Context: an optimization exercise on an open-source flow, tuned for small area. The choices shown serve that exercise and are no tape-out recipe. Only simulation tests tie the RTL to the original design; equivalence was not proved. The series may have gaps, and a smaller design here may also do less where the tests do not look. Power and IR drop assume default switching activity.

## config.mk

```make
export PLATFORM = sky130hd
export DESIGN_NAME = VendingMachine
export DESIGN_NICKNAME = VendingMachine
export VERILOG_FILES = /design/flow/design.v
export SDC_FILE = /design/flow/constraint.sdc
export NUM_CORES = 4
export LEC_CHECK = 0
export CAP_MARGIN = 20
export CORE_MARGIN = 2
export CORE_UTILIZATION = 40
export PLACE_DENSITY = 0.6
export SLEW_MARGIN = 20
```

## constraint.sdc

```tcl
create_clock -name core_clock -period 10.0 [get_ports {clock}]
set_input_delay 2.0000 -clock core_clock [delete_from_list [all_inputs] [get_ports {clock}]]
set_output_delay 2.0000 -clock core_clock [all_outputs]
set_load 0.01 [all_outputs]
```

## run.sh

```bash
#!/bin/bash
# synth_recipe.tcl (not shown) runs the flow's synth.tcl, then flattens the netlist and writes it again
# the make line also repeats each setting of config.mk as NAME=value (left out here)
make -C /OpenROAD-flow-scripts/flow DESIGN_CONFIG=/design/flow/config.mk WORK_HOME=/design/flow/orfs CLKGATE_MAP_FILE= SYNTH_SCRIPT=/design/flow/synth_recipe.tcl finish
```

## design.v

```verilog
module IoSync(
  input   clock,
  input   io_buy,
  input   io_coin2,
  input   io_coin5,
  input   io_p1,
  input   io_p2,
  output  io_s_buy,
  output  io_s_coin2,
  output  io_s_coin5,
  output  io_s_p1,
  output  io_s_p2
);
  reg  io_s_buy_REG;  
  reg  io_s_buy_REG_1;  
  reg  io_s_coin2_REG;  
  reg  io_s_coin2_REG_1;  
  reg  io_s_coin5_REG;  
  reg  io_s_coin5_REG_1;  
  reg  io_s_p1_REG;  
  reg  io_s_p1_REG_1;  
  reg  io_s_p2_REG;  
  reg  io_s_p2_REG_1;  
  assign io_s_buy = io_s_buy_REG_1;  
  assign io_s_coin2 = io_s_coin2_REG_1;  
  assign io_s_coin5 = io_s_coin5_REG_1;  
  assign io_s_p1 = io_s_p1_REG_1;  
  assign io_s_p2 = io_s_p2_REG_1;  
  always @(posedge clock) begin
    io_s_buy_REG <= io_buy;  
    io_s_buy_REG_1 <= io_s_buy_REG;  
    io_s_coin2_REG <= io_coin2;  
    io_s_coin2_REG_1 <= io_s_coin2_REG;  
    io_s_coin5_REG <= io_coin5;  
    io_s_coin5_REG_1 <= io_s_coin5_REG;  
    io_s_p1_REG <= io_p1;  
    io_s_p1_REG_1 <= io_s_p1_REG;  
    io_s_p2_REG <= io_p2;  
    io_s_p2_REG_1 <= io_s_p2_REG;  
  end
endmodule
module FSM(
  input   clock,
  input   reset,
  input   io_buyCheck,
  input   io_buy,
  input   io_coin2,
  input   io_coin5,
  output  io_add2,
  output  io_add5,
  output  io_subPrice,
  output  io_releaseCan,
  output  io_alarm
);
  reg [2:0] state;  
  wire  _T = 3'h0 == state;  
  wire [2:0] _GEN_0 = io_buy ? 3'h3 : 3'h0;  
  wire  _T_1 = 3'h2 == state;  
  wire  _T_2 = 3'h1 == state;  
  wire [2:0] _GEN_3 = io_buyCheck ? 3'h6 : 3'h4;  
  wire  _T_4 = 3'h4 == state;  
  wire [2:0] _GEN_4 = io_buy ? 3'h4 : 3'h7;  
  wire  _T_5 = 3'h6 == state;  
  wire  _T_6 = 3'h5 == state;  
  wire [2:0] _GEN_5 = io_buy ? 3'h5 : 3'h7;  
  wire [2:0] _GEN_6 = ~(io_buy | io_coin2 | io_coin5) ? 3'h0 : 3'h7;  
  wire [2:0] _GEN_7 = 3'h7 == state ? _GEN_6 : state;  
  wire [2:0] _GEN_8 = 3'h5 == state ? _GEN_5 : _GEN_7;  
  wire [2:0] _GEN_9 = 3'h6 == state ? 3'h5 : _GEN_8;  
  wire [2:0] _GEN_10 = 3'h4 == state ? _GEN_4 : _GEN_9;  
  wire [2:0] _GEN_11 = 3'h3 == state ? _GEN_3 : _GEN_10;  
  wire  _GEN_17 = _T_5 ? 1'h0 : _T_6;  
  wire  _GEN_19 = _T_4 ? 1'h0 : _T_5;  
  wire  _GEN_20 = _T_4 ? 1'h0 : _GEN_17;  
  wire  _GEN_22 = _T_2 ? 1'h0 : _T_4;  
  wire  _GEN_23 = _T_2 ? 1'h0 : _GEN_19;  
  wire  _GEN_24 = _T_2 ? 1'h0 : _GEN_20;  
  wire  _GEN_26 = _T_1 ? 1'h0 : _T_2;  
  wire  _GEN_27 = _T_1 ? 1'h0 : _GEN_22;  
  wire  _GEN_28 = _T_1 ? 1'h0 : _GEN_23;  
  wire  _GEN_29 = _T_1 ? 1'h0 : _GEN_24;  
  assign io_add2 = _T ? 1'h0 : _T_1;  
  assign io_add5 = _T ? 1'h0 : _GEN_26;  
  assign io_subPrice = _T ? 1'h0 : _GEN_28;  
  assign io_releaseCan = _T ? 1'h0 : _GEN_29;  
  assign io_alarm = _T ? 1'h0 : _GEN_27;  
  always @(posedge clock) begin
    if (reset) begin  
      state <= 3'h0;  
    end else if (3'h0 == state) begin  
      if (io_coin2) begin  
        state <= 3'h2;  
      end else if (io_coin5) begin  
        state <= 3'h1;  
      end else begin
        state <= _GEN_0;
      end
    end else if (3'h2 == state) begin  
      state <= 3'h7;  
    end else if (3'h1 == state) begin  
      state <= 3'h7;  
    end else begin
      state <= _GEN_11;
    end
  end
endmodule
module Datapath(
  input        clock,
  input        reset,
  input  [7:0] io_price,
  input        io_add2,
  input        io_add5,
  input        io_subPrice,
  output       io_buyCheck,
  output [7:0] io_sum
);
  reg [7:0] sumReg;  
  wire [7:0] _sumReg_T_1 = sumReg + 8'h2;  
  wire [7:0] _sumReg_T_3 = sumReg + 8'h5;  
  wire [7:0] _sumReg_T_5 = sumReg - io_price;  
  assign io_buyCheck = sumReg >= io_price;  
  assign io_sum = sumReg;  
  always @(posedge clock) begin
    if (reset) begin  
      sumReg <= 8'h0;  
    end else if (io_subPrice) begin  
      sumReg <= _sumReg_T_5;  
    end else if (io_add5) begin  
      sumReg <= _sumReg_T_3;  
    end else if (io_add2) begin  
      sumReg <= _sumReg_T_1;  
    end
  end
endmodule
module SevenSegDec(
  input  [4:0] io_in,
  output [6:0] io_out
);
  wire [6:0] _GEN_0 = 5'h1f == io_in ? 7'h5c : 7'h0;  
  wire [6:0] _GEN_1 = 5'h1e == io_in ? 7'h1c : _GEN_0;  
  wire [6:0] _GEN_2 = 5'h1d == io_in ? 7'h3e : _GEN_1;  
  wire [6:0] _GEN_3 = 5'h1c == io_in ? 7'h78 : _GEN_2;  
  wire [6:0] _GEN_4 = 5'h1b == io_in ? 7'h33 : _GEN_3;  
  wire [6:0] _GEN_5 = 5'h1a == io_in ? 7'h67 : _GEN_4;  
  wire [6:0] _GEN_6 = 5'h19 == io_in ? 7'h73 : _GEN_5;  
  wire [6:0] _GEN_7 = 5'h18 == io_in ? 7'h37 : _GEN_6;  
  wire [6:0] _GEN_8 = 5'h17 == io_in ? 7'h15 : _GEN_7;  
  wire [6:0] _GEN_9 = 5'h16 == io_in ? 7'h38 : _GEN_8;  
  wire [6:0] _GEN_10 = 5'h15 == io_in ? 7'h75 : _GEN_9;  
  wire [6:0] _GEN_11 = 5'h14 == io_in ? 7'h1e : _GEN_10;  
  wire [6:0] _GEN_12 = 5'h13 == io_in ? 7'h3d : _GEN_11;  
  wire [6:0] _GEN_13 = 5'h12 == io_in ? 7'hf : _GEN_12;  
  wire [6:0] _GEN_14 = 5'h11 == io_in ? 7'h39 : _GEN_13;  
  wire [6:0] _GEN_15 = 5'h10 == io_in ? 7'h76 : _GEN_14;  
  wire [6:0] _GEN_16 = 5'hf == io_in ? 7'h71 : _GEN_15;  
  wire [6:0] _GEN_17 = 5'he == io_in ? 7'h79 : _GEN_16;  
  wire [6:0] _GEN_18 = 5'hd == io_in ? 7'h5e : _GEN_17;  
  wire [6:0] _GEN_19 = 5'hc == io_in ? 7'h58 : _GEN_18;  
  wire [6:0] _GEN_20 = 5'hb == io_in ? 7'h7c : _GEN_19;  
  wire [6:0] _GEN_21 = 5'ha == io_in ? 7'h77 : _GEN_20;  
  wire [6:0] _GEN_22 = 5'h9 == io_in ? 7'h6f : _GEN_21;  
  wire [6:0] _GEN_23 = 5'h8 == io_in ? 7'h7f : _GEN_22;  
  wire [6:0] _GEN_24 = 5'h7 == io_in ? 7'h7 : _GEN_23;  
  wire [6:0] _GEN_25 = 5'h6 == io_in ? 7'h7d : _GEN_24;  
  wire [6:0] _GEN_26 = 5'h5 == io_in ? 7'h6d : _GEN_25;  
  wire [6:0] _GEN_27 = 5'h4 == io_in ? 7'h66 : _GEN_26;  
  wire [6:0] _GEN_28 = 5'h3 == io_in ? 7'h4f : _GEN_27;  
  wire [6:0] _GEN_29 = 5'h2 == io_in ? 7'h5b : _GEN_28;  
  wire [6:0] _GEN_30 = 5'h1 == io_in ? 7'h6 : _GEN_29;  
  assign io_out = 5'h0 == io_in ? 7'h3f : _GEN_30;  
endmodule
module DisplayMultiplexer5bit(
  input         clock,
  input         reset,
  input         io_rawEnable,
  input  [27:0] io_raw,
  input  [9:0]  io_sum,
  input  [9:0]  io_price,
  output [6:0]  io_seg,
  output [3:0]  io_an
);
  wire [4:0] decoder_io_in;  
  wire [6:0] decoder_io_out;  
  reg [31:0] tcReg;  
  reg [1:0] anReg;  
  wire [31:0] _tcReg_T_1 = tcReg + 32'h1;  
  wire [1:0] _anReg_T_1 = anReg + 2'h1;  
  wire  _T_1 = 2'h0 == anReg;  
  wire  _T_2 = 2'h1 == anReg;  
  wire  _T_3 = 2'h2 == anReg;  
  wire  _T_4 = 2'h3 == anReg;  
  wire [6:0] _GEN_3 = 2'h3 == anReg ? io_raw[6:0] : decoder_io_out;  
  wire [3:0] _GEN_4 = 2'h2 == anReg ? 4'h2 : 4'h1;  
  wire [6:0] _GEN_5 = 2'h2 == anReg ? io_raw[13:7] : _GEN_3;  
  wire [3:0] _GEN_6 = 2'h1 == anReg ? 4'h4 : _GEN_4;  
  wire [6:0] _GEN_7 = 2'h1 == anReg ? io_raw[20:14] : _GEN_5;  
  wire [3:0] _GEN_8 = 2'h0 == anReg ? 4'h8 : _GEN_6;  
  wire [6:0] _GEN_9 = 2'h0 == anReg ? io_raw[27:21] : _GEN_7;  
  wire [4:0] _GEN_11 = _T_4 ? io_price[4:0] : 5'h0;  
  wire [4:0] _GEN_13 = _T_3 ? io_price[9:5] : _GEN_11;  
  wire [4:0] _GEN_15 = _T_2 ? io_sum[4:0] : _GEN_13;  
  wire [4:0] _GEN_17 = _T_1 ? io_sum[9:5] : _GEN_15;  
  wire [3:0] select = io_rawEnable ? _GEN_8 : _GEN_8;  
  wire [6:0] sevSeg = io_rawEnable ? _GEN_9 : decoder_io_out;  
  SevenSegDec decoder (  
    .io_in(decoder_io_in),
    .io_out(decoder_io_out)
  );
  assign io_seg = ~sevSeg;  
  assign io_an = ~select;  
  assign decoder_io_in = io_rawEnable ? 5'h0 : _GEN_17;  
  always @(posedge clock) begin
    if (reset) begin  
      tcReg <= 32'h0;  
    end else if (tcReg < 32'h64) begin  
      tcReg <= _tcReg_T_1;  
    end else begin
      tcReg <= 32'h0;  
    end
    if (reset) begin  
      anReg <= 2'h0;  
    end else if (!(tcReg < 32'h64)) begin  
      anReg <= _anReg_T_1;  
    end
  end
endmodule
module DecimalSeperator(
  input  [7:0] io_in,
  output [7:0] io_out
);
  wire [7:0] _left_T = io_in / 10'ha;  
  wire [12:0] left = {_left_T, 5'h0};  
  wire [9:0] _GEN_1 = {{2'd0}, io_in};  
  wire [9:0] _GEN_2 = _GEN_1 % 10'ha;  
  wire [7:0] right = _GEN_2[7:0];  
  wire [12:0] _GEN_0 = {{5'd0}, right};  
  wire [12:0] _io_out_T = left | _GEN_0;  
  assign io_out = _io_out_T[7:0];  
endmodule
module RNG(
  input        clock,
  input        reset,
  output [3:0] io_random
);
  reg [3:0] cnt;  
  wire [3:0] _cnt_T_1 = cnt + 4'h1;  
  assign io_random = cnt;  
  always @(posedge clock) begin
    if (reset) begin  
      cnt <= 4'h0;  
    end else if (cnt == 4'hf) begin  
      cnt <= 4'h0;  
    end else begin
      cnt <= _cnt_T_1;  
    end
  end
endmodule
module Win(
  input         clock,
  input         reset,
  input         io_enable,
  output [3:0]  io_visualPoints,
  output [13:0] io_visualBuffer
);
  reg [3:0] cnt;  
  reg [31:0] clk;  
  wire [31:0] _clk_T_1 = clk + 32'h1;  
  wire [3:0] _cnt_T_1 = cnt + 4'h1;  
  wire  _T_2 = 4'h0 == cnt;  
  wire  _T_3 = 4'h1 == cnt;  
  wire  _T_4 = 4'h2 == cnt;  
  wire  _T_5 = 4'h3 == cnt;  
  wire  _T_6 = 4'h4 == cnt;  
  wire  _T_7 = 4'h5 == cnt;  
  wire  _T_8 = 4'h6 == cnt;  
  wire  _T_9 = 4'h7 == cnt;  
  wire  _T_10 = 4'h8 == cnt;  
  wire  _T_11 = 4'h9 == cnt;  
  wire  _T_12 = 4'ha == cnt;  
  wire  _T_13 = 4'hb == cnt;  
  wire  _T_14 = 4'hc == cnt;  
  wire  _T_15 = 4'hd == cnt;  
  wire  _T_16 = 4'he == cnt;  
  wire [2:0] _GEN_5 = 4'he == cnt ? 3'h7 : 3'h0;  
  wire [2:0] _GEN_6 = 4'hd == cnt ? 3'h0 : _GEN_5;  
  wire [2:0] _GEN_7 = 4'hc == cnt ? 3'h7 : _GEN_6;  
  wire [2:0] _GEN_8 = 4'hb == cnt ? 3'h0 : _GEN_7;  
  wire [2:0] _GEN_9 = 4'ha == cnt ? 3'h7 : _GEN_8;  
  wire [2:0] _GEN_10 = 4'h9 == cnt ? 3'h0 : _GEN_9;  
  wire [2:0] _GEN_11 = 4'h8 == cnt ? 3'h7 : _GEN_10;  
  wire [2:0] _GEN_12 = 4'h7 == cnt ? 3'h7 : _GEN_11;  
  wire [2:0] _GEN_13 = 4'h6 == cnt ? 3'h6 : _GEN_12;  
  wire [2:0] _GEN_14 = 4'h5 == cnt ? 3'h5 : _GEN_13;  
  wire [2:0] _GEN_15 = 4'h4 == cnt ? 3'h4 : _GEN_14;  
  wire [2:0] _GEN_16 = 4'h3 == cnt ? 3'h3 : _GEN_15;  
  wire [2:0] _GEN_17 = 4'h2 == cnt ? 3'h2 : _GEN_16;  
  wire [2:0] _GEN_18 = 4'h1 == cnt ? 3'h1 : _GEN_17;  
  wire [2:0] _GEN_19 = 4'h0 == cnt ? 3'h0 : _GEN_18;  
  wire [7:0] _GEN_20 = _T_16 ? 8'h81 : 8'h0;  
  wire [13:0] _GEN_21 = _T_15 ? 14'h2040 : {{6'd0}, _GEN_20};  
  wire [13:0] _GEN_22 = _T_14 ? 14'h408 : _GEN_21;  
  wire [13:0] _GEN_23 = _T_13 ? 14'h81 : _GEN_22;  
  wire [13:0] _GEN_24 = _T_12 ? 14'h2040 : _GEN_23;  
  wire [13:0] _GEN_25 = _T_11 ? 14'h408 : _GEN_24;  
  wire [13:0] _GEN_26 = _T_10 ? 14'h0 : _GEN_25;  
  wire [13:0] _GEN_27 = _T_9 ? 14'h2040 : _GEN_26;  
  wire [13:0] _GEN_28 = _T_8 ? 14'h2040 : _GEN_27;  
  wire [13:0] _GEN_29 = _T_7 ? 14'h81 : _GEN_28;  
  wire [13:0] _GEN_30 = _T_6 ? 14'h81 : _GEN_29;  
  wire [13:0] _GEN_31 = _T_5 ? 14'h2040 : _GEN_30;  
  wire [13:0] _GEN_32 = _T_4 ? 14'h2040 : _GEN_31;  
  wire [13:0] _GEN_33 = _T_3 ? 14'h408 : _GEN_32;  
  assign io_visualPoints = {{1'd0}, _GEN_19};
  assign io_visualBuffer = _T_2 ? 14'h408 : _GEN_33;  
  always @(posedge clock) begin
    if (reset) begin  
      cnt <= 4'h0;  
    end else if (io_enable) begin  
      if (cnt == 4'hf) begin  
        cnt <= 4'h0;  
      end else if (clk == 32'h341) begin  
        cnt <= _cnt_T_1;  
      end
    end
    if (reset) begin  
      clk <= 32'h0;  
    end else if (io_enable) begin  
      if (clk == 32'h341) begin  
        clk <= 32'h0;  
      end else begin
        clk <= _clk_T_1;  
      end
    end
  end
endmodule
module SpeedupTable(
  input  [3:0] io_idx,
  output [4:0] io_out
);
  wire [3:0] _GEN_0 = 4'hf == io_idx ? 4'hc : 4'h0;  
  wire [3:0] _GEN_1 = 4'he == io_idx ? 4'ha : _GEN_0;  
  wire [3:0] _GEN_2 = 4'hd == io_idx ? 4'h8 : _GEN_1;  
  wire [3:0] _GEN_3 = 4'hc == io_idx ? 4'h7 : _GEN_2;  
  wire [3:0] _GEN_4 = 4'hb == io_idx ? 4'h6 : _GEN_3;  
  wire [3:0] _GEN_5 = 4'ha == io_idx ? 4'h5 : _GEN_4;  
  wire [3:0] _GEN_6 = 4'h9 == io_idx ? 4'h4 : _GEN_5;  
  wire [3:0] _GEN_7 = 4'h8 == io_idx ? 4'h3 : _GEN_6;  
  wire [3:0] _GEN_8 = 4'h7 == io_idx ? 4'h2 : _GEN_7;  
  wire [3:0] _GEN_9 = 4'h6 == io_idx ? 4'h2 : _GEN_8;  
  wire [3:0] _GEN_10 = 4'h5 == io_idx ? 4'h2 : _GEN_9;  
  wire [3:0] _GEN_11 = 4'h4 == io_idx ? 4'h1 : _GEN_10;  
  wire [3:0] _GEN_12 = 4'h3 == io_idx ? 4'h1 : _GEN_11;  
  wire [3:0] _GEN_13 = 4'h2 == io_idx ? 4'h1 : _GEN_12;  
  wire [3:0] _GEN_14 = 4'h1 == io_idx ? 4'h1 : _GEN_13;  
  wire [3:0] _GEN_15 = 4'h0 == io_idx ? 4'h0 : _GEN_14;  
  assign io_out = {{1'd0}, _GEN_15};
endmodule
module Pong(
  input         clock,
  input         reset,
  input         io_p1,
  input         io_p2,
  input         io_restart,
  output [6:0]  io_p1points,
  output [6:0]  io_p2points,
  output        io_renderMode,
  output [27:0] io_renderOut
);
  wire  RNG_clock;  
  wire  RNG_reset;  
  wire [3:0] RNG_io_random;  
  wire  win_clock;  
  wire  win_reset;  
  wire  win_io_enable;  
  wire [3:0] win_io_visualPoints;  
  wire [13:0] win_io_visualBuffer;  
  wire [3:0] speedupTable_io_idx;  
  wire [4:0] speedupTable_io_out;  
  reg [3:0] p1pointsPersist;  
  reg [3:0] p2pointsPersist;  
  reg [3:0] p1pointsTable;  
  reg [3:0] p2pointsTable;  
  wire [6:0] _GEN_0 = 4'h8 == p1pointsTable ? 7'h7f : 7'h0;  
  wire [6:0] _GEN_1 = 4'h7 == p1pointsTable ? 7'h7f : _GEN_0;  
  wire [6:0] _GEN_2 = 4'h6 == p1pointsTable ? 7'h7e : _GEN_1;  
  wire [6:0] _GEN_3 = 4'h5 == p1pointsTable ? 7'h7c : _GEN_2;  
  wire [6:0] _GEN_4 = 4'h4 == p1pointsTable ? 7'h78 : _GEN_3;  
  wire [6:0] _GEN_5 = 4'h3 == p1pointsTable ? 7'h70 : _GEN_4;  
  wire [6:0] _GEN_6 = 4'h2 == p1pointsTable ? 7'h60 : _GEN_5;  
  wire [6:0] _GEN_7 = 4'h1 == p1pointsTable ? 7'h40 : _GEN_6;  
  wire [6:0] _GEN_9 = 4'h8 == p2pointsTable ? 7'h7f : 7'h0;  
  wire [6:0] _GEN_10 = 4'h7 == p2pointsTable ? 7'h7f : _GEN_9;  
  wire [6:0] _GEN_11 = 4'h6 == p2pointsTable ? 7'h7e : _GEN_10;  
  wire [6:0] _GEN_12 = 4'h5 == p2pointsTable ? 7'h7c : _GEN_11;  
  wire [6:0] _GEN_13 = 4'h4 == p2pointsTable ? 7'h78 : _GEN_12;  
  wire [6:0] _GEN_14 = 4'h3 == p2pointsTable ? 7'h70 : _GEN_13;  
  wire [6:0] _GEN_15 = 4'h2 == p2pointsTable ? 7'h60 : _GEN_14;  
  wire [6:0] _GEN_16 = 4'h1 == p2pointsTable ? 7'h40 : _GEN_15;  
  reg  blk;  
  reg [31:0] blkCnt;  
  wire [31:0] _blkCnt_T_1 = blkCnt + 32'h1;  
  wire  _GEN_19 = blkCnt == 32'h1388 ? 1'h0 : blk;  
  wire  _GEN_20 = blkCnt == 32'h9c4 | _GEN_19;  
  reg [27:0] buffer;  
  reg [31:0] bufCnt;  
  wire [31:0] _bufCnt_T_1 = bufCnt + 32'h1;  
  reg [3:0] hitCnt;  
  reg [31:0] bulletCnt;  
  wire [31:0] _bulletCnt_T_1 = bulletCnt + 32'h1;  
  wire [23:0] _T_21 = 19'h68 * speedupTable_io_out;  
  wire [23:0] _T_23 = 24'h9c4 - _T_21;  
  wire [31:0] _GEN_168 = {{8'd0}, _T_23};  
  reg  bulletY;  
  reg [2:0] bullet;  
  reg  p1pos;  
  reg  p2pos;  
  reg  p1Trigger_REG;  
  wire  p1Trigger = io_p1 & ~p1Trigger_REG;  
  reg  p2Trigger_REG;  
  wire  p2Trigger = io_p2 & ~p2Trigger_REG;  
  reg [3:0] state;  
  wire  _GEN_24 = io_p2 ? 1'h0 : bulletY;  
  wire [3:0] _GEN_25 = io_p2 ? 4'h4 : state;  
  wire  _GEN_27 = io_p1 | _GEN_24;  
  wire [3:0] _GEN_28 = io_p1 ? 4'h3 : _GEN_25;  
  wire [3:0] _hitCnt_T_1 = hitCnt + 4'h1;  
  wire [3:0] _GEN_29 = hitCnt < 4'hf ? _hitCnt_T_1 : hitCnt;  
  wire  rnd = RNG_io_random < 4'h8;  
  wire [2:0] _bullet_T_1 = bullet + 3'h1;  
  wire [2:0] _GEN_30 = rnd == bulletY ? _bullet_T_1 : bullet;  
  wire [3:0] _GEN_34 = p1pos == bulletY ? 4'h3 : 4'h6;  
  wire  rnd_1 = RNG_io_random > 4'h7;  
  wire [2:0] _bullet_T_3 = bullet - 3'h1;  
  wire [2:0] _GEN_36 = rnd_1 == bulletY ? _bullet_T_3 : bullet;  
  wire [3:0] _GEN_37 = p2pos == bulletY ? _GEN_29 : hitCnt;  
  wire [2:0] _GEN_38 = p2pos == bulletY ? _GEN_36 : bullet;  
  wire  _GEN_39 = p2pos == bulletY ? rnd_1 : bulletY;  
  wire [3:0] _GEN_40 = p2pos == bulletY ? 4'h4 : 4'h5;  
  wire [3:0] _p1pointsPersist_T_1 = p1pointsPersist + 4'h1;  
  wire [3:0] _p1pointsTable_T_1 = p1pointsTable + 4'h1;  
  wire [3:0] _GEN_41 = p1pointsPersist == 4'h6 ? 4'h9 : 4'h8;  
  wire [3:0] _p2pointsPersist_T_1 = p2pointsPersist + 4'h1;  
  wire [3:0] _p2pointsTable_T_1 = p2pointsTable + 4'h1;  
  wire [3:0] _GEN_42 = p2pointsPersist == 4'h6 ? 4'ha : 4'h7;  
  wire [3:0] _GEN_43 = p1Trigger ? 4'h3 : state;  
  wire [3:0] _GEN_44 = p2Trigger ? 4'h4 : state;  
  wire  _T_42 = bulletCnt == 32'h0;  
  wire [2:0] _GEN_45 = bulletCnt == 32'h0 ? _bullet_T_1 : bullet;  
  wire [2:0] _GEN_46 = bullet < 3'h7 ? _GEN_45 : bullet;  
  wire [3:0] _GEN_47 = bullet < 3'h7 ? state : 4'h2;  
  wire [2:0] _GEN_48 = _T_42 ? _bullet_T_3 : bullet;  
  wire [2:0] _GEN_49 = bullet > 3'h0 ? _GEN_48 : bullet;  
  wire [3:0] _GEN_50 = bullet > 3'h0 ? state : 4'h1;  
  wire [3:0] _GEN_51 = p1Trigger ? 4'h0 : state;  
  wire [27:0] _buffer_T = {win_io_visualBuffer, 14'h0};  
  wire [3:0] _GEN_52 = p2Trigger ? 4'h0 : state;  
  wire [3:0] _GEN_53 = 4'ha == state ? _GEN_52 : state;  
  wire [3:0] _GEN_55 = 4'ha == state ? win_io_visualPoints : p2pointsTable;  
  wire [27:0] _GEN_56 = 4'ha == state ? {{14'd0}, win_io_visualBuffer} : buffer;  
  wire [3:0] _GEN_57 = 4'h9 == state ? _GEN_51 : _GEN_53;  
  wire  _GEN_58 = 4'h9 == state | 4'ha == state;  
  wire [3:0] _GEN_59 = 4'h9 == state ? win_io_visualPoints : p1pointsTable;  
  wire [27:0] _GEN_60 = 4'h9 == state ? _buffer_T : _GEN_56;  
  wire [3:0] _GEN_61 = 4'h9 == state ? p2pointsTable : _GEN_55;  
  wire [2:0] _GEN_62 = 4'h4 == state ? _GEN_49 : bullet;  
  wire [3:0] _GEN_63 = 4'h4 == state ? _GEN_50 : _GEN_57;  
  wire  _GEN_64 = 4'h4 == state ? 1'h0 : _GEN_58;  
  wire [3:0] _GEN_65 = 4'h4 == state ? p1pointsTable : _GEN_59;  
  wire [27:0] _GEN_66 = 4'h4 == state ? buffer : _GEN_60;  
  wire [3:0] _GEN_67 = 4'h4 == state ? p2pointsTable : _GEN_61;  
  wire [2:0] _GEN_68 = 4'h3 == state ? _GEN_46 : _GEN_62;  
  wire [3:0] _GEN_69 = 4'h3 == state ? _GEN_47 : _GEN_63;  
  wire  _GEN_70 = 4'h3 == state ? 1'h0 : _GEN_64;  
  wire [3:0] _GEN_71 = 4'h3 == state ? p1pointsTable : _GEN_65;  
  wire [27:0] _GEN_72 = 4'h3 == state ? buffer : _GEN_66;  
  wire [3:0] _GEN_73 = 4'h3 == state ? p2pointsTable : _GEN_67;  
  wire [3:0] _GEN_74 = 4'h8 == state ? _GEN_44 : _GEN_69;  
  wire [2:0] _GEN_75 = 4'h8 == state ? bullet : _GEN_68;  
  wire  _GEN_76 = 4'h8 == state ? 1'h0 : _GEN_70;  
  wire [3:0] _GEN_77 = 4'h8 == state ? p1pointsTable : _GEN_71;  
  wire [27:0] _GEN_78 = 4'h8 == state ? buffer : _GEN_72;  
  wire [3:0] _GEN_79 = 4'h8 == state ? p2pointsTable : _GEN_73;  
  wire [3:0] _GEN_80 = 4'h7 == state ? _GEN_43 : _GEN_74;  
  wire [2:0] _GEN_81 = 4'h7 == state ? bullet : _GEN_75;  
  wire  _GEN_82 = 4'h7 == state ? 1'h0 : _GEN_76;  
  wire [3:0] _GEN_83 = 4'h7 == state ? p1pointsTable : _GEN_77;  
  wire [27:0] _GEN_84 = 4'h7 == state ? buffer : _GEN_78;  
  wire [3:0] _GEN_85 = 4'h7 == state ? p2pointsTable : _GEN_79;  
  wire [3:0] _GEN_86 = 4'h6 == state ? 4'h0 : hitCnt;  
  wire [3:0] _GEN_87 = 4'h6 == state ? _p2pointsPersist_T_1 : p2pointsPersist;  
  wire [3:0] _GEN_88 = 4'h6 == state ? _p2pointsTable_T_1 : _GEN_85;  
  wire [3:0] _GEN_89 = 4'h6 == state ? _GEN_42 : _GEN_80;  
  wire [2:0] _GEN_90 = 4'h6 == state ? bullet : _GEN_81;  
  wire  _GEN_91 = 4'h6 == state ? 1'h0 : _GEN_82;  
  wire [3:0] _GEN_92 = 4'h6 == state ? p1pointsTable : _GEN_83;  
  wire [27:0] _GEN_93 = 4'h6 == state ? buffer : _GEN_84;  
  wire [3:0] _GEN_94 = 4'h5 == state ? 4'h0 : _GEN_86;  
  wire [3:0] _GEN_95 = 4'h5 == state ? _p1pointsPersist_T_1 : p1pointsPersist;  
  wire [3:0] _GEN_96 = 4'h5 == state ? _p1pointsTable_T_1 : _GEN_92;  
  wire [3:0] _GEN_97 = 4'h5 == state ? _GEN_41 : _GEN_89;  
  wire [3:0] _GEN_98 = 4'h5 == state ? p2pointsPersist : _GEN_87;  
  wire [3:0] _GEN_99 = 4'h5 == state ? p2pointsTable : _GEN_88;  
  wire [2:0] _GEN_100 = 4'h5 == state ? bullet : _GEN_90;  
  wire  _GEN_101 = 4'h5 == state ? 1'h0 : _GEN_91;  
  wire [27:0] _GEN_102 = 4'h5 == state ? buffer : _GEN_93;  
  wire [3:0] _GEN_106 = 4'h2 == state ? _GEN_40 : _GEN_97;  
  wire  _GEN_111 = 4'h2 == state ? 1'h0 : _GEN_101;  
  wire [27:0] _GEN_112 = 4'h2 == state ? buffer : _GEN_102;  
  wire [3:0] _GEN_116 = 4'h1 == state ? _GEN_34 : _GEN_106;  
  wire  _GEN_121 = 4'h1 == state ? 1'h0 : _GEN_111;  
  wire [27:0] _GEN_122 = 4'h1 == state ? buffer : _GEN_112;  
  wire [27:0] _GEN_123 = 4'h0 == state ? 28'h0 : _GEN_122;  
  wire  _GEN_125 = 4'h0 == state ? 1'h0 : p1pos;  
  wire  _GEN_126 = 4'h0 == state | p2pos;  
  wire [3:0] _GEN_135 = 4'h0 == state ? _GEN_28 : _GEN_116;  
  wire  _p1pos_T = ~p1pos;  
  wire  _p2pos_T = ~p2pos;  
  wire [16:0] _T_49 = 17'h64 / 3'h4;  
  wire [31:0] _GEN_169 = {{15'd0}, _T_49};  
  wire  _T_52 = 3'h0 == bullet;  
  wire  _T_53 = 3'h1 == bullet;  
  wire  _T_54 = 3'h2 == bullet;  
  wire  _T_55 = 3'h3 == bullet;  
  wire  _T_56 = 3'h4 == bullet;  
  wire  _T_57 = 3'h5 == bullet;  
  wire  _T_58 = 3'h6 == bullet;  
  wire  _T_59 = 3'h7 == bullet;  
  wire [27:0] _GEN_139 = 3'h7 == bullet ? 28'h8 : _GEN_123;  
  wire [27:0] _GEN_140 = 3'h6 == bullet ? 28'h8 : _GEN_139;  
  wire [34:0] _GEN_141 = 3'h5 == bullet ? 35'h400 : {{7'd0}, _GEN_140};  
  wire [34:0] _GEN_142 = 3'h4 == bullet ? 35'h400 : _GEN_141;  
  wire [41:0] _GEN_143 = 3'h3 == bullet ? 42'h20000 : {{7'd0}, _GEN_142};  
  wire [41:0] _GEN_144 = 3'h2 == bullet ? 42'h20000 : _GEN_143;  
  wire [48:0] _GEN_145 = 3'h1 == bullet ? 49'h1000000 : {{7'd0}, _GEN_144};  
  wire [48:0] _GEN_146 = 3'h0 == bullet ? 49'h1000000 : _GEN_145;  
  wire [48:0] _GEN_147 = ~bulletY ? _GEN_146 : {{21'd0}, _GEN_123};  
  wire [48:0] _GEN_148 = _T_59 ? 49'h1 : _GEN_147;  
  wire [48:0] _GEN_149 = _T_58 ? 49'h1 : _GEN_148;  
  wire [48:0] _GEN_150 = _T_57 ? 49'h80 : _GEN_149;  
  wire [48:0] _GEN_151 = _T_56 ? 49'h80 : _GEN_150;  
  wire [48:0] _GEN_152 = _T_55 ? 49'h4000 : _GEN_151;  
  wire [48:0] _GEN_153 = _T_54 ? 49'h4000 : _GEN_152;  
  wire [48:0] _GEN_154 = _T_53 ? 49'h200000 : _GEN_153;  
  wire [48:0] _GEN_155 = _T_52 ? 49'h200000 : _GEN_154;  
  wire [48:0] _GEN_156 = bulletY ? _GEN_155 : _GEN_147;  
  wire [48:0] _GEN_157 = bufCnt == _GEN_169 ? _GEN_156 : {{21'd0}, _GEN_123};  
  wire [18:0] _T_70 = _T_49 * 2'h2;  
  wire [31:0] _GEN_170 = {{13'd0}, _T_70};  
  wire [27:0] _buffer_T_26 = buffer | 28'h2000000;  
  wire [27:0] _buffer_T_29 = buffer | 28'h4000000;  
  wire [48:0] _GEN_158 = p1pos ? {{21'd0}, _buffer_T_29} : _GEN_157;  
  wire [48:0] _GEN_159 = _p1pos_T ? {{21'd0}, _buffer_T_26} : _GEN_158;  
  wire [48:0] _GEN_160 = bufCnt == _GEN_170 ? _GEN_159 : _GEN_157;  
  wire [18:0] _T_75 = _T_49 * 2'h3;  
  wire [31:0] _GEN_171 = {{13'd0}, _T_75};  
  wire [27:0] _buffer_T_31 = buffer | 28'h4;  
  wire [27:0] _buffer_T_33 = buffer | 28'h2;  
  wire [48:0] _GEN_161 = p2pos ? {{21'd0}, _buffer_T_33} : _GEN_160;  
  wire [48:0] _GEN_162 = _p2pos_T ? {{21'd0}, _buffer_T_31} : _GEN_161;  
  wire [48:0] _GEN_163 = bufCnt == _GEN_171 ? _GEN_162 : _GEN_160;  
  wire [48:0] _GEN_167 = state != 4'h0 ? _GEN_163 : {{21'd0}, _GEN_123};  
  wire [48:0] _GEN_172 = reset ? 49'h0 : _GEN_167;  
  RNG RNG (  
    .clock(RNG_clock),
    .reset(RNG_reset),
    .io_random(RNG_io_random)
  );
  Win win (  
    .clock(win_clock),
    .reset(win_reset),
    .io_enable(win_io_enable),
    .io_visualPoints(win_io_visualPoints),
    .io_visualBuffer(win_io_visualBuffer)
  );
  SpeedupTable speedupTable (  
    .io_idx(speedupTable_io_idx),
    .io_out(speedupTable_io_out)
  );
  assign io_p1points = 4'h0 == p1pointsTable ? 7'h0 : _GEN_7;  
  assign io_p2points = 4'h0 == p2pointsTable ? 7'h0 : _GEN_16;  
  assign io_renderMode = 4'h0 == state ? blk : 1'h1;  
  assign io_renderOut = buffer;  
  assign RNG_clock = clock;
  assign RNG_reset = reset;
  assign win_clock = clock;
  assign win_reset = reset;
  assign win_io_enable = 4'h0 == state ? 1'h0 : _GEN_121;  
  assign speedupTable_io_idx = hitCnt;  
  always @(posedge clock) begin
    if (reset) begin  
      p1pointsPersist <= 4'h0;  
    end else if (4'h0 == state) begin  
      p1pointsPersist <= 4'h0;  
    end else if (!(4'h1 == state)) begin  
      if (!(4'h2 == state)) begin  
        p1pointsPersist <= _GEN_95;
      end
    end
    if (reset) begin  
      p2pointsPersist <= 4'h0;  
    end else if (4'h0 == state) begin  
      p2pointsPersist <= 4'h0;  
    end else if (!(4'h1 == state)) begin  
      if (!(4'h2 == state)) begin  
        p2pointsPersist <= _GEN_98;
      end
    end
    if (reset) begin  
      p1pointsTable <= 4'h0;  
    end else if (4'h0 == state) begin  
      p1pointsTable <= 4'h0;  
    end else if (!(4'h1 == state)) begin  
      if (!(4'h2 == state)) begin  
        p1pointsTable <= _GEN_96;
      end
    end
    if (reset) begin  
      p2pointsTable <= 4'h0;  
    end else if (4'h0 == state) begin  
      p2pointsTable <= 4'h0;  
    end else if (!(4'h1 == state)) begin  
      if (!(4'h2 == state)) begin  
        p2pointsTable <= _GEN_99;
      end
    end
    if (reset) begin  
      blk <= 1'h0;  
    end else begin
      blk <= _GEN_20;
    end
    if (reset) begin  
      blkCnt <= 32'h0;  
    end else if (blkCnt == 32'h1388) begin  
      blkCnt <= 32'h0;  
    end else begin
      blkCnt <= _blkCnt_T_1;  
    end
    buffer <= _GEN_172[27:0];  
    if (reset) begin  
      bufCnt <= 32'h0;  
    end else if (bufCnt == 32'h64) begin  
      bufCnt <= 32'h0;  
    end else begin
      bufCnt <= _bufCnt_T_1;  
    end
    if (reset) begin  
      hitCnt <= 4'h0;  
    end else if (4'h0 == state) begin  
      hitCnt <= 4'h0;  
    end else if (4'h1 == state) begin  
      if (p1pos == bulletY) begin  
        hitCnt <= _GEN_29;
      end
    end else if (4'h2 == state) begin  
      hitCnt <= _GEN_37;
    end else begin
      hitCnt <= _GEN_94;
    end
    if (reset) begin  
      bulletCnt <= 32'h0;  
    end else if (bulletCnt >= _GEN_168) begin  
      bulletCnt <= 32'h0;  
    end else begin
      bulletCnt <= _bulletCnt_T_1;  
    end
    if (reset) begin  
      bulletY <= 1'h0;  
    end else if (4'h0 == state) begin  
      bulletY <= _GEN_27;
    end else if (4'h1 == state) begin  
      if (p1pos == bulletY) begin  
        bulletY <= rnd;  
      end
    end else if (4'h2 == state) begin  
      bulletY <= _GEN_39;
    end
    if (reset) begin  
      bullet <= 3'h0;  
    end else if (4'h0 == state) begin  
      if (io_p1) begin  
        bullet <= 3'h0;  
      end else if (io_p2) begin  
        bullet <= 3'h7;  
      end
    end else if (4'h1 == state) begin  
      if (p1pos == bulletY) begin  
        bullet <= _GEN_30;
      end
    end else if (4'h2 == state) begin  
      bullet <= _GEN_38;
    end else begin
      bullet <= _GEN_100;
    end
    if (reset) begin  
      p1pos <= 1'h0;  
    end else if (state != 4'h0) begin  
      if (p1Trigger) begin  
        p1pos <= ~p1pos;  
      end else begin
        p1pos <= _GEN_125;
      end
    end else begin
      p1pos <= _GEN_125;
    end
    if (reset) begin  
      p2pos <= 1'h0;  
    end else if (state != 4'h0) begin  
      if (p2Trigger) begin  
        p2pos <= ~p2pos;  
      end else begin
        p2pos <= _GEN_126;
      end
    end else begin
      p2pos <= _GEN_126;
    end
    p1Trigger_REG <= io_p1;  
    p2Trigger_REG <= io_p2;  
    if (reset) begin  
      state <= 4'h0;  
    end else if (state != 4'h0) begin  
      if (io_restart) begin  
        state <= 4'h0;  
      end else begin
        state <= _GEN_135;
      end
    end else begin
      state <= _GEN_135;
    end
  end
endmodule
module VendingMachine(
  input        clock,
  input        reset,
  input        io_pongMode,
  input  [4:0] io_price,
  input        io_coin2,
  input        io_coin5,
  input        io_buy,
  input        io_p1,
  input        io_p2,
  output       io_releaseCan,
  output       io_alarm,
  output [6:0] io_seg,
  output [3:0] io_an,
  output       io_p2LED1,
  output       io_p2LED2,
  output       io_p2LED3,
  output       io_p2LED4,
  output       io_p2LED5,
  output       io_p2LED6,
  output       io_p2LED7,
  output       io_p1LED1,
  output       io_p1LED2,
  output       io_p1LED3,
  output       io_p1LED4,
  output       io_p1LED5,
  output       io_p1LED6,
  output       io_p1LED7
);
  wire  IoSync_clock;  
  wire  IoSync_io_buy;  
  wire  IoSync_io_coin2;  
  wire  IoSync_io_coin5;  
  wire  IoSync_io_p1;  
  wire  IoSync_io_p2;  
  wire  IoSync_io_s_buy;  
  wire  IoSync_io_s_coin2;  
  wire  IoSync_io_s_coin5;  
  wire  IoSync_io_s_p1;  
  wire  IoSync_io_s_p2;  
  wire  FSM_clock;  
  wire  FSM_reset;  
  wire  FSM_io_buyCheck;  
  wire  FSM_io_buy;  
  wire  FSM_io_coin2;  
  wire  FSM_io_coin5;  
  wire  FSM_io_add2;  
  wire  FSM_io_add5;  
  wire  FSM_io_subPrice;  
  wire  FSM_io_releaseCan;  
  wire  FSM_io_alarm;  
  wire  DP_clock;  
  wire  DP_reset;  
  wire [7:0] DP_io_price;  
  wire  DP_io_add2;  
  wire  DP_io_add5;  
  wire  DP_io_subPrice;  
  wire  DP_io_buyCheck;  
  wire [7:0] DP_io_sum;  
  wire  display_clock;  
  wire  display_reset;  
  wire  display_io_rawEnable;  
  wire [27:0] display_io_raw;  
  wire [9:0] display_io_sum;  
  wire [9:0] display_io_price;  
  wire [6:0] display_io_seg;  
  wire [3:0] display_io_an;  
  wire [7:0] seperator1_io_in;  
  wire [7:0] seperator1_io_out;  
  wire [7:0] seperator2_io_in;  
  wire [7:0] seperator2_io_out;  
  wire  pong_clock;  
  wire  pong_reset;  
  wire  pong_io_p1;  
  wire  pong_io_p2;  
  wire  pong_io_restart;  
  wire [6:0] pong_io_p1points;  
  wire [6:0] pong_io_p2points;  
  wire  pong_io_renderMode;  
  wire [27:0] pong_io_renderOut;  
  IoSync IoSync (  
    .clock(IoSync_clock),
    .io_buy(IoSync_io_buy),
    .io_coin2(IoSync_io_coin2),
    .io_coin5(IoSync_io_coin5),
    .io_p1(IoSync_io_p1),
    .io_p2(IoSync_io_p2),
    .io_s_buy(IoSync_io_s_buy),
    .io_s_coin2(IoSync_io_s_coin2),
    .io_s_coin5(IoSync_io_s_coin5),
    .io_s_p1(IoSync_io_s_p1),
    .io_s_p2(IoSync_io_s_p2)
  );
  FSM FSM (  
    .clock(FSM_clock),
    .reset(FSM_reset),
    .io_buyCheck(FSM_io_buyCheck),
    .io_buy(FSM_io_buy),
    .io_coin2(FSM_io_coin2),
    .io_coin5(FSM_io_coin5),
    .io_add2(FSM_io_add2),
    .io_add5(FSM_io_add5),
    .io_subPrice(FSM_io_subPrice),
    .io_releaseCan(FSM_io_releaseCan),
    .io_alarm(FSM_io_alarm)
  );
  Datapath DP (  
    .clock(DP_clock),
    .reset(DP_reset),
    .io_price(DP_io_price),
    .io_add2(DP_io_add2),
    .io_add5(DP_io_add5),
    .io_subPrice(DP_io_subPrice),
    .io_buyCheck(DP_io_buyCheck),
    .io_sum(DP_io_sum)
  );
  DisplayMultiplexer5bit display (  
    .clock(display_clock),
    .reset(display_reset),
    .io_rawEnable(display_io_rawEnable),
    .io_raw(display_io_raw),
    .io_sum(display_io_sum),
    .io_price(display_io_price),
    .io_seg(display_io_seg),
    .io_an(display_io_an)
  );
  DecimalSeperator seperator1 (  
    .io_in(seperator1_io_in),
    .io_out(seperator1_io_out)
  );
  DecimalSeperator seperator2 (  
    .io_in(seperator2_io_in),
    .io_out(seperator2_io_out)
  );
  Pong pong (  
    .clock(pong_clock),
    .reset(pong_reset),
    .io_p1(pong_io_p1),
    .io_p2(pong_io_p2),
    .io_restart(pong_io_restart),
    .io_p1points(pong_io_p1points),
    .io_p2points(pong_io_p2points),
    .io_renderMode(pong_io_renderMode),
    .io_renderOut(pong_io_renderOut)
  );
  assign io_releaseCan = FSM_io_releaseCan;  
  assign io_alarm = FSM_io_alarm;  
  assign io_seg = display_io_seg;  
  assign io_an = display_io_an;  
  assign io_p2LED1 = pong_io_p2points[6];  
  assign io_p2LED2 = pong_io_p2points[5];  
  assign io_p2LED3 = pong_io_p2points[4];  
  assign io_p2LED4 = pong_io_p2points[3];  
  assign io_p2LED5 = pong_io_p2points[2];  
  assign io_p2LED6 = pong_io_p2points[1];  
  assign io_p2LED7 = pong_io_p2points[0];  
  assign io_p1LED1 = pong_io_p1points[6];  
  assign io_p1LED2 = pong_io_p1points[5];  
  assign io_p1LED3 = pong_io_p1points[4];  
  assign io_p1LED4 = pong_io_p1points[3];  
  assign io_p1LED5 = pong_io_p1points[2];  
  assign io_p1LED6 = pong_io_p1points[1];  
  assign io_p1LED7 = pong_io_p1points[0];  
  assign IoSync_clock = clock;
  assign IoSync_io_buy = io_buy;  
  assign IoSync_io_coin2 = io_coin2;  
  assign IoSync_io_coin5 = io_coin5;  
  assign IoSync_io_p1 = io_p1;  
  assign IoSync_io_p2 = io_p2;  
  assign FSM_clock = clock;
  assign FSM_reset = reset;
  assign FSM_io_buyCheck = DP_io_buyCheck;  
  assign FSM_io_buy = IoSync_io_s_buy;  
  assign FSM_io_coin2 = IoSync_io_s_coin2;  
  assign FSM_io_coin5 = IoSync_io_s_coin5;  
  assign DP_clock = clock;
  assign DP_reset = reset;
  assign DP_io_price = {{3'd0}, io_price};  
  assign DP_io_add2 = FSM_io_add2;  
  assign DP_io_add5 = FSM_io_add5;  
  assign DP_io_subPrice = FSM_io_subPrice;  
  assign display_clock = clock;
  assign display_reset = reset;
  assign display_io_rawEnable = io_pongMode & pong_io_renderMode;  
  assign display_io_raw = pong_io_renderOut;  
  assign display_io_sum = io_pongMode ? 10'h320 : {{2'd0}, seperator1_io_out};  
  assign display_io_price = io_pongMode ? 10'h313 : {{2'd0}, seperator2_io_out};  
  assign seperator1_io_in = DP_io_sum;  
  assign seperator2_io_in = {{3'd0}, io_price};  
  assign pong_clock = clock;
  assign pong_reset = reset;
  assign pong_io_p1 = IoSync_io_s_p1;  
  assign pong_io_p2 = IoSync_io_s_p2;  
  assign pong_io_restart = ~io_pongMode;  
endmodule
```

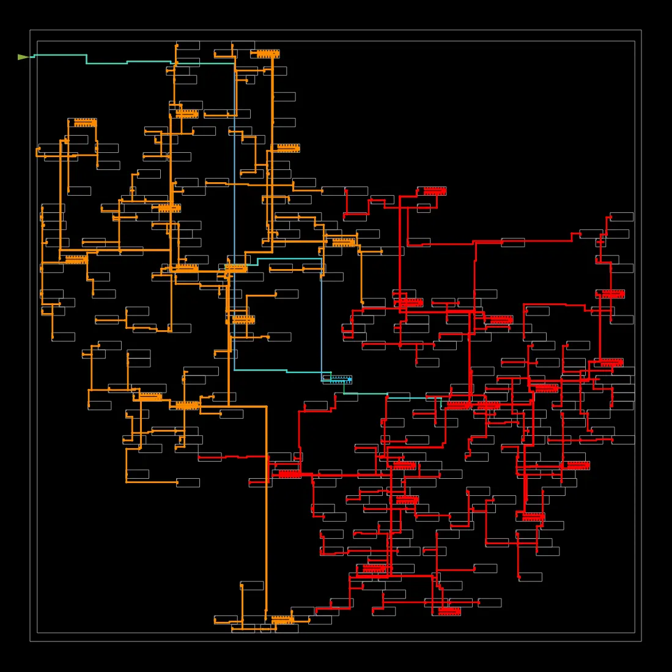
**Above:** run 1 (clock tree branches).
number of clock sinks seen by CTS: 252
seq_cells: 252
number of H-tree levels: 1
clock tree root driver cell: clkbuf_16
Num CTS Buffers: 29

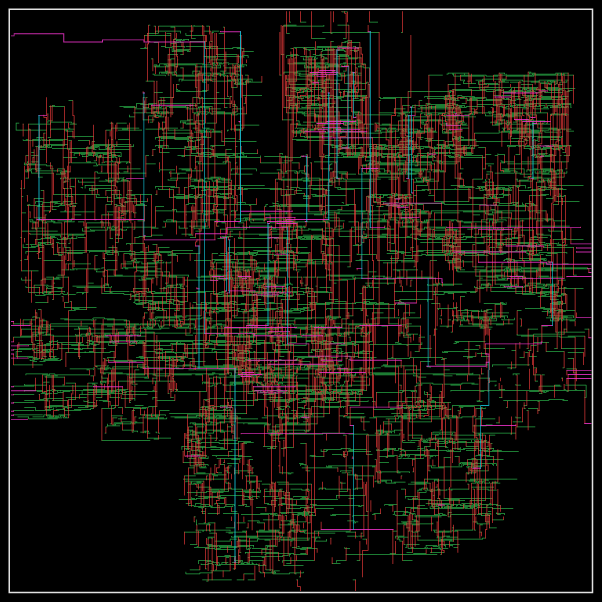
**Above:** run 1 (signal wires by layer).
(3 px per um)
layer	color	wire length
M3	magenta	1320 um
M2	red	14700 um
M4	cyan	898 um
M1	green	16000 um

==> notes.md, run 1 <==
## Setup path
• count of buffer and inverter cells on the critical path: 2
• nature of the critical path endpoint: primary output
• Worst setup endpoint: io_seg[5]
• kind of critical path: reg2out
• Arrival @ worst endpoint: 6.83 ns
• kind of start point of the critical path: flip-flop
• family with the most delay on the worst path: compound AO/OA/AOI/OAI gates
• FF-to-FF path depth: 19
• CP Depth: 17
• worst reg2reg startpoint: pong.hitCnt[0]

## Power and ir drop
• Combinational Power: 0.727 mW
• Int Power: 2.07 mW
• Static Leak: 6.20 nW
• clock share of power: 39.7%
• Net Switching: 0.945 mW
• group drawing the most power: clock
• overall power after layout: 3.01 mW
• sequential group power: 1.09 mW
• worst vdd rail ir drop: 0.000169 V
• switching portion of total power: 31.4%

## Layout
• non-clock buffer instance count of the final layout: 46
• fill cell instance count of the final layout: 3547
• clock network share of area: 6.73%
• area used by multi-input combinational logic: 8930 um2
• fraction of standard cell area that is sequential: 30.8%
• share of post-route cells with drive strength above 1: 5.18%
• count of non-CTS inverters in the layout: 82
• non-filler instance count after layout: 2332
• Largest cell class: multi-input gates
• area growth from synthesis to layout: 13.7%
• Register Area: 5040 um2
• number of antenna diodes: 0
• most used cells in the layout excluding fill and tap cells: nor2_1, dfxtp_1, nand2_1

## Logic synthesis
• async set or reset register ratio after synthesis: 0%
• library cells used by synthesis: 92
• Yosys top cell area share: 35.0%
• synthesized cell area: 14400 um2
• top cells by instance count after synthesis: nor2_1, dfxtp_1, nand2_1, a21oi_1, o21ai_0
• adder-cell area share of the yosys netlist: 7.56%
• fraction of the mapped netlist area in compound gates: 18.6%
• parity-gate share of the synthesized area counting xor and xnor cells: 8.38%
• sequential element share of the synthesized area: 35.0%
• most common cell in the synthesized netlist: nor2_1
• number of enable flip-flop cells after synthesis: 0
• Synth Area per Inst: 8.00 um2

## Die
• Die X-Extent: 194 um
• Die Outline Area: 37600 um2
• TAP cells: 461
• number of placement rows: 69
• starting density of the core: 40.6%
• IO Count: 40
• area of the core region: 35600 um2

## STA
• unrepaired setup endpoints after global routing: false
• Hold WS: 0.328 ns
• tightest slew margin relative to the limit: 32.7%
• Period Utilization, post-route: 88.3%
• FMAX: 113 MHz
• Final setup violation count: 0
• Final TNS setup: 0 ns
• final setup margin: 1.17 ns

## Clock tree
• Setup Buffers After CTS: 0
• clock tree from TritonCTS: yes
• maximum clock path buffer count: 3
• clk slew on worst S/H paths: 0.06 ns
• Post-CTS Hold Fix Bufs: 0

## GRT
• largest net degree at the start of global routing: 45
• Most Used Layer, Global Route: met2
• remaining global-route overflow: 0
• antenna violations before repair: 0
• wire length of the first global-routing pass: 56.3 mm
• met1 usage in global routing: 23.7%
• aggregate global-route resource usage: 17.2%

## Detailed routing
• metal1 wirelength: 16.0 mm
• length of the first detailed-routing pass in iterations: 5
• DR vias: 12600
• average detailed-routed wire length per instance: 14.1 um
• Iter 0 DRT Violations: 716

## Worst hold path
• count of cells along the worst hold path: 0
• hold path startpoint: IoSync.io_s_coin2_REG

## Placement
• Detail Placement HPWL: 23.1 mm
• post-placement cell count: 2278
• Port Buffers: 39

## Outcome
• result of the run: finished clean

## Flow run
• number of maximum-capacitance violations: 0

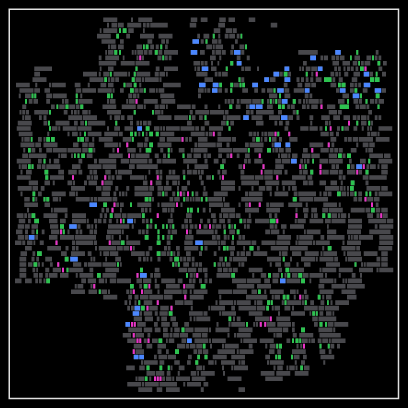
**Above:** run 1 (gate-type map).
(2 px per um)
family	color	cells	most used
non-inverting ao/oa cells	blue	47	a21o_1
nand cells	green	262	nand2_1
inv cells	magenta	82	inv_1

--- run 2 (changed files replaced; the others as in run 1) ---
==> design.v <==
module VendingMachine(
  input        clock,
  input        reset,
  input        io_pongMode,
  input  [4:0] io_price,
  input        io_coin2,
  input        io_coin5,
  input        io_buy,
  input        io_p1,
  input        io_p2,
  output       io_releaseCan,
  output       io_alarm,
  output [6:0] io_seg,
  output [3:0] io_an,
  output       io_p2LED1,
  output       io_p2LED2,
  output       io_p2LED3,
  output       io_p2LED4,
  output       io_p2LED5,
  output       io_p2LED6,
  output       io_p2LED7,
  output       io_p1LED1,
  output       io_p1LED2,
  output       io_p1LED3,
  output       io_p1LED4,
  output       io_p1LED5,
  output       io_p1LED6,
  output       io_p1LED7
);
  reg buy_a, buy_s, c2_a, c2_s, c5_a, c5_s, p1_a, p1_s, p2_a, p2_s;
  reg p1_d, p2_d;
  always @(posedge clock) begin
    buy_a <= io_buy;   buy_s <= buy_a;
    c2_a  <= io_coin2; c2_s  <= c2_a;
    c5_a  <= io_coin5; c5_s  <= c5_a;
    p1_a  <= io_p1;    p1_s  <= p1_a;
    p2_a  <= io_p2;    p2_s  <= p2_a;
    p1_d  <= p1_s;
    p2_d  <= p2_s;
  end
  wire p1Trig = p1_s & ~p1_d;
  wire p2Trig = p2_s & ~p2_d;
  reg [2:0] vst;
  reg [7:0] sum;
  wire buyCheck = sum >= {3'b000, io_price};
  always @(posedge clock) begin
    if (reset) vst <= 3'd0;
    else case (vst)
      3'd0: vst <= c2_s ? 3'd2 : c5_s ? 3'd1 : buy_s ? 3'd3 : 3'd0;
      3'd1, 3'd2: vst <= 3'd7;
      3'd3: vst <= buyCheck ? 3'd6 : 3'd4;
      3'd4: vst <= buy_s ? 3'd4 : 3'd7;
      3'd5: vst <= buy_s ? 3'd5 : 3'd7;
      3'd6: vst <= 3'd5;
      default: vst <= (buy_s | c2_s | c5_s) ? 3'd7 : 3'd0;
    endcase
  end
  assign io_releaseCan = vst == 3'd5;
  assign io_alarm = vst == 3'd4;
  always @(posedge clock) begin
    if (reset) sum <= 8'd0;
    else if (vst == 3'd6) sum <= sum - {3'b000, io_price};
    else if (vst == 3'd1) sum <= sum + 8'd5;
    else if (vst == 3'd2) sum <= sum + 8'd2;
  end
  reg [6:0] tc;
  reg [1:0] an;
  wire tcEnd = tc[6] & tc[5] & tc[2];    
  always @(posedge clock) begin
    if (reset) begin
      tc <= 7'd0;
      an <= 2'd0;
    end else begin
      tc <= tcEnd ? 7'd0 : tc + 7'd1;
      if (tcEnd) an <= an + 2'd1;
    end
  end
  reg [3:0] st;
  reg [2:0] pt1, pt2;         
  reg [3:0] hitCnt;
  reg [11:0] bulletCnt;
  reg       bulletY;
  reg [2:0] bullet;
  reg       p1pos, p2pos;
  reg [3:0] rng;
  reg [3:0] wcnt;
  reg [9:0] wclk;
  reg [11:0] bc;
  reg        blk;
  wire bcEnd = bc[11] & bc[8] & bc[7] & bc[6] & bc[2];   
  always @(posedge clock) begin
    if (reset) begin
      bc <= 12'd0;
      blk <= 1'b0;
    end else if (bcEnd) begin
      bc <= {11'd0, ~blk};
      blk <= ~blk;
    end else
      bc <= bc + 12'd1;
  end
  always @(posedge clock) begin
    if (reset) rng <= 4'd0;
    else rng <= rng + 4'd1;
  end
  wire s0 = st == 4'd0;
  wire s1 = st == 4'd1;
  wire s2 = st == 4'd2;
  wire s3 = st == 4'd3;
  wire s4 = st == 4'd4;
  wire s5 = st == 4'd5;
  wire s6 = st == 4'd6;
  wire s9 = st == 4'd9;
  wire s10 = st == 4'd10;
  wire winEn = s9 | s10;
  wire wclkEnd = wclk[9] & wclk[8] & wclk[6] & wclk[0];   
  always @(posedge clock) begin
    if (reset) begin
      wcnt <= 4'd0;
      wclk <= 10'd0;
    end else if (winEn) begin
      if (wcnt == 4'hf) wcnt <= 4'd0;
      else if (wclkEnd) wcnt <= wcnt + 4'd1;
      wclk <= wclkEnd ? 10'd0 : wclk + 10'd1;
    end
  end
  reg [2:0] vPts;
  reg [1:0] vPat;    
  always @(*) begin
    case (wcnt)
      4'd0, 4'd1, 4'd2, 4'd3, 4'd4, 4'd5, 4'd6: vPts = wcnt[2:0];
      4'd7, 4'd8, 4'd10, 4'd12, 4'd14: vPts = 3'd7;
      default: vPts = 3'd0;
    endcase
    case (wcnt)
      4'd0, 4'd1, 4'd9, 4'd12: vPat = 2'd2;
      4'd2, 4'd3, 4'd6, 4'd7, 4'd10, 4'd13: vPat = 2'd3;
      4'd4, 4'd5, 4'd11, 4'd14: vPat = 2'd1;
      default: vPat = 2'd0;
    endcase
  end
  reg [3:0] spd;
  always @(*) begin
    case (hitCnt)
      4'd0: spd = 4'd0;
      4'd1, 4'd2, 4'd3, 4'd4: spd = 4'd1;
      4'd5, 4'd6, 4'd7: spd = 4'd2;
      4'd8: spd = 4'd3;
      4'd9: spd = 4'd4;
      4'd10: spd = 4'd5;
      4'd11: spd = 4'd6;
      4'd12: spd = 4'd7;
      4'd13: spd = 4'd8;
      4'd14: spd = 4'd10;
      default: spd = 4'd12;
    endcase
  end
  wire [11:0] limit = 12'd2500 - 12'd104 * {8'd0, spd};
  always @(posedge clock) begin
    if (reset) bulletCnt <= 12'd0;
    else if (bulletCnt >= limit) bulletCnt <= 12'd0;
    else bulletCnt <= bulletCnt + 12'd1;
  end
  wire bulletTick = bulletCnt == 12'd0;
  wire hit1 = p1pos == bulletY;
  wire hit2 = p2pos == bulletY;
  wire [3:0] hitInc = (hitCnt == 4'hf) ? hitCnt : hitCnt + 4'd1;
  always @(posedge clock) begin
    if (reset) st <= 4'd0;
    else if (!s0 && !io_pongMode) st <= 4'd0;
    else case (st)
      4'd0: st <= p1_s ? 4'd3 : p2_s ? 4'd4 : 4'd0;
      4'd1: st <= hit1 ? 4'd3 : 4'd6;
      4'd2: st <= hit2 ? 4'd4 : 4'd5;
      4'd3: st <= (bullet == 3'd7) ? 4'd2 : 4'd3;
      4'd4: st <= (bullet == 3'd0) ? 4'd1 : 4'd4;
      4'd5: st <= (pt1 == 3'd6) ? 4'd9 : 4'd8;
      4'd6: st <= (pt2 == 3'd6) ? 4'd10 : 4'd7;
      4'd7: st <= p1Trig ? 4'd3 : 4'd7;
      4'd8: st <= p2Trig ? 4'd4 : 4'd8;
      4'd9: st <= p1Trig ? 4'd0 : 4'd9;
      4'd10: st <= p2Trig ? 4'd0 : 4'd10;
      default: st <= st;
    endcase
  end
  always @(posedge clock) begin
    if (reset) begin
      pt1 <= 3'd0;
      pt2 <= 3'd0;
      hitCnt <= 4'd0;
      bulletY <= 1'b0;
      bullet <= 3'd0;
      p1pos <= 1'b0;
      p2pos <= 1'b0;
    end else begin
      if (s0) pt1 <= 3'd0;
      else if (s5) pt1 <= pt1 + 3'd1;
      else if (s9) pt1 <= vPts;
      if (s0) pt2 <= 3'd0;
      else if (s6) pt2 <= pt2 + 3'd1;
      else if (s10) pt2 <= vPts;
      if (s0 | s5 | s6) hitCnt <= 4'd0;
      else if ((s1 & hit1) | (s2 & hit2)) hitCnt <= hitInc;
      if (s0) begin
        if (p1_s) bulletY <= 1'b1;
        else if (p2_s) bulletY <= 1'b0;
      end else if (s1 & hit1) bulletY <= ~rng[3];
      else if (s2 & hit2) bulletY <= rng[3];
      if (s0) begin
        if (p1_s) bullet <= 3'd0;
        else if (p2_s) bullet <= 3'd7;
      end else if (s1 & hit1) begin
        if (rng[3] != bulletY) bullet <= bullet + 3'd1;
      end else if (s2 & hit2) begin
        if (rng[3] == bulletY) bullet <= bullet - 3'd1;
      end else if (s3 & bullet != 3'd7 & bulletTick) bullet <= bullet + 3'd1;
      else if (s4 & bullet != 3'd0 & bulletTick) bullet <= bullet - 3'd1;
      if (s0) p1pos <= 1'b0;
      else if (p1Trig) p1pos <= ~p1pos;
      if (s0) p2pos <= 1'b1;
      else if (p2Trig) p2pos <= ~p2pos;
    end
  end
  reg [3:0] bA, bD, bG;
  reg bE, bF, bB, bC;
  wire tc25 = tc == 7'd25;
  wire tc50 = tc == 7'd50;
  wire tc75 = tc == 7'd75;
  wire [3:0] ballDig = 4'b1000 >> bullet[2:1];
  wire [3:0] visDig = s9 ? 4'b1100 : 4'b0011;    
  always @(posedge clock) begin
    if (reset | s0) begin
      bA <= 4'd0; bD <= 4'd0; bG <= 4'd0;
      bE <= 1'b0; bF <= 1'b0; bB <= 1'b0; bC <= 1'b0;
    end else if (tc25) begin
      bA <= bulletY ? ballDig : 4'd0;
      bD <= bulletY ? 4'd0 : ballDig;
      bG <= 4'd0;
      bE <= 1'b0; bF <= 1'b0; bB <= 1'b0; bC <= 1'b0;
    end else if (tc50) begin
      if (p1pos) bF <= 1'b1; else bE <= 1'b1;
    end else if (tc75) begin
      if (p2pos) bB <= 1'b1; else bC <= 1'b1;
    end else if (winEn) begin
      bA <= (vPat == 2'd1) ? visDig : 4'd0;
      bD <= (vPat == 2'd2) ? visDig : 4'd0;
      bG <= (vPat == 2'd3) ? visDig : 4'd0;
      bE <= 1'b0; bF <= 1'b0; bB <= 1'b0; bC <= 1'b0;
    end
  end
  wire rawEn = io_pongMode & (s0 ? blk : 1'b1);
  wire [7:0] sq = sum / 8'd10;
  wire [7:0] sr = sum % 8'd10;
  wire [4:0] pq = io_price / 5'd10;
  wire [4:0] pr = io_price % 5'd10;
  reg [3:0] dig;
  always @(*) begin
    case (an)
      2'd0: dig = {1'b0, sq[2:0]};
      2'd1: dig = sr[3:0];
      2'd2: dig = {2'b00, pq[1:0]};
      default: dig = pr[3:0];
    endcase
  end
  reg [6:0] decSeg;
  always @(*) begin
    case (dig)
      4'd0: decSeg = 7'h3f;
      4'd1: decSeg = 7'h06;
      4'd2: decSeg = 7'h5b;
      4'd3: decSeg = 7'h4f;
      4'd4: decSeg = 7'h66;
      4'd5: decSeg = 7'h6d;
      4'd6: decSeg = 7'h7d;
      4'd7: decSeg = 7'h07;
      4'd8: decSeg = 7'h7f;
      default: decSeg = 7'h6f;
    endcase
  end
  reg [6:0] pongSeg;    
  always @(*) begin
    case (an)
      2'd0: pongSeg = 7'h73;
      2'd1: pongSeg = 7'h3f;
      2'd2: pongSeg = 7'h37;
      default: pongSeg = 7'h3d;
    endcase
  end
  reg [6:0] rawSeg;
  always @(*) begin
    case (an)
      2'd0: rawSeg = {bG[3], bF, bE, bD[3], 2'b00, bA[3]};
      2'd1: rawSeg = {bG[2], 2'b00, bD[2], 2'b00, bA[2]};
      2'd2: rawSeg = {bG[1], 2'b00, bD[1], 2'b00, bA[1]};
      default: rawSeg = {bG[0], 2'b00, bD[0], bC, bB, bA[0]};
    endcase
  end
  wire [6:0] seg = rawEn ? rawSeg : io_pongMode ? pongSeg : decSeg;
  assign io_seg = ~seg;
  assign io_an = ~(4'b1000 >> an);
  assign io_p1LED1 = pt1 >= 3'd1;
  assign io_p1LED2 = pt1 >= 3'd2;
  assign io_p1LED3 = pt1 >= 3'd3;
  assign io_p1LED4 = pt1 >= 3'd4;
  assign io_p1LED5 = pt1 >= 3'd5;
  assign io_p1LED6 = pt1 >= 3'd6;
  assign io_p1LED7 = pt1 == 3'd7;
  assign io_p2LED1 = pt2 >= 3'd1;
  assign io_p2LED2 = pt2 >= 3'd2;
  assign io_p2LED3 = pt2 >= 3'd3;
  assign io_p2LED4 = pt2 >= 3'd4;
  assign io_p2LED5 = pt2 >= 3'd5;
  assign io_p2LED6 = pt2 >= 3'd6;
  assign io_p2LED7 = pt2 == 3'd7;
endmodule
==> notes.md, run 2 <==
## Power and ir drop
• Net Switching: 0.597 mW, was 0.945 mW
• sequential group power: 0.566 mW, was 1.09 mW
• clock share of power: 37.6%, was 39.7%
• power density over the cells: 189 nW/um2, was 184 nW/um2
• power in the clock group: 0.658 mW, was 1.20 mW
• sequential power share: 32.3%, was 36.2%
• switching portion of total power: 34.1%, was 31.4%
• group drawing the most power: clock, unchanged
• overall power after layout: 1.75 mW, was 3.01 mW
• Static Leak: 3.72 nW, was 6.20 nW
• Combinational Power: 0.528 mW, was 0.727 mW
• Comb pwr share: 30.2%, was 24.2%
• worst vdd rail ir drop: 0.000124 V, was 0.000169 V
• Int Power: 1.15 mW, was 2.07 mW

## Setup path
• Worst setup endpoint: io_seg[4], was io_seg[5]
• standard cell with the maximum stage delay on the critical path: clkdlybuf4s50_1, was a31oi_1
• Crit Path Max Fanout: 5, was 19
• Register-to-Register Setup Slack: 6.34 ns, was 5.11 ns
• capture instance of the worst register-to-register path: bulletCnt[11], was pong.bulletCnt[10]
• count of buffer and inverter cells on the critical path: 4, was 2
• kind of start point of the critical path: primary input, was flip-flop
• stage delay of the slowest cell on the critical path: 0.48 ns, was 0.72 ns
• Arrival @ worst endpoint: 6.52 ns, was 6.83 ns
• family with the most delay on the worst path: compound AO/OA/AOI/OAI gates, unchanged
• Critical Path Most Common Cell: a21oi_1, unchanged
• worst reg2reg startpoint: spd[1], was pong.hitCnt[0]
• FF-to-FF path depth: 14, was 19
• nature of the critical path endpoint: primary output, unchanged
• crit path launch: io_price[3], was DP.sumReg[2]
• kind of critical path: in2out, was reg2out
• cell breakdown of the critical path: clkdlybuf4s50_1 -> mux2_2 -> a32oi_1 -> o22ai_1 -> a21oi_1 -> ha_1 -> nor4b_1 -> a311o_1 -> a31oi_1 -> o211ai_1 -> o2111a_1 -> a21boi_1 -> o211ai_1 -> inv_1 -> ha_1 -> inv_1 -> a21oi_1 -> a21oi_1 -> o31a_1 -> clkdlybuf4s50_1, was inv_1 -> ha_1 -> nor2b_1 -> a21oi_1 -> o21ai_0 -> and3_1 -> a21oi_1 -> o21ai_1 -> o21ai_0 -> a22oi_1 -> o41ai_1 -> a31oi_1 -> nand3_1 -> a21oi_1 -> a21oi_1 -> o221ai_1 -> clkdlybuf4s50_1
• required time reported for the critical path endpoint: 8.00 ns, about the same
• CP Depth: 20, was 17

## Detailed routing
• drt drc: 0, unchanged
• Iter 0 DRT Violations: 478, was 716
• via density per instance: 5.45, was 5.41
• metal1 wirelength: 9.16 mm, was 16.0 mm
• Routed Antenna Nets: 0, unchanged
• Detail Route met2 WL: 8.82 mm, was 14.7 mm
• DR vias: 7206, was 12600
• drt total wl: 18.9 mm, was 32.9 mm
• length of the first detailed-routing pass in iterations: 7, was 5
• met3 wirelength from detailed routing: 607 um, was 1.32 mm
• average detailed-routed wire length per instance: 14.3 um, was 14.1 um
• highest metal layer with signal wires: met4, unchanged

## Layout
• most used cells in the layout excluding fill and tap cells: nor2_1, dfxtp_1, ha_1, was nor2_1, dfxtp_1, nand2_1
• Signal buf overhead: 4.45%, was 2.67%
• Regs by FF count: bc x12, bulletCnt x12, wclk x10
• nets: 1138, was 1947
• area growth from synthesis to layout: 14.7%, was 13.7%
• final instance area: 9270 um2, was 16400 um2
• utilization of the core after routing: 47.2%, was 46.1%
• count of multi-input combinational gates: 796, was 1437
• non-clock buffer instance count of the final layout: 42, was 46
• fraction of standard cell area that is sequential: 24.8%, was 30.8%
• Largest cell class: multi-input gates, unchanged
• area used by multi-input combinational logic: 5300 um2, was 8930 um2
• most frequent standard cell in the layout excluding fill and tap cells: nor2_1, unchanged
• Register Area: 2300 um2, was 5040 um2
• share of post-route cells with drive strength above 1: 5.58%, was 5.18%
• multi-input logic portion of the cell area: 57.2%, was 54.5%
• fill cell instance count of the final layout: 1972, was 3547
• non-filler instance count after layout: 1323, was 2332
• count of non-CTS inverters in the layout: 73, was 82
• clock network share of area: 6.97%, was 6.73%
• number of antenna diodes: 0, unchanged
• CLK BUF: 20, was 34

## Die
• area of the core region: 19700 um2, was 35600 um2
• Die Outline Area: 21300 um2, was 37600 um2
• IO Count: 40, unchanged
• Die X-Extent: 146 um, was 194 um
• starting density of the core: 41.1%, was 40.6%
• die height: 146 um, was 194 um
• number of placement rows: 51, was 69
• TAP cells: 265, was 461

## Logic synthesis
• fraction of the mapped netlist area in compound gates: 20.8%, was 18.6%
• sequential element share of the synthesized area: 28.5%, was 35.0%
• synthesized instance count: 1027, was 1804
• number of enable flip-flop cells after synthesis: 0, unchanged
• Synth Register Bits: 115, was 252
• Yosys top cell area share: 28.5%, was 35.0%
• cells taking the most area after synthesis: dfxtp_1, ha_1, nor2_1, unchanged
• synthesized cell area: 8080 um2, was 14400 um2
• Synth Area per Inst: 7.87 um2, was 8.00 um2
• top cells by instance count after synthesis: nor2_1, dfxtp_1, ha_1, a21oi_1, inv_1, was nor2_1, dfxtp_1, nand2_1, a21oi_1, o21ai_0
• yosys warns: 1, was 7
• most common cell in the synthesized netlist: nor2_1, unchanged
• top flip-flop cell by instance count after synthesis: dfxtp_1, unchanged
• cell accounting for the most synthesized area: dfxtp_1, unchanged
• parity-gate share of the synthesized area counting xor and xnor cells: 7.37%, was 8.38%
• simple logic cell fraction of the synthesized area: 22.8%, was 25.2%
• adder-cell area share of the yosys netlist: 12.8%, was 7.56%
• async set or reset register ratio after synthesis: 0%, unchanged
• library cells used by synthesis: 82, was 92
• multiplexer fraction of the synthesized cell area: 1.89%, was 1.03%
• main combinational cell family by area after synthesis: simple AND/OR/NAND/NOR gates, unchanged

## STA
• final setup margin: 1.48 ns, was 1.17 ns
• Final setup violation count: 0, unchanged
• post-layout min period: 8.52 ns, was 8.83 ns
• number of endpoints with negative hold slack in the final report: 0, unchanged
• tightest slew margin relative to the limit: 37.9%, was 32.7%
• Final TNS setup: 0 ns, unchanged
• Period Utilization, post-route: 85.2%, was 88.3%
• Hold WS: 0.324 ns, was 0.328 ns
• FMAX: 117 MHz, was 113 MHz
• number of max-slew violations in the final report: 0, unchanged
• transition at the pin with the smallest max-transition slack: 0.927 ns, was 1.01 ns
• Setup Skew: 0.0115 ns, was 0.00913 ns
• unrepaired setup endpoints after global routing: false, unchanged

## Clock tree
• clk slew on worst S/H paths: 0.05 ns, was 0.06 ns
• maximum clock path buffer count: 2, was 3
• Post-CTS Hold Fix Bufs: 0, unchanged
• clock tree from TritonCTS: yes, unchanged
• Clk Latency, worst-skew pair: 0.43 ns, was 0.56 ns
• clock tree root driver cell: clkbuf_16, unchanged
• number of instances resized during post-cts repair: 0, unchanged
• Setup Buffers After CTS: 0, unchanged

## Placement
• post-placement cell count: 1291, was 2278
• Detail Placement HPWL: 13.8 mm, was 23.1 mm
• Port Buffers: 39, unchanged
• area after detailed placement: 8620 um2, was 15300 um2
• Placement Setup Slack: 1.51 ns, was 1.47 ns
• GPL Wtd Cong: 0.851, was 0.863

## GRT
• antenna violations before repair: 0, unchanged
• aggregate global-route resource usage: 17.7%, was 17.2%
• wire length of the first global-routing pass: 31.5 mm, was 56.3 mm
• Most Used Layer, Global Route: met2, unchanged
• met1 usage in global routing: 23.3%, was 23.7%
• remaining global-route overflow: 0, unchanged
• fraction of met3 tracks used by global routing: 3.06%, was 2.21%
• global-route track usage on met2: 29.6%, was 27.8%
• largest net degree at the start of global routing: 32, was 45
• vias in the first global route: 6616, was 11600

## Worst hold path
• hold path startpoint: c2_a, was IoSync.io_s_coin2_REG
• class of the tightest hold or removal check: reg2reg, unchanged
• Hold Crit Endpoint: c2_s, was IoSync.io_s_coin2_REG_1
• count of cells along the worst hold path: 0, unchanged

## Outcome
• result of the run: finished clean, unchanged

## Flow run
• number of maximum-capacitance violations: 0, unchanged

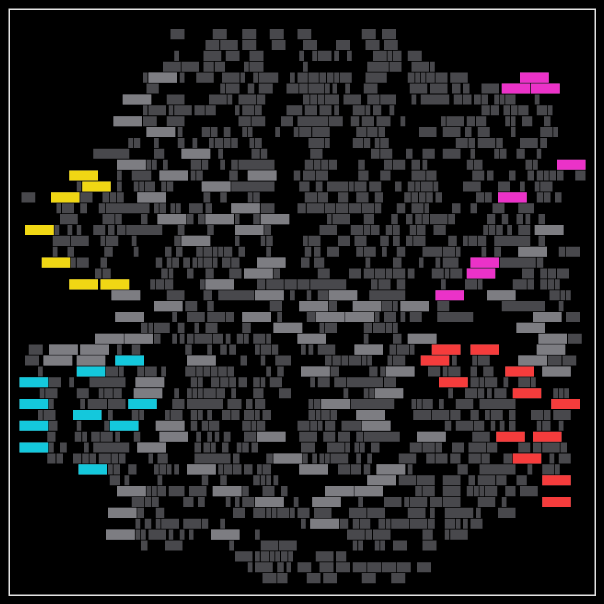
**Above:** run 2 (sequential cells colored by netlist name).
(4 px per um) Other sequential cells in the stronger gray, the rest of the logic in the fainter gray.
signal	color	flops
`sum`	magenta	8
`bulletCnt`	red	12
`tc`	yellow	7
`wclk`	cyan	10
not colored	78

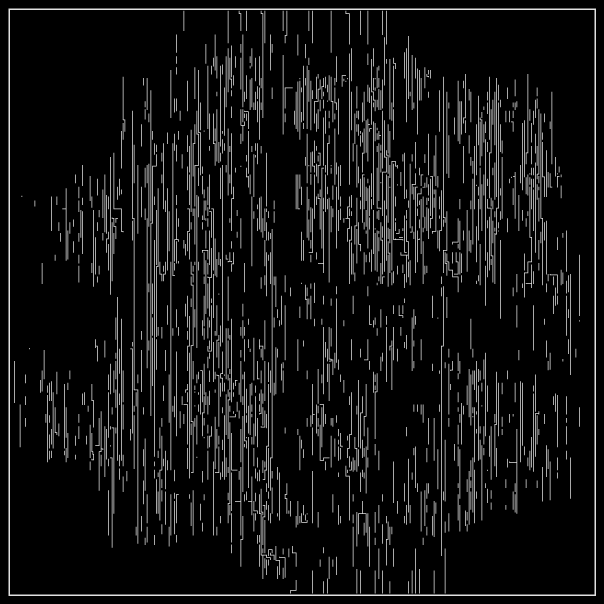
**Above:** run 2 (signal wires on met2).
(4 px per um)
share of all routed wire	47%
nets with wire on the layer	908
wire length on this layer	8820 um
main direction	vertical

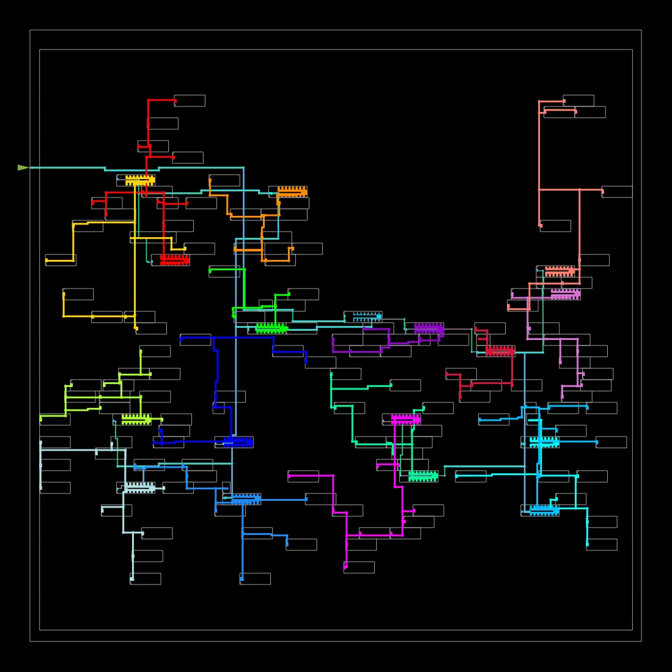
**Above:** run 2 (clock tree branches).
Num CTS Buffers: 17
number of H-tree levels: 4
number of clock sinks seen by CTS: 115
seq_cells: 115

--- run 3 (diff from run 2) ---
--- a/config.mk
+++ b/config.mk
@@ -5,6 +5,7 @@
 export SDC_FILE = /design/flow/constraint.sdc
 export NUM_CORES = 4
 export LEC_CHECK = 0
+export ABC_AREA = 1
 export CAP_MARGIN = 20
 export CORE_MARGIN = 2
 export CORE_UTILIZATION = 40
==> notes.md, run 3 <==
## Setup path
• crit path launch: io_price[4], was io_price[3]
• Register-to-Register Setup Slack: 6.62 ns, was 6.34 ns
• FF-to-FF path depth: 15, was 14
• CP Depth: 29, was 20
• nature of the critical path endpoint: primary output, unchanged
• kind of start point of the critical path: primary input, unchanged
• Crit Path Max Fanout: 5, unchanged
• required time reported for the critical path endpoint: 8.00 ns, about the same
• Critical Path Most Common Cell: nand2_2, was a21oi_1

## Layout
• count of non-CTS inverters in the layout: 198, was 73
• count of multi-input combinational gates: 808, was 796
• area growth from synthesis to layout: 15.7%, was 14.7%
• area used by multi-input combinational logic: 4740 um2, was 5300 um2
• non-clock buffer instance count of the final layout: 41, was 42
• nets: 1274, was 1138
• number of antenna diodes: 0, unchanged
• non-filler instance count after layout: 1459, was 1323
• clock network share of area: 6.27%, was 6.97%
• seq_cells: 115, unchanged
• fraction of standard cell area that is sequential: 25.3%, was 24.8%
• Largest cell class: multi-input gates, unchanged

## Clock tree
• clk slew on worst S/H paths: 0.05 ns, about the same
• number of H-tree levels: 4, unchanged
• number of clock sinks seen by CTS: 115, unchanged
• clock tree from TritonCTS: yes, unchanged
• Setup Buffers After CTS: 0, unchanged
• Num CTS Buffers: 17, unchanged

## Logic synthesis
• synthesized cell area: 7870 um2, was 8080 um2
• multiplexer fraction of the synthesized cell area: 0%, was 1.89%
• parity-gate share of the synthesized area counting xor and xnor cells: 2.78%, was 7.37%
• number of enable flip-flop cells after synthesis: 0, unchanged
• most common cell in the synthesized netlist: nand2_1, was nor2_1
• Yosys top cell area share: 29.3%, was 28.5%
• library cells used by synthesis: 58, was 82
• async set or reset register ratio after synthesis: 0%, unchanged
• main combinational cell family by area after synthesis: simple AND/OR/NAND/NOR gates, unchanged
• synthesized instance count: 1138, was 1027
• yosys warns: 1, unchanged
• top cells by instance count after synthesis: nand2_1, inv_1, nor2_1, dfxtp_1, ha_1, was nor2_1, dfxtp_1, ha_1, a21oi_1, inv_1
• sequential element share of the synthesized area: 29.3%, was 28.5%
• top flip-flop cell by instance count after synthesis: dfxtp_1, unchanged
• cell accounting for the most synthesized area: dfxtp_1, unchanged

## Power and ir drop
• power density over the cells: 227 nW/um2, was 189 nW/um2
• clock share of power: 28.2%, was 37.6%
• Int Power: 1.22 mW, was 1.15 mW
• sequential group power: 0.567 mW, was 0.566 mW
• Comb pwr share: 44.5%, was 30.2%
• worst vdd rail ir drop: 0.000123 V, was 0.000124 V
• group drawing the most power: combinational logic, was clock
• Net Switching: 0.846 mW, was 0.597 mW
• switching portion of total power: 40.8%, was 34.1%
• Combinational Power: 0.920 mW, was 0.528 mW

## Placement
• Placement Setup Slack: 1.93 ns, was 1.51 ns
• Detail Placement HPWL: 13.1 mm, was 13.8 mm
• area after detailed placement: 8530 um2, was 8620 um2
• post-placement cell count: 1427, was 1291

## Outcome
• result of the run: finished clean, unchanged

## Die
• TAP cells: 265, unchanged
• starting density of the core: 40.6%, was 41.1%

## STA
• tightest slew margin relative to the limit: 48.3%, was 37.9%
• transition at the pin with the smallest max-transition slack: 0.776 ns, was 0.927 ns
• post-layout min period: 8.06 ns, was 8.52 ns
• unrepaired setup endpoints after global routing: false, unchanged
• Final setup violation count: 0, unchanged
• FMAX: 124 MHz, was 117 MHz
• Period Utilization, post-route: 80.6%, was 85.2%
• final setup margin: 1.94 ns, was 1.48 ns
• Hold WS: 0.324 ns, about the same
• number of max-slew violations in the final report: 0, unchanged
• Setup Skew: 0.00756 ns, was 0.0115 ns

## Detailed routing
• length of the first detailed-routing pass in iterations: 4, was 7
• highest metal layer with signal wires: met4, unchanged
• Routed Antenna Nets: 0, unchanged
• drt drc: 0, unchanged
• met3 wirelength from detailed routing: 546 um, was 607 um
• Iter 0 DRT Violations: 325, was 478
• metal1 wirelength: 8.38 mm, was 9.16 mm
• average detailed-routed wire length per instance: 11.7 um, was 14.3 um
• DR vias: 7081, was 7206

## GRT
• fraction of met3 tracks used by global routing: 3.38%, was 3.06%
• Most Used Layer, Global Route: met2, unchanged
• vias in the first global route: 6807, was 6616
• remaining global-route overflow: 0, unchanged
• aggregate global-route resource usage: 17.3%, was 17.7%
• largest net degree at the start of global routing: 21, was 32

## Worst hold path
• class of the tightest hold or removal check: reg2reg, unchanged
• count of cells along the worst hold path: 0, unchanged

## Flow run
• number of maximum-capacitance violations: 0, unchanged

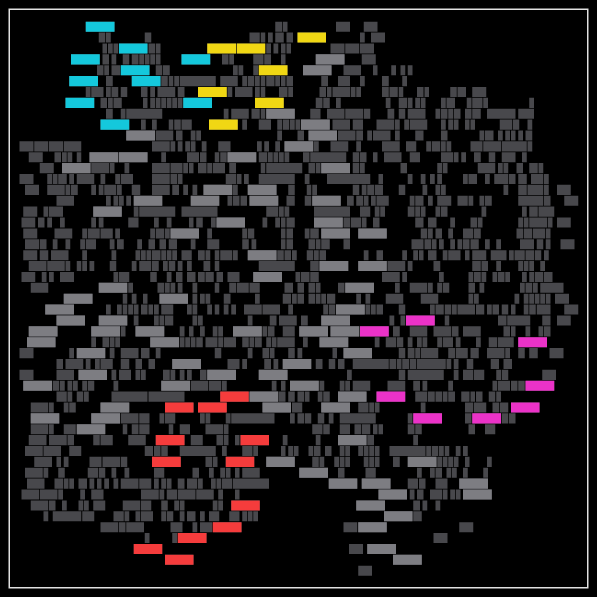
**Above:** run 3 (sequential cells colored by netlist name).
(4 px per um) Other sequential cells in the stronger gray, the rest of the logic in the fainter gray.
signal	color	flops
`sum`	magenta	8
`bulletCnt`	red	12
`tc`	yellow	7
`wclk`	cyan	10
not colored	78

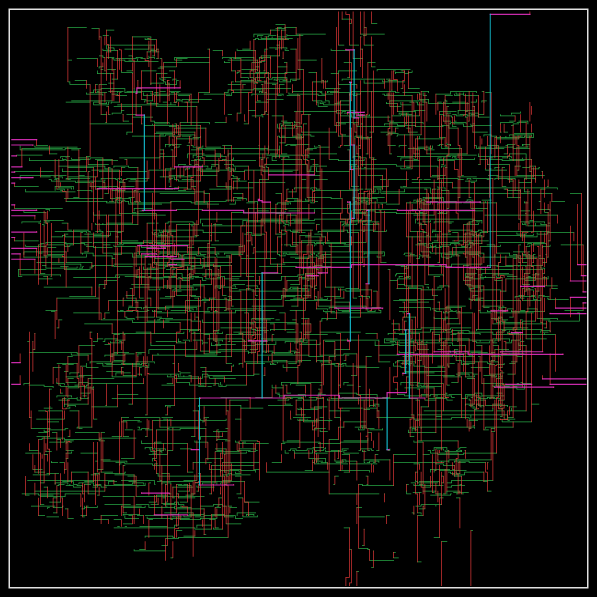
**Above:** run 3 (signal wires by layer).
(4 px per um)
layer	color	wire length
M1	green	8380 um
M2	red	7870 um
M3	magenta	547 um
M4	cyan	295 um

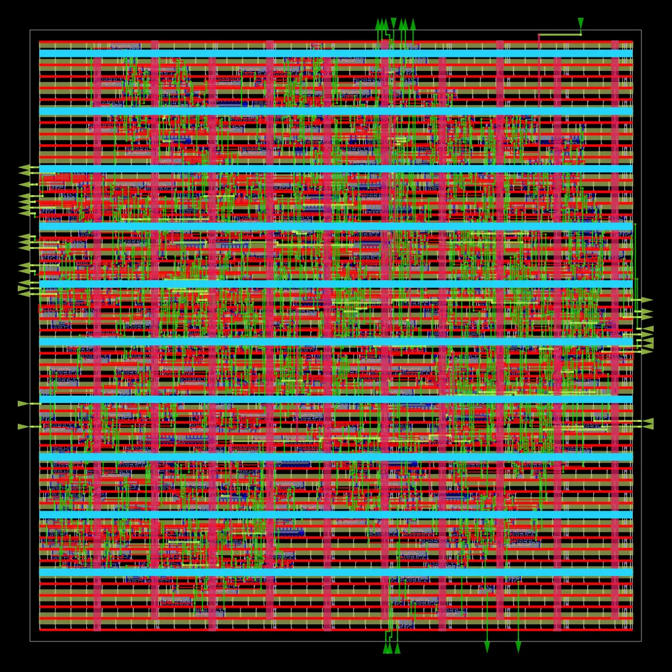
**Above:** run 3 (finished layout with every layer on).
drt total wl: 17.1 mm
final instance area: 9100 um2
utilization of the core after routing: 46.9%
IO Count: 40
Die X-Extent: 144 um

==> run 4: a larger rewrite; changed files in full <==
removed: run.sh
==> design.v <==
module VendingMachine(
  input        clock,
  input        reset,
  input        io_pongMode,
  input  [4:0] io_price,
  input        io_coin2,
  input        io_coin5,
  input        io_buy,
  input        io_p1,
  input        io_p2,
  output       io_releaseCan,
  output       io_alarm,
  output [6:0] io_seg,
  output [3:0] io_an,
  output       io_p2LED1,
  output       io_p2LED2,
  output       io_p2LED3,
  output       io_p2LED4,
  output       io_p2LED5,
  output       io_p2LED6,
  output       io_p2LED7,
  output       io_p1LED1,
  output       io_p1LED2,
  output       io_p1LED3,
  output       io_p1LED4,
  output       io_p1LED5,
  output       io_p1LED6,
  output       io_p1LED7
);
  reg buy_a, buy_s, c2_a, c2_s, c5_a, c5_s, p1_a, p1_s, p2_a, p2_s;
  reg p1_d, p2_d;
  always @(posedge clock) begin
    buy_a <= io_buy;   buy_s <= buy_a;
    c2_a  <= io_coin2; c2_s  <= c2_a;
    c5_a  <= io_coin5; c5_s  <= c5_a;
    p1_a  <= io_p1;    p1_s  <= p1_a;
    p2_a  <= io_p2;    p2_s  <= p2_a;
    p1_d  <= p1_s;
    p2_d  <= p2_s;
  end
  wire p1Trig = p1_s & ~p1_d;
  wire p2Trig = p2_s & ~p2_d;
  reg [2:0] vst;
  reg [7:0] sum;
  wire buyCheck = sum >= {3'b000, io_price};
  always @(posedge clock) begin
    if (reset) vst <= 3'd0;
    else case (vst)
      3'd0: vst <= c2_s ? 3'd2 : c5_s ? 3'd1 : buy_s ? 3'd3 : 3'd0;
      3'd1, 3'd2: vst <= 3'd7;
      3'd3: vst <= buyCheck ? 3'd6 : 3'd4;
      3'd4: vst <= buy_s ? 3'd4 : 3'd7;
      3'd5: vst <= buy_s ? 3'd5 : 3'd7;
      3'd6: vst <= 3'd5;
      default: vst <= (buy_s | c2_s | c5_s) ? 3'd7 : 3'd0;
    endcase
  end
  assign io_releaseCan = vst == 3'd5;
  assign io_alarm = vst == 3'd4;
  always @(posedge clock) begin
    if (reset) sum <= 8'd0;
    else if (vst == 3'd6) sum <= sum - {3'b000, io_price};
    else if (vst == 3'd1) sum <= sum + 8'd5;
    else if (vst == 3'd2) sum <= sum + 8'd2;
  end
  reg [6:0] tc;
  reg [1:0] an;
  wire tc25  = (tc & 7'h6e) == 7'h64;
  wire tc50  = (tc & 7'h5b) == 7'h51;
  wire tc75  = tc == 7'h7b;
  wire tcEnd = (tc & 7'h2f) == 7'h05;
  wire tcClr = reset | tcEnd;
  always @(posedge clock) begin
    tc <= tcClr ? 7'd0 : {~tc[5:0], ~(tc[0] ^ tc[6])};
    if (reset) an <= 2'd0;
    else if (tcEnd) an <= an + 2'd1;
  end
  reg [3:0] st;
  reg [2:0] pt1, pt2;         
  reg [3:0] hitCnt;
  reg       bulletY;
  reg [2:0] bullet;
  reg       p1pos, p2pos;
  reg [3:0] rng;
  reg [3:0] wcnt;
  reg [9:0] wclk;
  reg [11:0] bc;
  reg        blk;
  wire bcEnd = blk ? ((bc & 12'hd7f) == 12'hc6c) : ((bc & 12'haff) == 12'h227);
  always @(posedge clock) begin
    bc <= (reset | bcEnd) ? 12'd0 : {~bc[10:0], bc[0] ^ bc[11]};
    if (reset) blk <= 1'b0;
    else if (bcEnd) blk <= ~blk;
  end
  always @(posedge clock) begin
    if (reset) rng <= 4'd0;
    else rng <= rng + 4'd1;
  end
  wire s0 = st == 4'd0;
  wire s1 = st == 4'd1;
  wire s2 = st == 4'd2;
  wire s3 = st == 4'd3;
  wire s4 = st == 4'd4;
  wire s5 = st == 4'd5;
  wire s6 = st == 4'd6;
  wire s9 = st == 4'd9;
  wire s10 = st == 4'd10;
  wire winEn = s9 | s10;
  wire wclkEnd = (wclk & 10'h27f) == 10'h20e;
  always @(posedge clock) begin
    if (reset) begin
      wcnt <= 4'd0;
      wclk <= 10'd0;
    end else if (winEn) begin
      if (wcnt == 4'hf) wcnt <= 4'd0;
      else if (wclkEnd) wcnt <= wcnt + 4'd1;
      wclk <= wclkEnd ? 10'd0 : {~wclk[8:0], wclk[8] ^ wclk[9]};
    end
  end
  wire [2:0] vPts = wcnt[3] ? (wcnt[0] ? 3'd0 : 3'd7) : (wcnt == 4'd7 ? 3'd7 : wcnt[2:0]);
  wire vA = (wcnt == 4'd4) | (wcnt == 4'd5) | (wcnt == 4'd11) | (wcnt == 4'd14);
  wire vD = (wcnt == 4'd0) | (wcnt == 4'd1) | (wcnt == 4'd9) | (wcnt == 4'd12);
  wire vG = (wcnt == 4'd2) | (wcnt == 4'd3) | (wcnt == 4'd6) | (wcnt == 4'd7) |
            (wcnt == 4'd10) | (wcnt == 4'd13);
  wire [1:0] vPat = {vD | vG, vA | vG};
  reg [6:0] bk;
  reg [4:0] bj;
  wire [4:0] bjLim =
    (hitCnt == 4'd0)  ? 5'd25 :
    (hitCnt <= 4'd4)  ? 5'd24 :
    (hitCnt <= 4'd7)  ? 5'd23 :
    (hitCnt == 4'd8)  ? 5'd22 :
    (hitCnt == 4'd9)  ? 5'd21 :
    (hitCnt == 4'd10) ? 5'd20 :
    (hitCnt == 4'd11) ? 5'd19 :
    (hitCnt == 4'd12) ? 5'd18 :
    (hitCnt == 4'd13) ? 5'd17 :
    (hitCnt == 4'd14) ? 5'd15 : 5'd13;
  wire bRestart = bj >= bjLim;
  wire bkEnd = (bk & 7'h7b) == 7'h20;
  wire bk3   = (bk & 7'h77) == 7'h72;
  always @(posedge clock) begin
    bk <= (reset | bRestart | bkEnd) ? 7'd0 : {~bk[5:0], bk[2] ^ bk[6]};
    if (reset | bRestart) bj <= 5'd0;
    else if (bk3) bj <= bj + 5'd1;
  end
  wire bulletTick = (bj == 5'd0) & ~bk[1];
  wire hit1 = p1pos == bulletY;
  wire hit2 = p2pos == bulletY;
  wire [3:0] hitInc = (hitCnt == 4'hf) ? hitCnt : hitCnt + 4'd1;
  always @(posedge clock) begin
    if (reset) st <= 4'd0;
    else if (!s0 && !io_pongMode) st <= 4'd0;
    else case (st)
      4'd0: st <= p1_s ? 4'd3 : p2_s ? 4'd4 : 4'd0;
      4'd1: st <= hit1 ? 4'd3 : 4'd6;
      4'd2: st <= hit2 ? 4'd4 : 4'd5;
      4'd3: st <= (bullet == 3'd7) ? 4'd2 : 4'd3;
      4'd4: st <= (bullet == 3'd0) ? 4'd1 : 4'd4;
      4'd5: st <= (pt1 == 3'd6) ? 4'd9 : 4'd8;
      4'd6: st <= (pt2 == 3'd6) ? 4'd10 : 4'd7;
      4'd7: st <= p1Trig ? 4'd3 : 4'd7;
      4'd8: st <= p2Trig ? 4'd4 : 4'd8;
      4'd9: st <= p1Trig ? 4'd0 : 4'd9;
      4'd10: st <= p2Trig ? 4'd0 : 4'd10;
      default: st <= st;
    endcase
  end
  always @(posedge clock) begin
    if (reset) begin
      pt1 <= 3'd0;
      pt2 <= 3'd0;
      hitCnt <= 4'd0;
      bulletY <= 1'b0;
      bullet <= 3'd0;
      p1pos <= 1'b0;
      p2pos <= 1'b0;
    end else begin
      if (s0) pt1 <= 3'd0;
      else if (s5) pt1 <= pt1 + 3'd1;
      else if (s9) pt1 <= vPts;
      if (s0) pt2 <= 3'd0;
      else if (s6) pt2 <= pt2 + 3'd1;
      else if (s10) pt2 <= vPts;
      if (s0 | s5 | s6) hitCnt <= 4'd0;
      else if ((s1 & hit1) | (s2 & hit2)) hitCnt <= hitInc;
      if (s0) begin
        if (p1_s) bulletY <= 1'b1;
        else if (p2_s) bulletY <= 1'b0;
      end else if (s1 & hit1) bulletY <= ~rng[3];
      else if (s2 & hit2) bulletY <= rng[3];
      if (s0) begin
        if (p1_s) bullet <= 3'd0;
        else if (p2_s) bullet <= 3'd7;
      end else if (s1 & hit1) begin
        if (rng[3] != bulletY) bullet <= bullet + 3'd1;
      end else if (s2 & hit2) begin
        if (rng[3] == bulletY) bullet <= bullet - 3'd1;
      end else if (s3 & bullet != 3'd7 & bulletTick) bullet <= bullet + 3'd1;
      else if (s4 & bullet != 3'd0 & bulletTick) bullet <= bullet - 3'd1;
      if (s0) p1pos <= 1'b0;
      else if (p1Trig) p1pos <= ~p1pos;
      if (s0) p2pos <= 1'b1;
      else if (p2Trig) p2pos <= ~p2pos;
    end
  end
  reg [1:0] rSeg;
  reg       rVis;
  reg [1:0] rDig;
  reg       rP1, rP1f, rP2, rP2b;
  always @(posedge clock) begin
    if (reset | s0) begin
      rSeg <= 2'd0;
      rP1 <= 1'b0;
      rP2 <= 1'b0;
    end else if (tc25) begin
      rSeg <= bulletY ? 2'd1 : 2'd2;
      rVis <= 1'b0;
      rDig <= bullet[2:1];
      rP1 <= 1'b0;
      rP2 <= 1'b0;
    end else if (tc50) begin
      rP1 <= 1'b1;
      rP1f <= p1pos;
    end else if (tc75) begin
      rP2 <= 1'b1;
      rP2b <= p2pos;
    end else if (winEn) begin
      rSeg <= vPat;
      rVis <= 1'b1;
      rDig[1] <= s10;
      rP1 <= 1'b0;
      rP2 <= 1'b0;
    end
  end
  wire rawEn = io_pongMode & (s0 ? blk : 1'b1);
  wire [7:0] sq = sum / 8'd10;
  wire [7:0] sr = sum % 8'd10;
  wire [4:0] pq = io_price / 5'd10;
  wire [4:0] pr = io_price % 5'd10;
  wire [3:0] dig = an[1] ? (an[0] ? pr[3:0] : {2'b00, pq[1:0]})
                         : (an[0] ? sr[3:0] : {1'b0, sq[2:0]});
  wire [6:0] decSeg =
    (dig == 4'd0) ? 7'h3f : (dig == 4'd1) ? 7'h06 : (dig == 4'd2) ? 7'h5b :
    (dig == 4'd3) ? 7'h4f : (dig == 4'd4) ? 7'h66 : (dig == 4'd5) ? 7'h6d :
    (dig == 4'd6) ? 7'h7d : (dig == 4'd7) ? 7'h07 : (dig == 4'd8) ? 7'h7f : 7'h6f;
  wire [6:0] pongSeg = an[1] ? (an[0] ? 7'h3d : 7'h37) : (an[0] ? 7'h3f : 7'h73);
  wire rHere = (rDig[1] == an[1]) & (rVis | (rDig[0] == an[0]));
  wire an0 = an == 2'd0;
  wire an3 = an == 2'd3;
  wire [6:0] rawSeg = {rHere & (rSeg == 2'd3),
                       an0 & rP1 & rP1f,
                       an0 & rP1 & ~rP1f,
                       rHere & (rSeg == 2'd2),
                       an3 & rP2 & ~rP2b,
                       an3 & rP2 & rP2b,
                       rHere & (rSeg == 2'd1)};
  wire [6:0] seg = rawEn ? rawSeg : io_pongMode ? pongSeg : decSeg;
  assign io_seg = ~seg;
  assign io_an = ~(4'b1000 >> an);
  assign io_p1LED1 = pt1 >= 3'd1;
  assign io_p1LED2 = pt1 >= 3'd2;
  assign io_p1LED3 = pt1 >= 3'd3;
  assign io_p1LED4 = pt1 >= 3'd4;
  assign io_p1LED5 = pt1 >= 3'd5;
  assign io_p1LED6 = pt1 >= 3'd6;
  assign io_p1LED7 = pt1 == 3'd7;
  assign io_p2LED1 = pt2 >= 3'd1;
  assign io_p2LED2 = pt2 >= 3'd2;
  assign io_p2LED3 = pt2 >= 3'd3;
  assign io_p2LED4 = pt2 >= 3'd4;
  assign io_p2LED5 = pt2 >= 3'd5;
  assign io_p2LED6 = pt2 >= 3'd6;
  assign io_p2LED7 = pt2 == 3'd7;
endmodule
==> flow/run.sh <==
#!/bin/bash
# Own layout flow: the standard ORFS flow (standard.sh) with three changes:
#  - synthesis maps adders with ABC like the rest of the logic (no extract_fa pre-mapping to
#    half/full-adder cells) and uses an area-oriented ABC script (flow/abc_area.script);
#    registers are mapped exactly as in the standard synthesis;
#  - the ports are buffered with the smallest buffer;
#  - clock tree synthesis uses small clock buffers and no dummy loads.
# Each make run's full output goes to a log file in this folder.
set -euo pipefail
W=$PWD
cat > "$W/own_synth.tcl" <<EOT
proc abc {args} {
  set i [lsearch \$args -script]
  set a [lreplace \$args [expr {\$i + 1}] [expr {\$i + 1}] $W/flow/abc_area.script]
  yosys abc {*}\$a
}
source $W/synth_recipe.tcl
EOT
VARS=(
  "SYNTH_SCRIPT=$W/own_synth.tcl"
  "ADDER_MAP_FILE="
  "BUFFER_PORTS_ARGS=-buffer_cell sky130_fd_sc_hd__buf_1"
  "CTS_ARGS=-sink_clustering_enable -repair_clock_nets -dont_use_dummy_load -sink_clustering_size 12 -buf_list {sky130_fd_sc_hd__clkbuf_4 sky130_fd_sc_hd__clkbuf_8}"
)
bash standard.sh "${VARS[@]}" synth > "$W/flow_synth.log" 2>&1
bash standard.sh "${VARS[@]}" finish > "$W/flow_finish.log" 2>&1
==> flow/abc_area.script <==
strash
ifraig
scorr
dc2
strash
dch -f
map -a
strash
dch -f
map -a
topo
==> standard.sh <==
#!/bin/bash
# synth_recipe.tcl (not shown) runs the flow's synth.tcl, then flattens the netlist and writes it again
# the make line also repeats each setting of config.mk as NAME=value (left out here)
make -C /OpenROAD-flow-scripts/flow DESIGN_CONFIG=/design/flow/config.mk WORK_HOME=/design/flow/orfs CLKGATE_MAP_FILE= SYNTH_SCRIPT=/design/flow/synth_recipe.tcl "${@:-finish}"
==> config.mk <==
export PLATFORM = sky130hd
export DESIGN_NAME = VendingMachine
export DESIGN_NICKNAME = VendingMachine
export VERILOG_FILES = /design/flow/design.v
export SDC_FILE = /design/flow/constraint.sdc
export NUM_CORES = 4
export LEC_CHECK = 0
export CAP_MARGIN = 20
export CORE_MARGIN = 2
export CORE_UTILIZATION = 40
export PLACE_DENSITY = 0.6
export SLEW_MARGIN = 20
==> notes.md, run 4 <==
## Outcome
• result of the run: finished clean, unchanged

## Power and ir drop
• group drawing the most power: registers, was combinational logic
• Static Leak: 2.00 nW, was 4.01 nW
• switching portion of total power: 40.3%, was 40.8%
• Int Power: 0.687 mW, was 1.22 mW
• Net Switching: 0.465 mW, was 0.846 mW
• overall power after layout: 1.15 mW, was 2.07 mW
• Combinational Power: 0.441 mW, was 0.920 mW
• clock share of power: 17.9%, was 28.2%
• sequential group power: 0.504 mW, was 0.567 mW
• sequential power share: 43.8%, was 27.4%
• power density over the cells: 205 nW/um2, was 227 nW/um2
• Comb pwr share: 38.3%, was 44.5%
• power in the clock group: 0.206 mW, was 0.583 mW
• worst vdd rail ir drop: 0.000115 V, was 0.000123 V

## Die
• area of the core region: 12600 um2, was 19400 um2
• Die Outline Area: 13700 um2, was 20800 um2
• IO Count: 40, unchanged
• starting density of the core: 40.8%, was 40.6%
• die height: 117 um, was 144 um
• Die X-Extent: 117 um, was 144 um
• TAP cells: 172, was 265
• number of placement rows: 41, was 51

## GRT
• Most Used Layer, Global Route: met2, unchanged
• antenna violations before repair: 0, unchanged
• remaining global-route overflow: 0, unchanged
• largest net degree at the start of global routing: 30, was 21
• fraction of met3 tracks used by global routing: 4.27%, was 3.38%
• global-route track usage on met2: 28.9%, was 29.5%
• met1 usage in global routing: 24.1%, was 22.0%
• wire length of the first global-routing pass: 19.8 mm, was 29.7 mm
• aggregate global-route resource usage: 17.9%, was 17.3%
• vias in the first global route: 4438, was 6807

## Detailed routing
• drt total wl: 11.7 mm, was 17.1 mm
• highest metal layer with signal wires: met4, unchanged
• Routed Antenna Nets: 0, unchanged
• met3 wirelength from detailed routing: 443 um, was 546 um
• average detailed-routed wire length per instance: 12.0 um, was 11.7 um
• Iter 0 DRT Violations: 309, was 325
• drt drc: 0, unchanged
• DR vias: 4880, was 7081
• Detail Route met2 WL: 5.27 mm, was 7.87 mm
• metal1 wirelength: 5.78 mm, was 8.38 mm
• via density per instance: 5.03, was 4.85
• length of the first detailed-routing pass in iterations: 5, was 4

## STA
• Setup Skew: 0.0271 ns, was 0.00756 ns
• Period Utilization, post-route: 67.1%, was 80.6%
• tightest slew margin relative to the limit: 38.6%, was 48.3%
• Final TNS setup: 0 ns, unchanged
• Final setup violation count: 0, unchanged
• FMAX: 149 MHz, was 124 MHz
• number of endpoints with negative hold slack in the final report: 0, unchanged
• number of max-slew violations in the final report: 0, unchanged
• transition at the pin with the smallest max-transition slack: 0.912 ns, was 0.776 ns
• post-layout min period: 6.71 ns, was 8.06 ns
• final setup margin: 3.29 ns, was 1.94 ns
• unrepaired setup endpoints after global routing: false, unchanged
• Hold WS: 0.341 ns, was 0.324 ns

## Layout
• CLK BUF: 9, was 19
• area used by multi-input combinational logic: 2460 um2, was 4740 um2
• non-clock buffer instance count of the final layout: 42, was 41
• number of antenna diodes: 0, unchanged
• largest register by flop count: bc
• fill cell instance count of the final layout: 1305, was 2020
• area growth from synthesis to layout: 9.77%, was 15.7%
• most frequent standard cell in the layout excluding fill and tap cells: nor2_1, was nand2_1
• count of multi-input combinational gates: 502, was 808
• final instance area: 5630 um2, was 9100 um2
• Register Area: 2130 um2, was 2300 um2
• count of non-CTS inverters in the layout: 141, was 198
• share of post-route cells with drive strength above 1: 2.38%, was 7.71%
• non-filler instance count after layout: 970, was 1459
• Signal buf overhead: 3.00%, was 4.45%
• multi-input logic portion of the cell area: 43.7%, was 52.1%
• nets: 813, was 1274
• utilization of the core after routing: 44.8%, was 46.9%
• flip-flop count of the largest register after layout: 12
• Largest cell class: multi-input gates, unchanged
• most used cells in the layout excluding fill and tap cells: nor2_1, clkinv_1, dfxtp_1, was nand2_1, inv_1, nor2_1
• fraction of standard cell area that is sequential: 37.9%, was 25.3%
• Regs by FF count: bc x12, wclk x10, sum x8, was bc x12, bulletCnt x12, wclk x10
• clock network share of area: 2.20%, was 6.27%

## Logic synthesis
• number of enable flip-flop cells after synthesis: 5, was 0
• yosys warns: 1, unchanged
• Synth Area per Inst: 6.84 um2, was 6.91 um2
• parity-gate share of the synthesized area counting xor and xnor cells: 2.56%, was 2.78%
• fraction of the mapped netlist area in compound gates: 21.9%, was 15.5%
• synthesized cell area: 5120 um2, was 7870 um2
• Yosys top cell area share: 38.7%, was 29.3%
• synthesized instance count: 749, was 1138
• async set or reset register ratio after synthesis: 0%, unchanged
• sequential element share of the synthesized area: 41.6%, was 29.3%
• multiplexer fraction of the synthesized cell area: 0%, unchanged
• Synth Register Bits: 104, was 115
• most common cell in the synthesized netlist: nor2_1, was nand2_1
• adder-cell area share of the yosys netlist: 0%, was 12.9%
• cell accounting for the most synthesized area: dfxtp_1, unchanged
• simple logic cell fraction of the synthesized area: 23.5%, was 29.1%
• library cells used by synthesis: 31, was 58
• top flip-flop cell by instance count after synthesis: dfxtp_1, unchanged
• cells taking the most area after synthesis: dfxtp_1, nor2_1, clkinv_1, was dfxtp_1, ha_1, nand2_1
• main combinational cell family by area after synthesis: simple AND/OR/NAND/NOR gates, unchanged
• top cells by instance count after synthesis: nor2_1, clkinv_1, dfxtp_1, o21ai_0, nand2_1, was nand2_1, inv_1, nor2_1, dfxtp_1, ha_1

## Worst hold path
• Hold Crit Endpoint: p2_s, was c2_s
• count of cells along the worst hold path: 0, unchanged
• hold path startpoint: p2_a, was c2_a
• class of the tightest hold or removal check: reg2reg, unchanged

## Setup path
• Worst setup endpoint: io_seg[1], was io_seg[3]
• required time reported for the critical path endpoint: 8.00 ns, about the same
• kind of critical path: reg2out, was in2out
• count of buffer and inverter cells on the critical path: 8, was 6
• family with the most delay on the worst path: compound AO/OA/AOI/OAI gates, was simple AND/OR/NAND/NOR gates
• Register-to-Register Setup Slack: 7.49 ns, was 6.62 ns
• nature of the critical path endpoint: primary output, unchanged
• worst reg2reg startpoint: vst[2], was spd[1]
• Arrival @ worst endpoint: 4.71 ns, was 6.06 ns
• capture instance of the worst register-to-register path: sum[6], was bulletCnt[3]
• CP Depth: 30, was 29
• FF-to-FF path depth: 9, was 15
• Crit Path Max Fanout: 5, unchanged
• stage delay of the slowest cell on the critical path: 0.41 ns, was 0.59 ns
• kind of start point of the critical path: flip-flop, was primary input
• standard cell with the maximum stage delay on the critical path: dfxtp_1, was clkdlybuf4s50_1
• crit path launch: sum[6], was io_price[4]

## Placement
• Placement Setup Slack: 3.60 ns, was 1.93 ns
• Port Buffers: 39, unchanged
• post-placement cell count: 961, was 1427
• Detail Placement HPWL: 8.96 mm, was 13.1 mm
• GPL Wtd Cong: 0.839, was 0.854
• area after detailed placement: 5500 um2, was 8530 um2

## Clock tree
• Clk Latency, worst-skew pair: 0.37 ns, was 0.41 ns
• clock tree from TritonCTS: yes, unchanged
• number of instances resized during post-cts repair: 0, unchanged
• Post-CTS Hold Fix Bufs: 0, unchanged
• maximum clock path buffer count: 2, unchanged
• Setup Buffers After CTS: 0, unchanged
• clk slew on worst S/H paths: 0.10 ns, was 0.05 ns

## Flow run
• number of maximum-capacitance violations: 0, unchanged

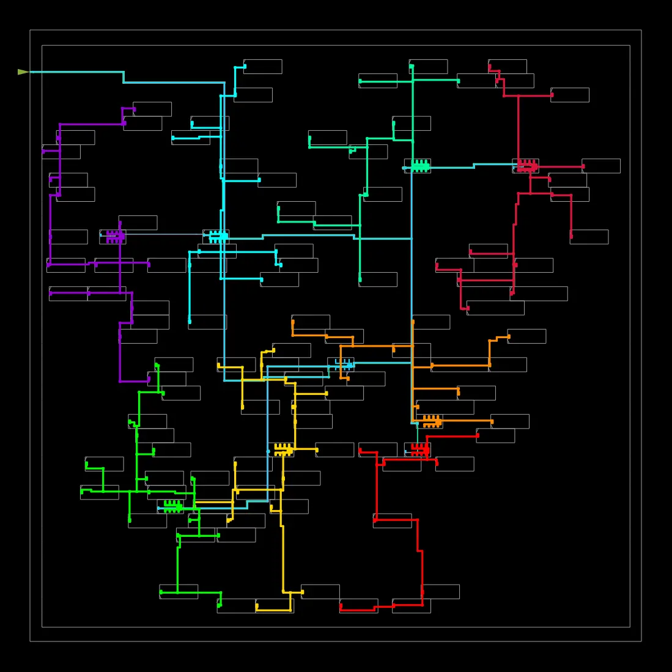
**Above:** run 4 (clock tree branches).
clock tree root driver cell: clkbuf_8
Num CTS Buffers: 9
number of H-tree levels: 3
number of clock sinks seen by CTS: 104
seq_cells: 104

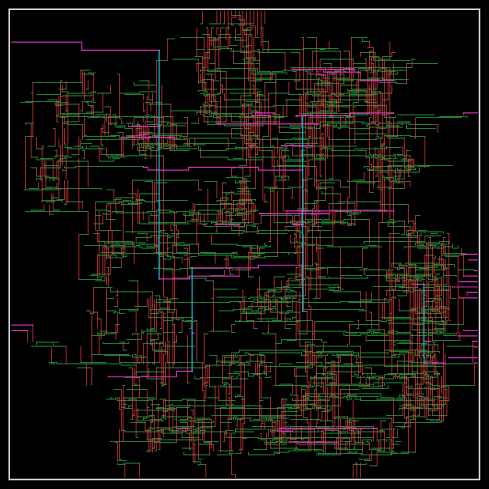
**Above:** run 4 (signal wires by layer).
(4 px per um)
layer	color	wire length
M4	cyan	152 um
M2	red	5270 um
M3	magenta	444 um
M1	green	5780 um

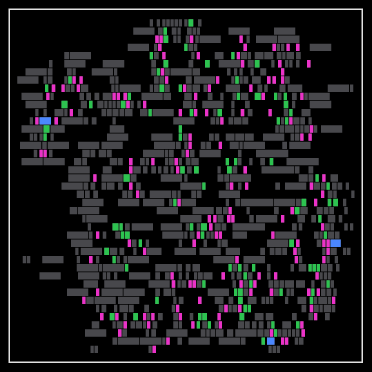
**Above:** run 4 (gate-type map).
(3 px per um)
family	color	cells
inv cells	magenta	141
nand cells	green	93
non-inverting ao/oa cells	blue	3

--- run 5 (diff from run 4) ---
--- a/design.v
+++ b/design.v
@@ -75,7 +75,8 @@
     if (reset) an <= 2'd0;
     else if (tcEnd) an <= an + 2'd1;
   end
-  reg [3:0] st;
+  reg [2:0] ph;
+  reg       side;
   reg [2:0] pt1, pt2;         
   reg [3:0] hitCnt;
   reg       bulletY;
@@ -96,16 +97,14 @@
     if (reset) rng <= 4'd0;
     else rng <= rng + 4'd1;
   end
-  wire s0 = st == 4'd0;
-  wire s1 = st == 4'd1;
-  wire s2 = st == 4'd2;
-  wire s3 = st == 4'd3;
-  wire s4 = st == 4'd4;
-  wire s5 = st == 4'd5;
-  wire s6 = st == 4'd6;
-  wire s9 = st == 4'd9;
-  wire s10 = st == 4'd10;
-  wire winEn = s9 | s10;
+  localparam [2:0] IDLE = 3'd0, MOVE = 3'd1, ATEND = 3'd2, POINT = 3'd3, WAIT = 3'd4, WON = 3'd5;
+  wire s0 = ph == IDLE;
+  wire sMove = ph == MOVE;
+  wire sEnd = ph == ATEND;
+  wire sPoint = ph == POINT;
+  wire winEn = ph == WON;
+  wire s9 = winEn & ~side;
+  wire s10 = winEn & side;
   wire wclkEnd = (wclk & 10'h27f) == 10'h20e;
   always @(posedge clock) begin
     if (reset) begin
@@ -145,26 +144,28 @@
     else if (bk3) bj <= bj + 5'd1;
   end
   wire bulletTick = (bj == 5'd0) & ~bk[1];
-  wire hit1 = p1pos == bulletY;
-  wire hit2 = p2pos == bulletY;
+  wire defPos = side ? p1pos : p2pos;         
+  wire hit = defPos == bulletY;
+  wire atEnd = side ? (bullet == 3'd0) : (bullet == 3'd7);
+  wire attTrig = side ? p2Trig : p1Trig;       
+  wire defTrig = side ? p1Trig : p2Trig;
+  wire [2:0] attPts = side ? pt2 : pt1;
   wire [3:0] hitInc = (hitCnt == 4'hf) ? hitCnt : hitCnt + 4'd1;
-  always @(posedge clock) begin
-    if (reset) st <= 4'd0;
-    else if (!s0 && !io_pongMode) st <= 4'd0;
-    else case (st)
-      4'd0: st <= p1_s ? 4'd3 : p2_s ? 4'd4 : 4'd0;
-      4'd1: st <= hit1 ? 4'd3 : 4'd6;
-      4'd2: st <= hit2 ? 4'd4 : 4'd5;
-      4'd3: st <= (bullet == 3'd7) ? 4'd2 : 4'd3;
-      4'd4: st <= (bullet == 3'd0) ? 4'd1 : 4'd4;
-      4'd5: st <= (pt1 == 3'd6) ? 4'd9 : 4'd8;
-      4'd6: st <= (pt2 == 3'd6) ? 4'd10 : 4'd7;
-      4'd7: st <= p1Trig ? 4'd3 : 4'd7;
-      4'd8: st <= p2Trig ? 4'd4 : 4'd8;
-      4'd9: st <= p1Trig ? 4'd0 : 4'd9;
-      4'd10: st <= p2Trig ? 4'd0 : 4'd10;
-      default: st <= st;
+  wire newY = rng[3] ^ side;                    
+  always @(posedge clock) begin
+    if (reset) ph <= IDLE;
+    else if (!s0 && !io_pongMode) ph <= IDLE;
+    else case (ph)
+      IDLE:  if (p1_s | p2_s) ph <= MOVE;
+      MOVE:  if (atEnd) ph <= ATEND;
+      ATEND: ph <= hit ? MOVE : POINT;
+      POINT: ph <= (attPts == 3'd6) ? WON : WAIT;
+      WAIT:  if (defTrig) ph <= MOVE;
+      WON:   if (attTrig) ph <= IDLE;
+      default: ph <= ph;
     endcase
+    if (s0) side <= ~p1_s;
+    else if ((sEnd & hit) | ((ph == WAIT) & defTrig)) side <= ~side;
   end
   always @(posedge clock) begin
     if (reset) begin
@@ -177,27 +178,23 @@
       p2pos <= 1'b0;
     end else begin
       if (s0) pt1 <= 3'd0;
-      else if (s5) pt1 <= pt1 + 3'd1;
+      else if (sPoint & ~side) pt1 <= pt1 + 3'd1;
       else if (s9) pt1 <= vPts;
       if (s0) pt2 <= 3'd0;
-      else if (s6) pt2 <= pt2 + 3'd1;
+      else if (sPoint & side) pt2 <= pt2 + 3'd1;
       else if (s10) pt2 <= vPts;
-      if (s0 | s5 | s6) hitCnt <= 4'd0;
-      else if ((s1 & hit1) | (s2 & hit2)) hitCnt <= hitInc;
+      if (s0 | sPoint) hitCnt <= 4'd0;
+      else if (sEnd & hit) hitCnt <= hitInc;
       if (s0) begin
         if (p1_s) bulletY <= 1'b1;
         else if (p2_s) bulletY <= 1'b0;
-      end else if (s1 & hit1) bulletY <= ~rng[3];
-      else if (s2 & hit2) bulletY <= rng[3];
+      end else if (sEnd & hit) bulletY <= newY;
       if (s0) begin
         if (p1_s) bullet <= 3'd0;
         else if (p2_s) bullet <= 3'd7;
-      end else if (s1 & hit1) begin
-        if (rng[3] != bulletY) bullet <= bullet + 3'd1;
-      end else if (s2 & hit2) begin
-        if (rng[3] == bulletY) bullet <= bullet - 3'd1;
-      end else if (s3 & bullet != 3'd7 & bulletTick) bullet <= bullet + 3'd1;
-      else if (s4 & bullet != 3'd0 & bulletTick) bullet <= bullet - 3'd1;
+      end else if (sEnd & hit) begin
+        if (newY == bulletY) bullet <= side ? bullet + 3'd1 : bullet - 3'd1;
+      end else if (sMove & ~atEnd & bulletTick) bullet <= side ? bullet - 3'd1 : bullet + 3'd1;
       if (s0) p1pos <= 1'b0;
       else if (p1Trig) p1pos <= ~p1pos;
       if (s0) p2pos <= 1'b1;
==> flow/run.sh (replaced) <==
#!/bin/bash
# Own layout flow: the standard ORFS flow (standard.sh) with these changes:
#  - synthesis maps adders with ABC like the rest of the logic (no extract_fa pre-mapping to
#    half/full-adder cells) and uses area-oriented ABC scripts: it is run with each script in
#    flow/abc_*.script and the smallest netlist is kept; registers are mapped exactly as in the
#    standard synthesis;
#  - the ports are buffered with the smallest buffer;
#  - clock tree synthesis uses clkbuf_4/clkbuf_8 and no dummy loads.
# Each make run's full output goes to a log file of its own in this folder.
set -euo pipefail
W=$PWD
common=(
  "ADDER_MAP_FILE="
  "BUFFER_PORTS_ARGS=-buffer_cell sky130_fd_sc_hd__buf_1"
  "CTS_ARGS=-sink_clustering_enable -repair_clock_nets -dont_use_dummy_load -sink_clustering_size 12 -buf_list {sky130_fd_sc_hd__clkbuf_4 sky130_fd_sc_hd__clkbuf_8}"
)
synth_tcl() {
  cat > "$W/own_synth_$1.tcl" <<EOT
proc abc {args} {
  set i [lsearch \$args -script]
  set a [lreplace \$args [expr {\$i + 1}] [expr {\$i + 1}] $W/flow/abc_$1.script]
  yosys abc {*}\$a
}
source $W/synth_recipe.tcl
EOT
}
best=""; best_area=""
for f in flow/abc_*.script; do
  s=$(basename "$f" .script); s=${s#abc_}
  synth_tcl "$s"
  rm -rf "$W/orfs"
  if bash standard.sh "${common[@]}" "SYNTH_SCRIPT=$W/own_synth_$s.tcl" synth > "$W/flow_synth_$s.log" 2>&1; then
    a=$(awk '/Chip area for module/ {print $NF}' "$W"/orfs/reports/*/VendingMachine/base/synth_stat.txt)
    echo "synthesis with abc_$s: area $a" | tee -a "$W/flow_choice.log"
    if [[ -z "$best_area" ]] || awk -v a="$a" -v b="$best_area" 'BEGIN {exit !(a < b)}'; then
      best=$s; best_area=$a
    fi
  fi
done
echo "chosen: abc_$best ($best_area)" | tee -a "$W/flow_choice.log"
rm -rf "$W/orfs"
bash standard.sh "${common[@]}" "SYNTH_SCRIPT=$W/own_synth_$best.tcl" synth > "$W/flow_synth.log" 2>&1
bash standard.sh "${common[@]}" "SYNTH_SCRIPT=$W/own_synth_$best.tcl" finish > "$W/flow_finish.log" 2>&1
==> flow/abc_a10.script (new file) <==
strash
ifraig
scorr
dc2
strash
dch -f
map -a
strash
dch -f
map -a
strash
dch -f
map -a -F 1
topo
==> flow/abc_a5.script (new file) <==
strash
dch -f
map -a
strash
dch -f
map -a
strash
dch -f
map -a
topo
==> flow/abc_a7.script (new file) <==
strash
ifraig
scorr
dc2
strash
dch -f
map -a
strash
dch -f
map -a
topo
==> flow/abc_a8.script (new file) <==
strash
ifraig
scorr
dc2
strash
dch -f
amap
topo
==> flow/abc_a9.script (new file) <==
strash
ifraig
scorr
dc2
strash
&get -n
&dch -f
&nf -R 1000
&put
topo
--- a/config.mk
+++ b/config.mk
@@ -7,6 +7,6 @@
 export LEC_CHECK = 0
 export CAP_MARGIN = 20
 export CORE_MARGIN = 2
-export CORE_UTILIZATION = 40
-export PLACE_DENSITY = 0.6
+export CORE_UTILIZATION = 60
+export PLACE_DENSITY = 0.75
 export SLEW_MARGIN = 20
removed: flow/abc_area.script
==> notes.md, run 5 <==
## Logic synthesis
• async set or reset register ratio after synthesis: 0%, unchanged
• Synth Area per Inst: 7.37 um2, was 6.84 um2
• Synth Register Bits: 104, unchanged
• cells taking the most area after synthesis: dfxtp_1, nor2_1, clkinv_1, unchanged
• main combinational cell family by area after synthesis: simple AND/OR/NAND/NOR gates, unchanged
• fraction of the mapped netlist area in compound gates: 24.6%, was 21.9%
• top cells by instance count after synthesis: nor2_1, dfxtp_1, clkinv_1, nand2_1, o21ai_0, was nor2_1, clkinv_1, dfxtp_1, o21ai_0, nand2_1
• sequential element share of the synthesized area: 43.3%, was 41.6%
• top flip-flop cell by instance count after synthesis: dfxtp_1, unchanged
• adder-cell area share of the yosys netlist: 0%, unchanged
• cell accounting for the most synthesized area: dfxtp_1, unchanged
• parity-gate share of the synthesized area counting xor and xnor cells: 0%, was 2.56%
• number of enable flip-flop cells after synthesis: 6, was 5
• library cells used by synthesis: 45, was 31
• synthesized instance count: 671, was 749
• multiplexer fraction of the synthesized cell area: 0%, unchanged
• synthesized cell area: 4940 um2, was 5120 um2

## Power and ir drop
• power in the clock group: 0.201 mW, was 0.206 mW
• Combinational Power: 0.496 mW, was 0.441 mW
• worst vdd rail ir drop: 0.000115 V, about the same
• sequential group power: 0.511 mW, was 0.504 mW
• Net Switching: 0.496 mW, was 0.465 mW
• Comb pwr share: 41.1%, was 38.3%
• sequential power share: 42.3%, was 43.8%
• Int Power: 0.712 mW, was 0.687 mW
• clock share of power: 16.6%, was 17.9%

## Clock tree
• number of H-tree levels: 3, unchanged
• maximum clock path buffer count: 2, unchanged
• Clk Latency, worst-skew pair: 0.37 ns, about the same
• clock tree root driver cell: clkbuf_8, unchanged
• Post-CTS Hold Fix Bufs: 0, unchanged

## Setup path
• Crit Path Max Fanout: 4, was 5
• stage delay of the slowest cell on the critical path: 0.40 ns, was 0.41 ns
• Arrival @ worst endpoint: 5.48 ns, was 4.71 ns
• Critical Path Most Common Cell: nor2_1
• family with the most delay on the worst path: compound AO/OA/AOI/OAI gates, unchanged
• required time reported for the critical path endpoint: 8.00 ns, about the same
• capture instance of the worst register-to-register path: bullet[1], was sum[6]
• kind of critical path: reg2out, unchanged
• count of buffer and inverter cells on the critical path: 5, was 8
• CP Depth: 29, was 30
• kind of start point of the critical path: flip-flop, unchanged
• nature of the critical path endpoint: primary output, unchanged
• Worst setup endpoint: io_seg[3], was io_seg[1]

## Layout
• multi-input logic portion of the cell area: 45.9%, was 43.7%
• fraction of standard cell area that is sequential: 40.0%, was 37.9%
• final instance area: 5350 um2, was 5630 um2
• seq_cells: 104, unchanged
• share of post-route cells with drive strength above 1: 1.53%, was 2.38%
• non-clock buffer instance count of the final layout: 41, was 42
• Largest cell class: multi-input gates, unchanged
• clock network share of area: 2.31%, was 2.20%
• flip-flop count of the largest register after layout: 12, unchanged
• utilization of the core after routing: 66.1%, was 44.8%
• largest register by flop count: bc, unchanged
• most used cells in the layout excluding fill and tap cells: nor2_1, dfxtp_1, clkinv_1, was nor2_1, clkinv_1, dfxtp_1
• Signal buf overhead: 3.02%, was 3.00%
• nets: 734, was 813
• count of non-CTS inverters in the layout: 89, was 141

## Detailed routing
• drt drc: 0, unchanged
• via density per instance: 5.92, was 5.03
• metal1 wirelength: 5.03 mm, was 5.78 mm
• length of the first detailed-routing pass in iterations: 5, unchanged
• average detailed-routed wire length per instance: 13.7 um, was 12.0 um
• DR vias: 4874, was 4880
• met3 wirelength from detailed routing: 514 um, was 443 um

## Placement
• Port Buffers: 39, unchanged
• Placement Setup Slack: 3.00 ns, was 3.60 ns
• GPL Wtd Cong: 0.931, was 0.839
• area after detailed placement: 5230 um2, was 5500 um2
• Detail Placement HPWL: 8.49 mm, was 8.96 mm

## GRT
• wire length of the first global-routing pass: 18.8 mm, was 19.8 mm
• fraction of met3 tracks used by global routing: 5.19%, was 4.27%
• met1 usage in global routing: 31.1%, was 24.1%
• aggregate global-route resource usage: 26.0%, was 17.9%
• vias in the first global route: 4437, was 4438
• Most Used Layer, Global Route: met2, unchanged
• largest net degree at the start of global routing: 35, was 30
• antenna violations before repair: 0, unchanged
• remaining global-route overflow: 0, unchanged

## Die
• IO Count: 40, unchanged
• die height: 94.8 um, was 117 um
• starting density of the core: 61.1%, was 40.8%
• number of placement rows: 33, was 41
• TAP cells: 105, was 172
• Die X-Extent: 94.8 um, was 117 um

## STA
• number of max-slew violations in the final report: 0, unchanged
• Period Utilization, post-route: 74.8%, was 67.1%
• FMAX: 134 MHz, was 149 MHz
• Final setup violation count: 0, unchanged
• transition at the pin with the smallest max-transition slack: 0.953 ns, was 0.912 ns
• final setup margin: 2.52 ns, was 3.29 ns
• Setup Skew: 0.0368 ns, was 0.0271 ns
• post-layout min period: 7.48 ns, was 6.71 ns
• tightest slew margin relative to the limit: 36.0%, was 38.6%
• unrepaired setup endpoints after global routing: false, unchanged

## Flow run
• number of maximum-capacitance violations: 0, unchanged

## Outcome
• result of the run: finished clean, unchanged

## Worst hold path
• Hold Crit Endpoint: p1_s, was p2_s
• count of cells along the worst hold path: 0, unchanged

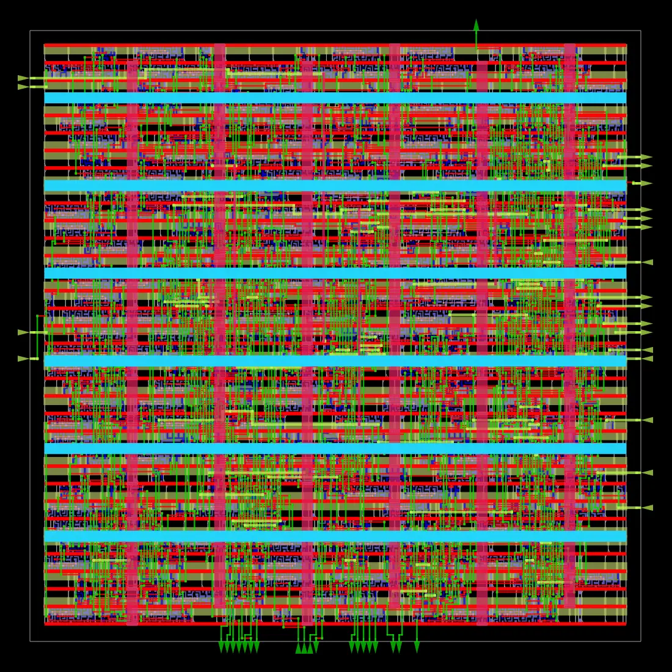
**Above:** run 5 (finished layout with every layer on).
non-filler instance count after layout: 824
Die Outline Area: 8980 um2

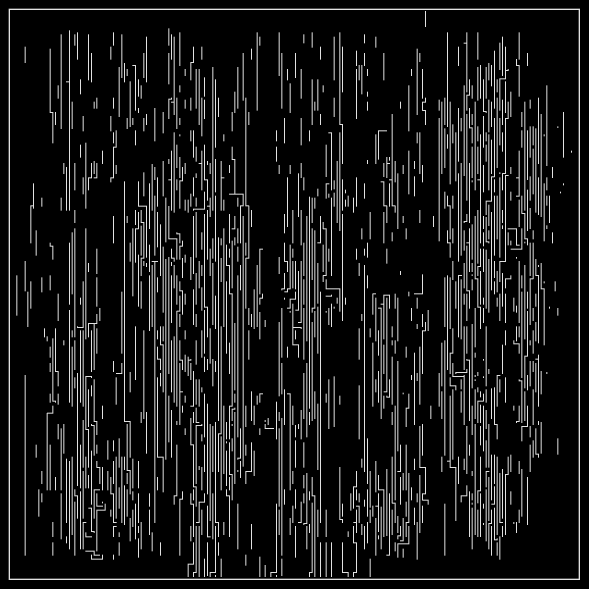
**Above:** run 5 (signal wires on met2).
(6 px per um)
longest straight run	43.5 um
wire length on this layer	5600 um
nets with wire on the layer	637

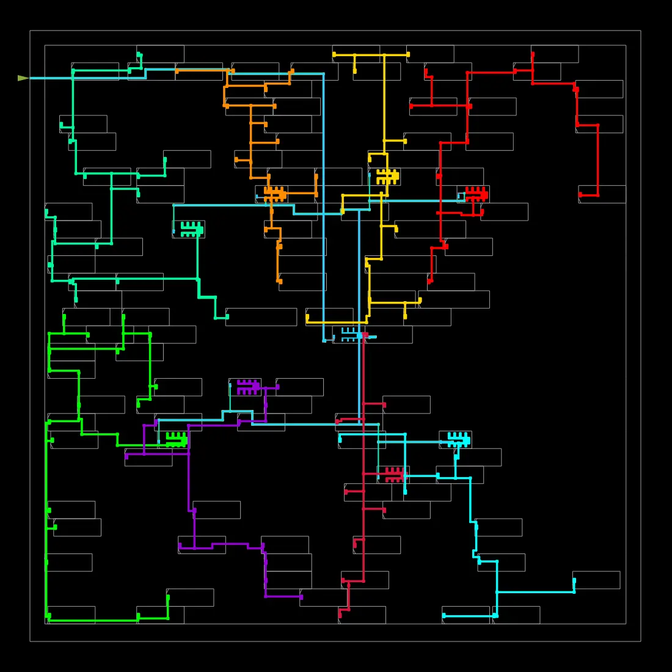
**Above:** run 5 (clock tree branches).


==> layout pictures side by side <==
Signal wires on met2.
image #1
(3 px per um)
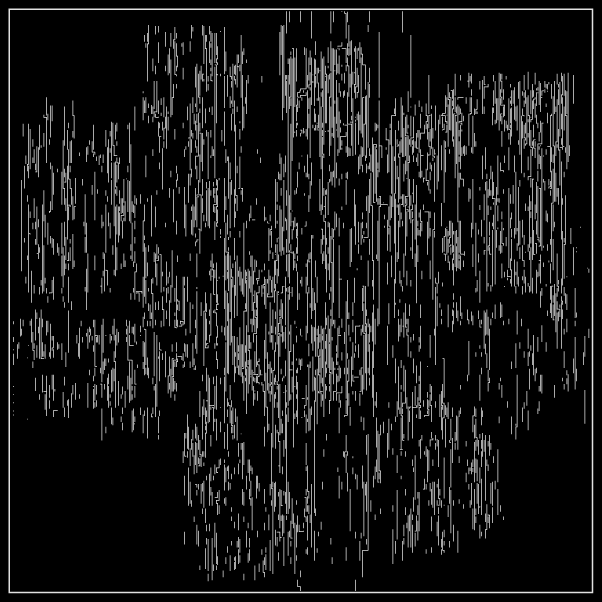
image #2
(4 px per um)
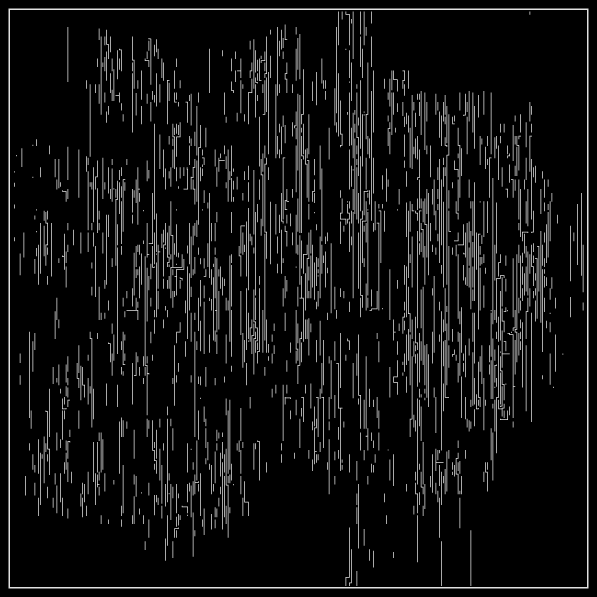
image #3
(4 px per um)
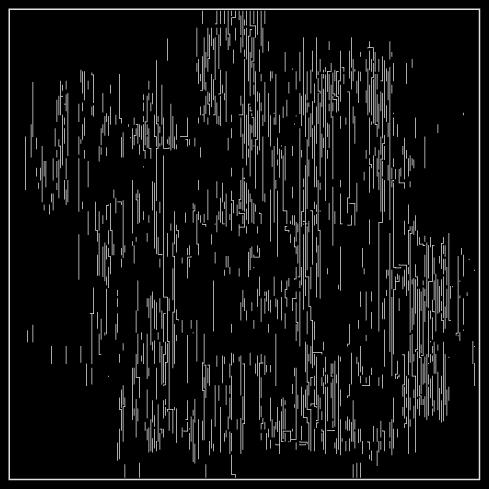
image #2 -> run 3
image #3 -> run 4
image #1 -> run 1
The one with the smallest die is image #3.
The one with the largest die is image #1.

Key to image #3:
main direction	vertical
share of all routed wire	45%
wire length on this layer	5270 um


==> layout pictures side by side <==
Finished layout with every layer on.
Plate I
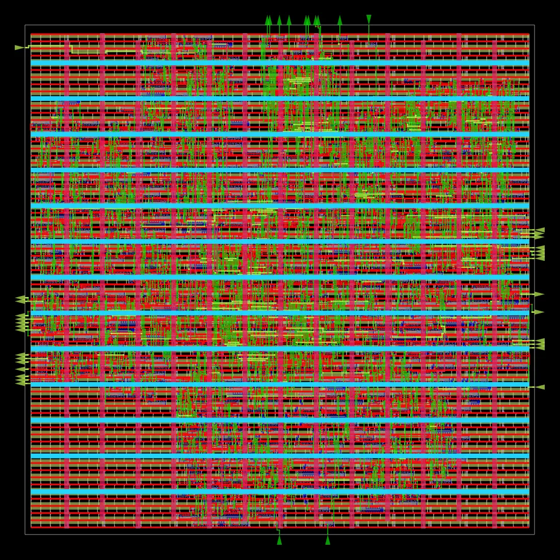
Plate II
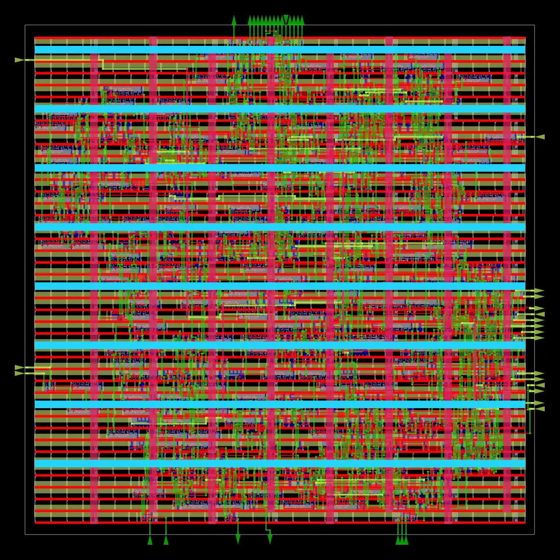
Plate III
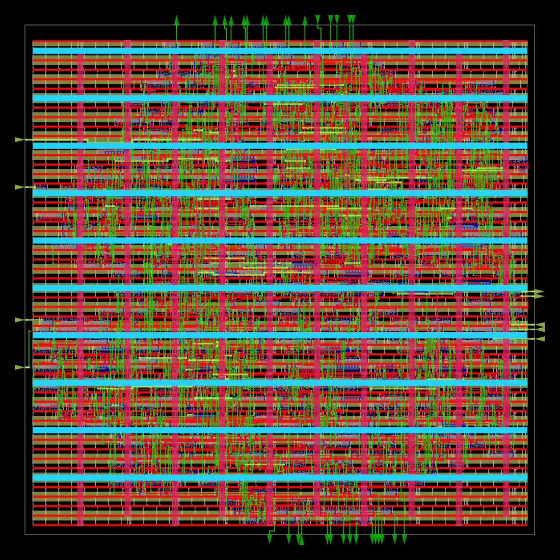
- most wire: Plate I
For run 1, see Plate I.
For run 4, see Plate II.
For run 2, see Plate III.

## what the ideal ports hide
The flow's constraints put no driver on any port. The routed layouts listed below were extracted and timed again, unchanged, in two steps. Step 1: set_driving_cell puts a clkbuf_16 on clock and a buf_2 on each other input, an assumption about the parent block. Step 2 adds t to the input delays and takes it off the output delays; t is the mean of the earliest and latest rising clock arrival at the registers after step 1. Input paths then give back, and output paths get back, about the clock's delay inside the block. Three values: no drivers, after step 1, after step 2; two values: the first two.
run | t (ns) | setup slack, ns | hold slack, ns | cell pins on the clock port's net
run 1 | 0.609 | 1.168 / 1.112 / 1.285 | 0.328 / 0.328 / 0.328 | 1
run 2 | 0.461 | 1.476 / 1.453 / 1.453 | 0.324 / 0.324 / 0.324 | 1
run 3 | 0.452 | 1.945 / 1.917 / 1.917 | 0.324 / 0.324 / 0.324 | 1
run 4 | 0.395 | 3.286 / 3.249 / 3.558 | 0.341 / 0.341 / 0.341 | 1
run 5 | 0.381 | 2.520 / 2.487 / 2.867 | 0.338 / 0.338 / 0.338 | 1
After both steps setup and hold are still met in every run listed. For run 3, which loses most, drivers alone change the setup slack by -0.028 ns; drivers and shift together by -0.028 ns.
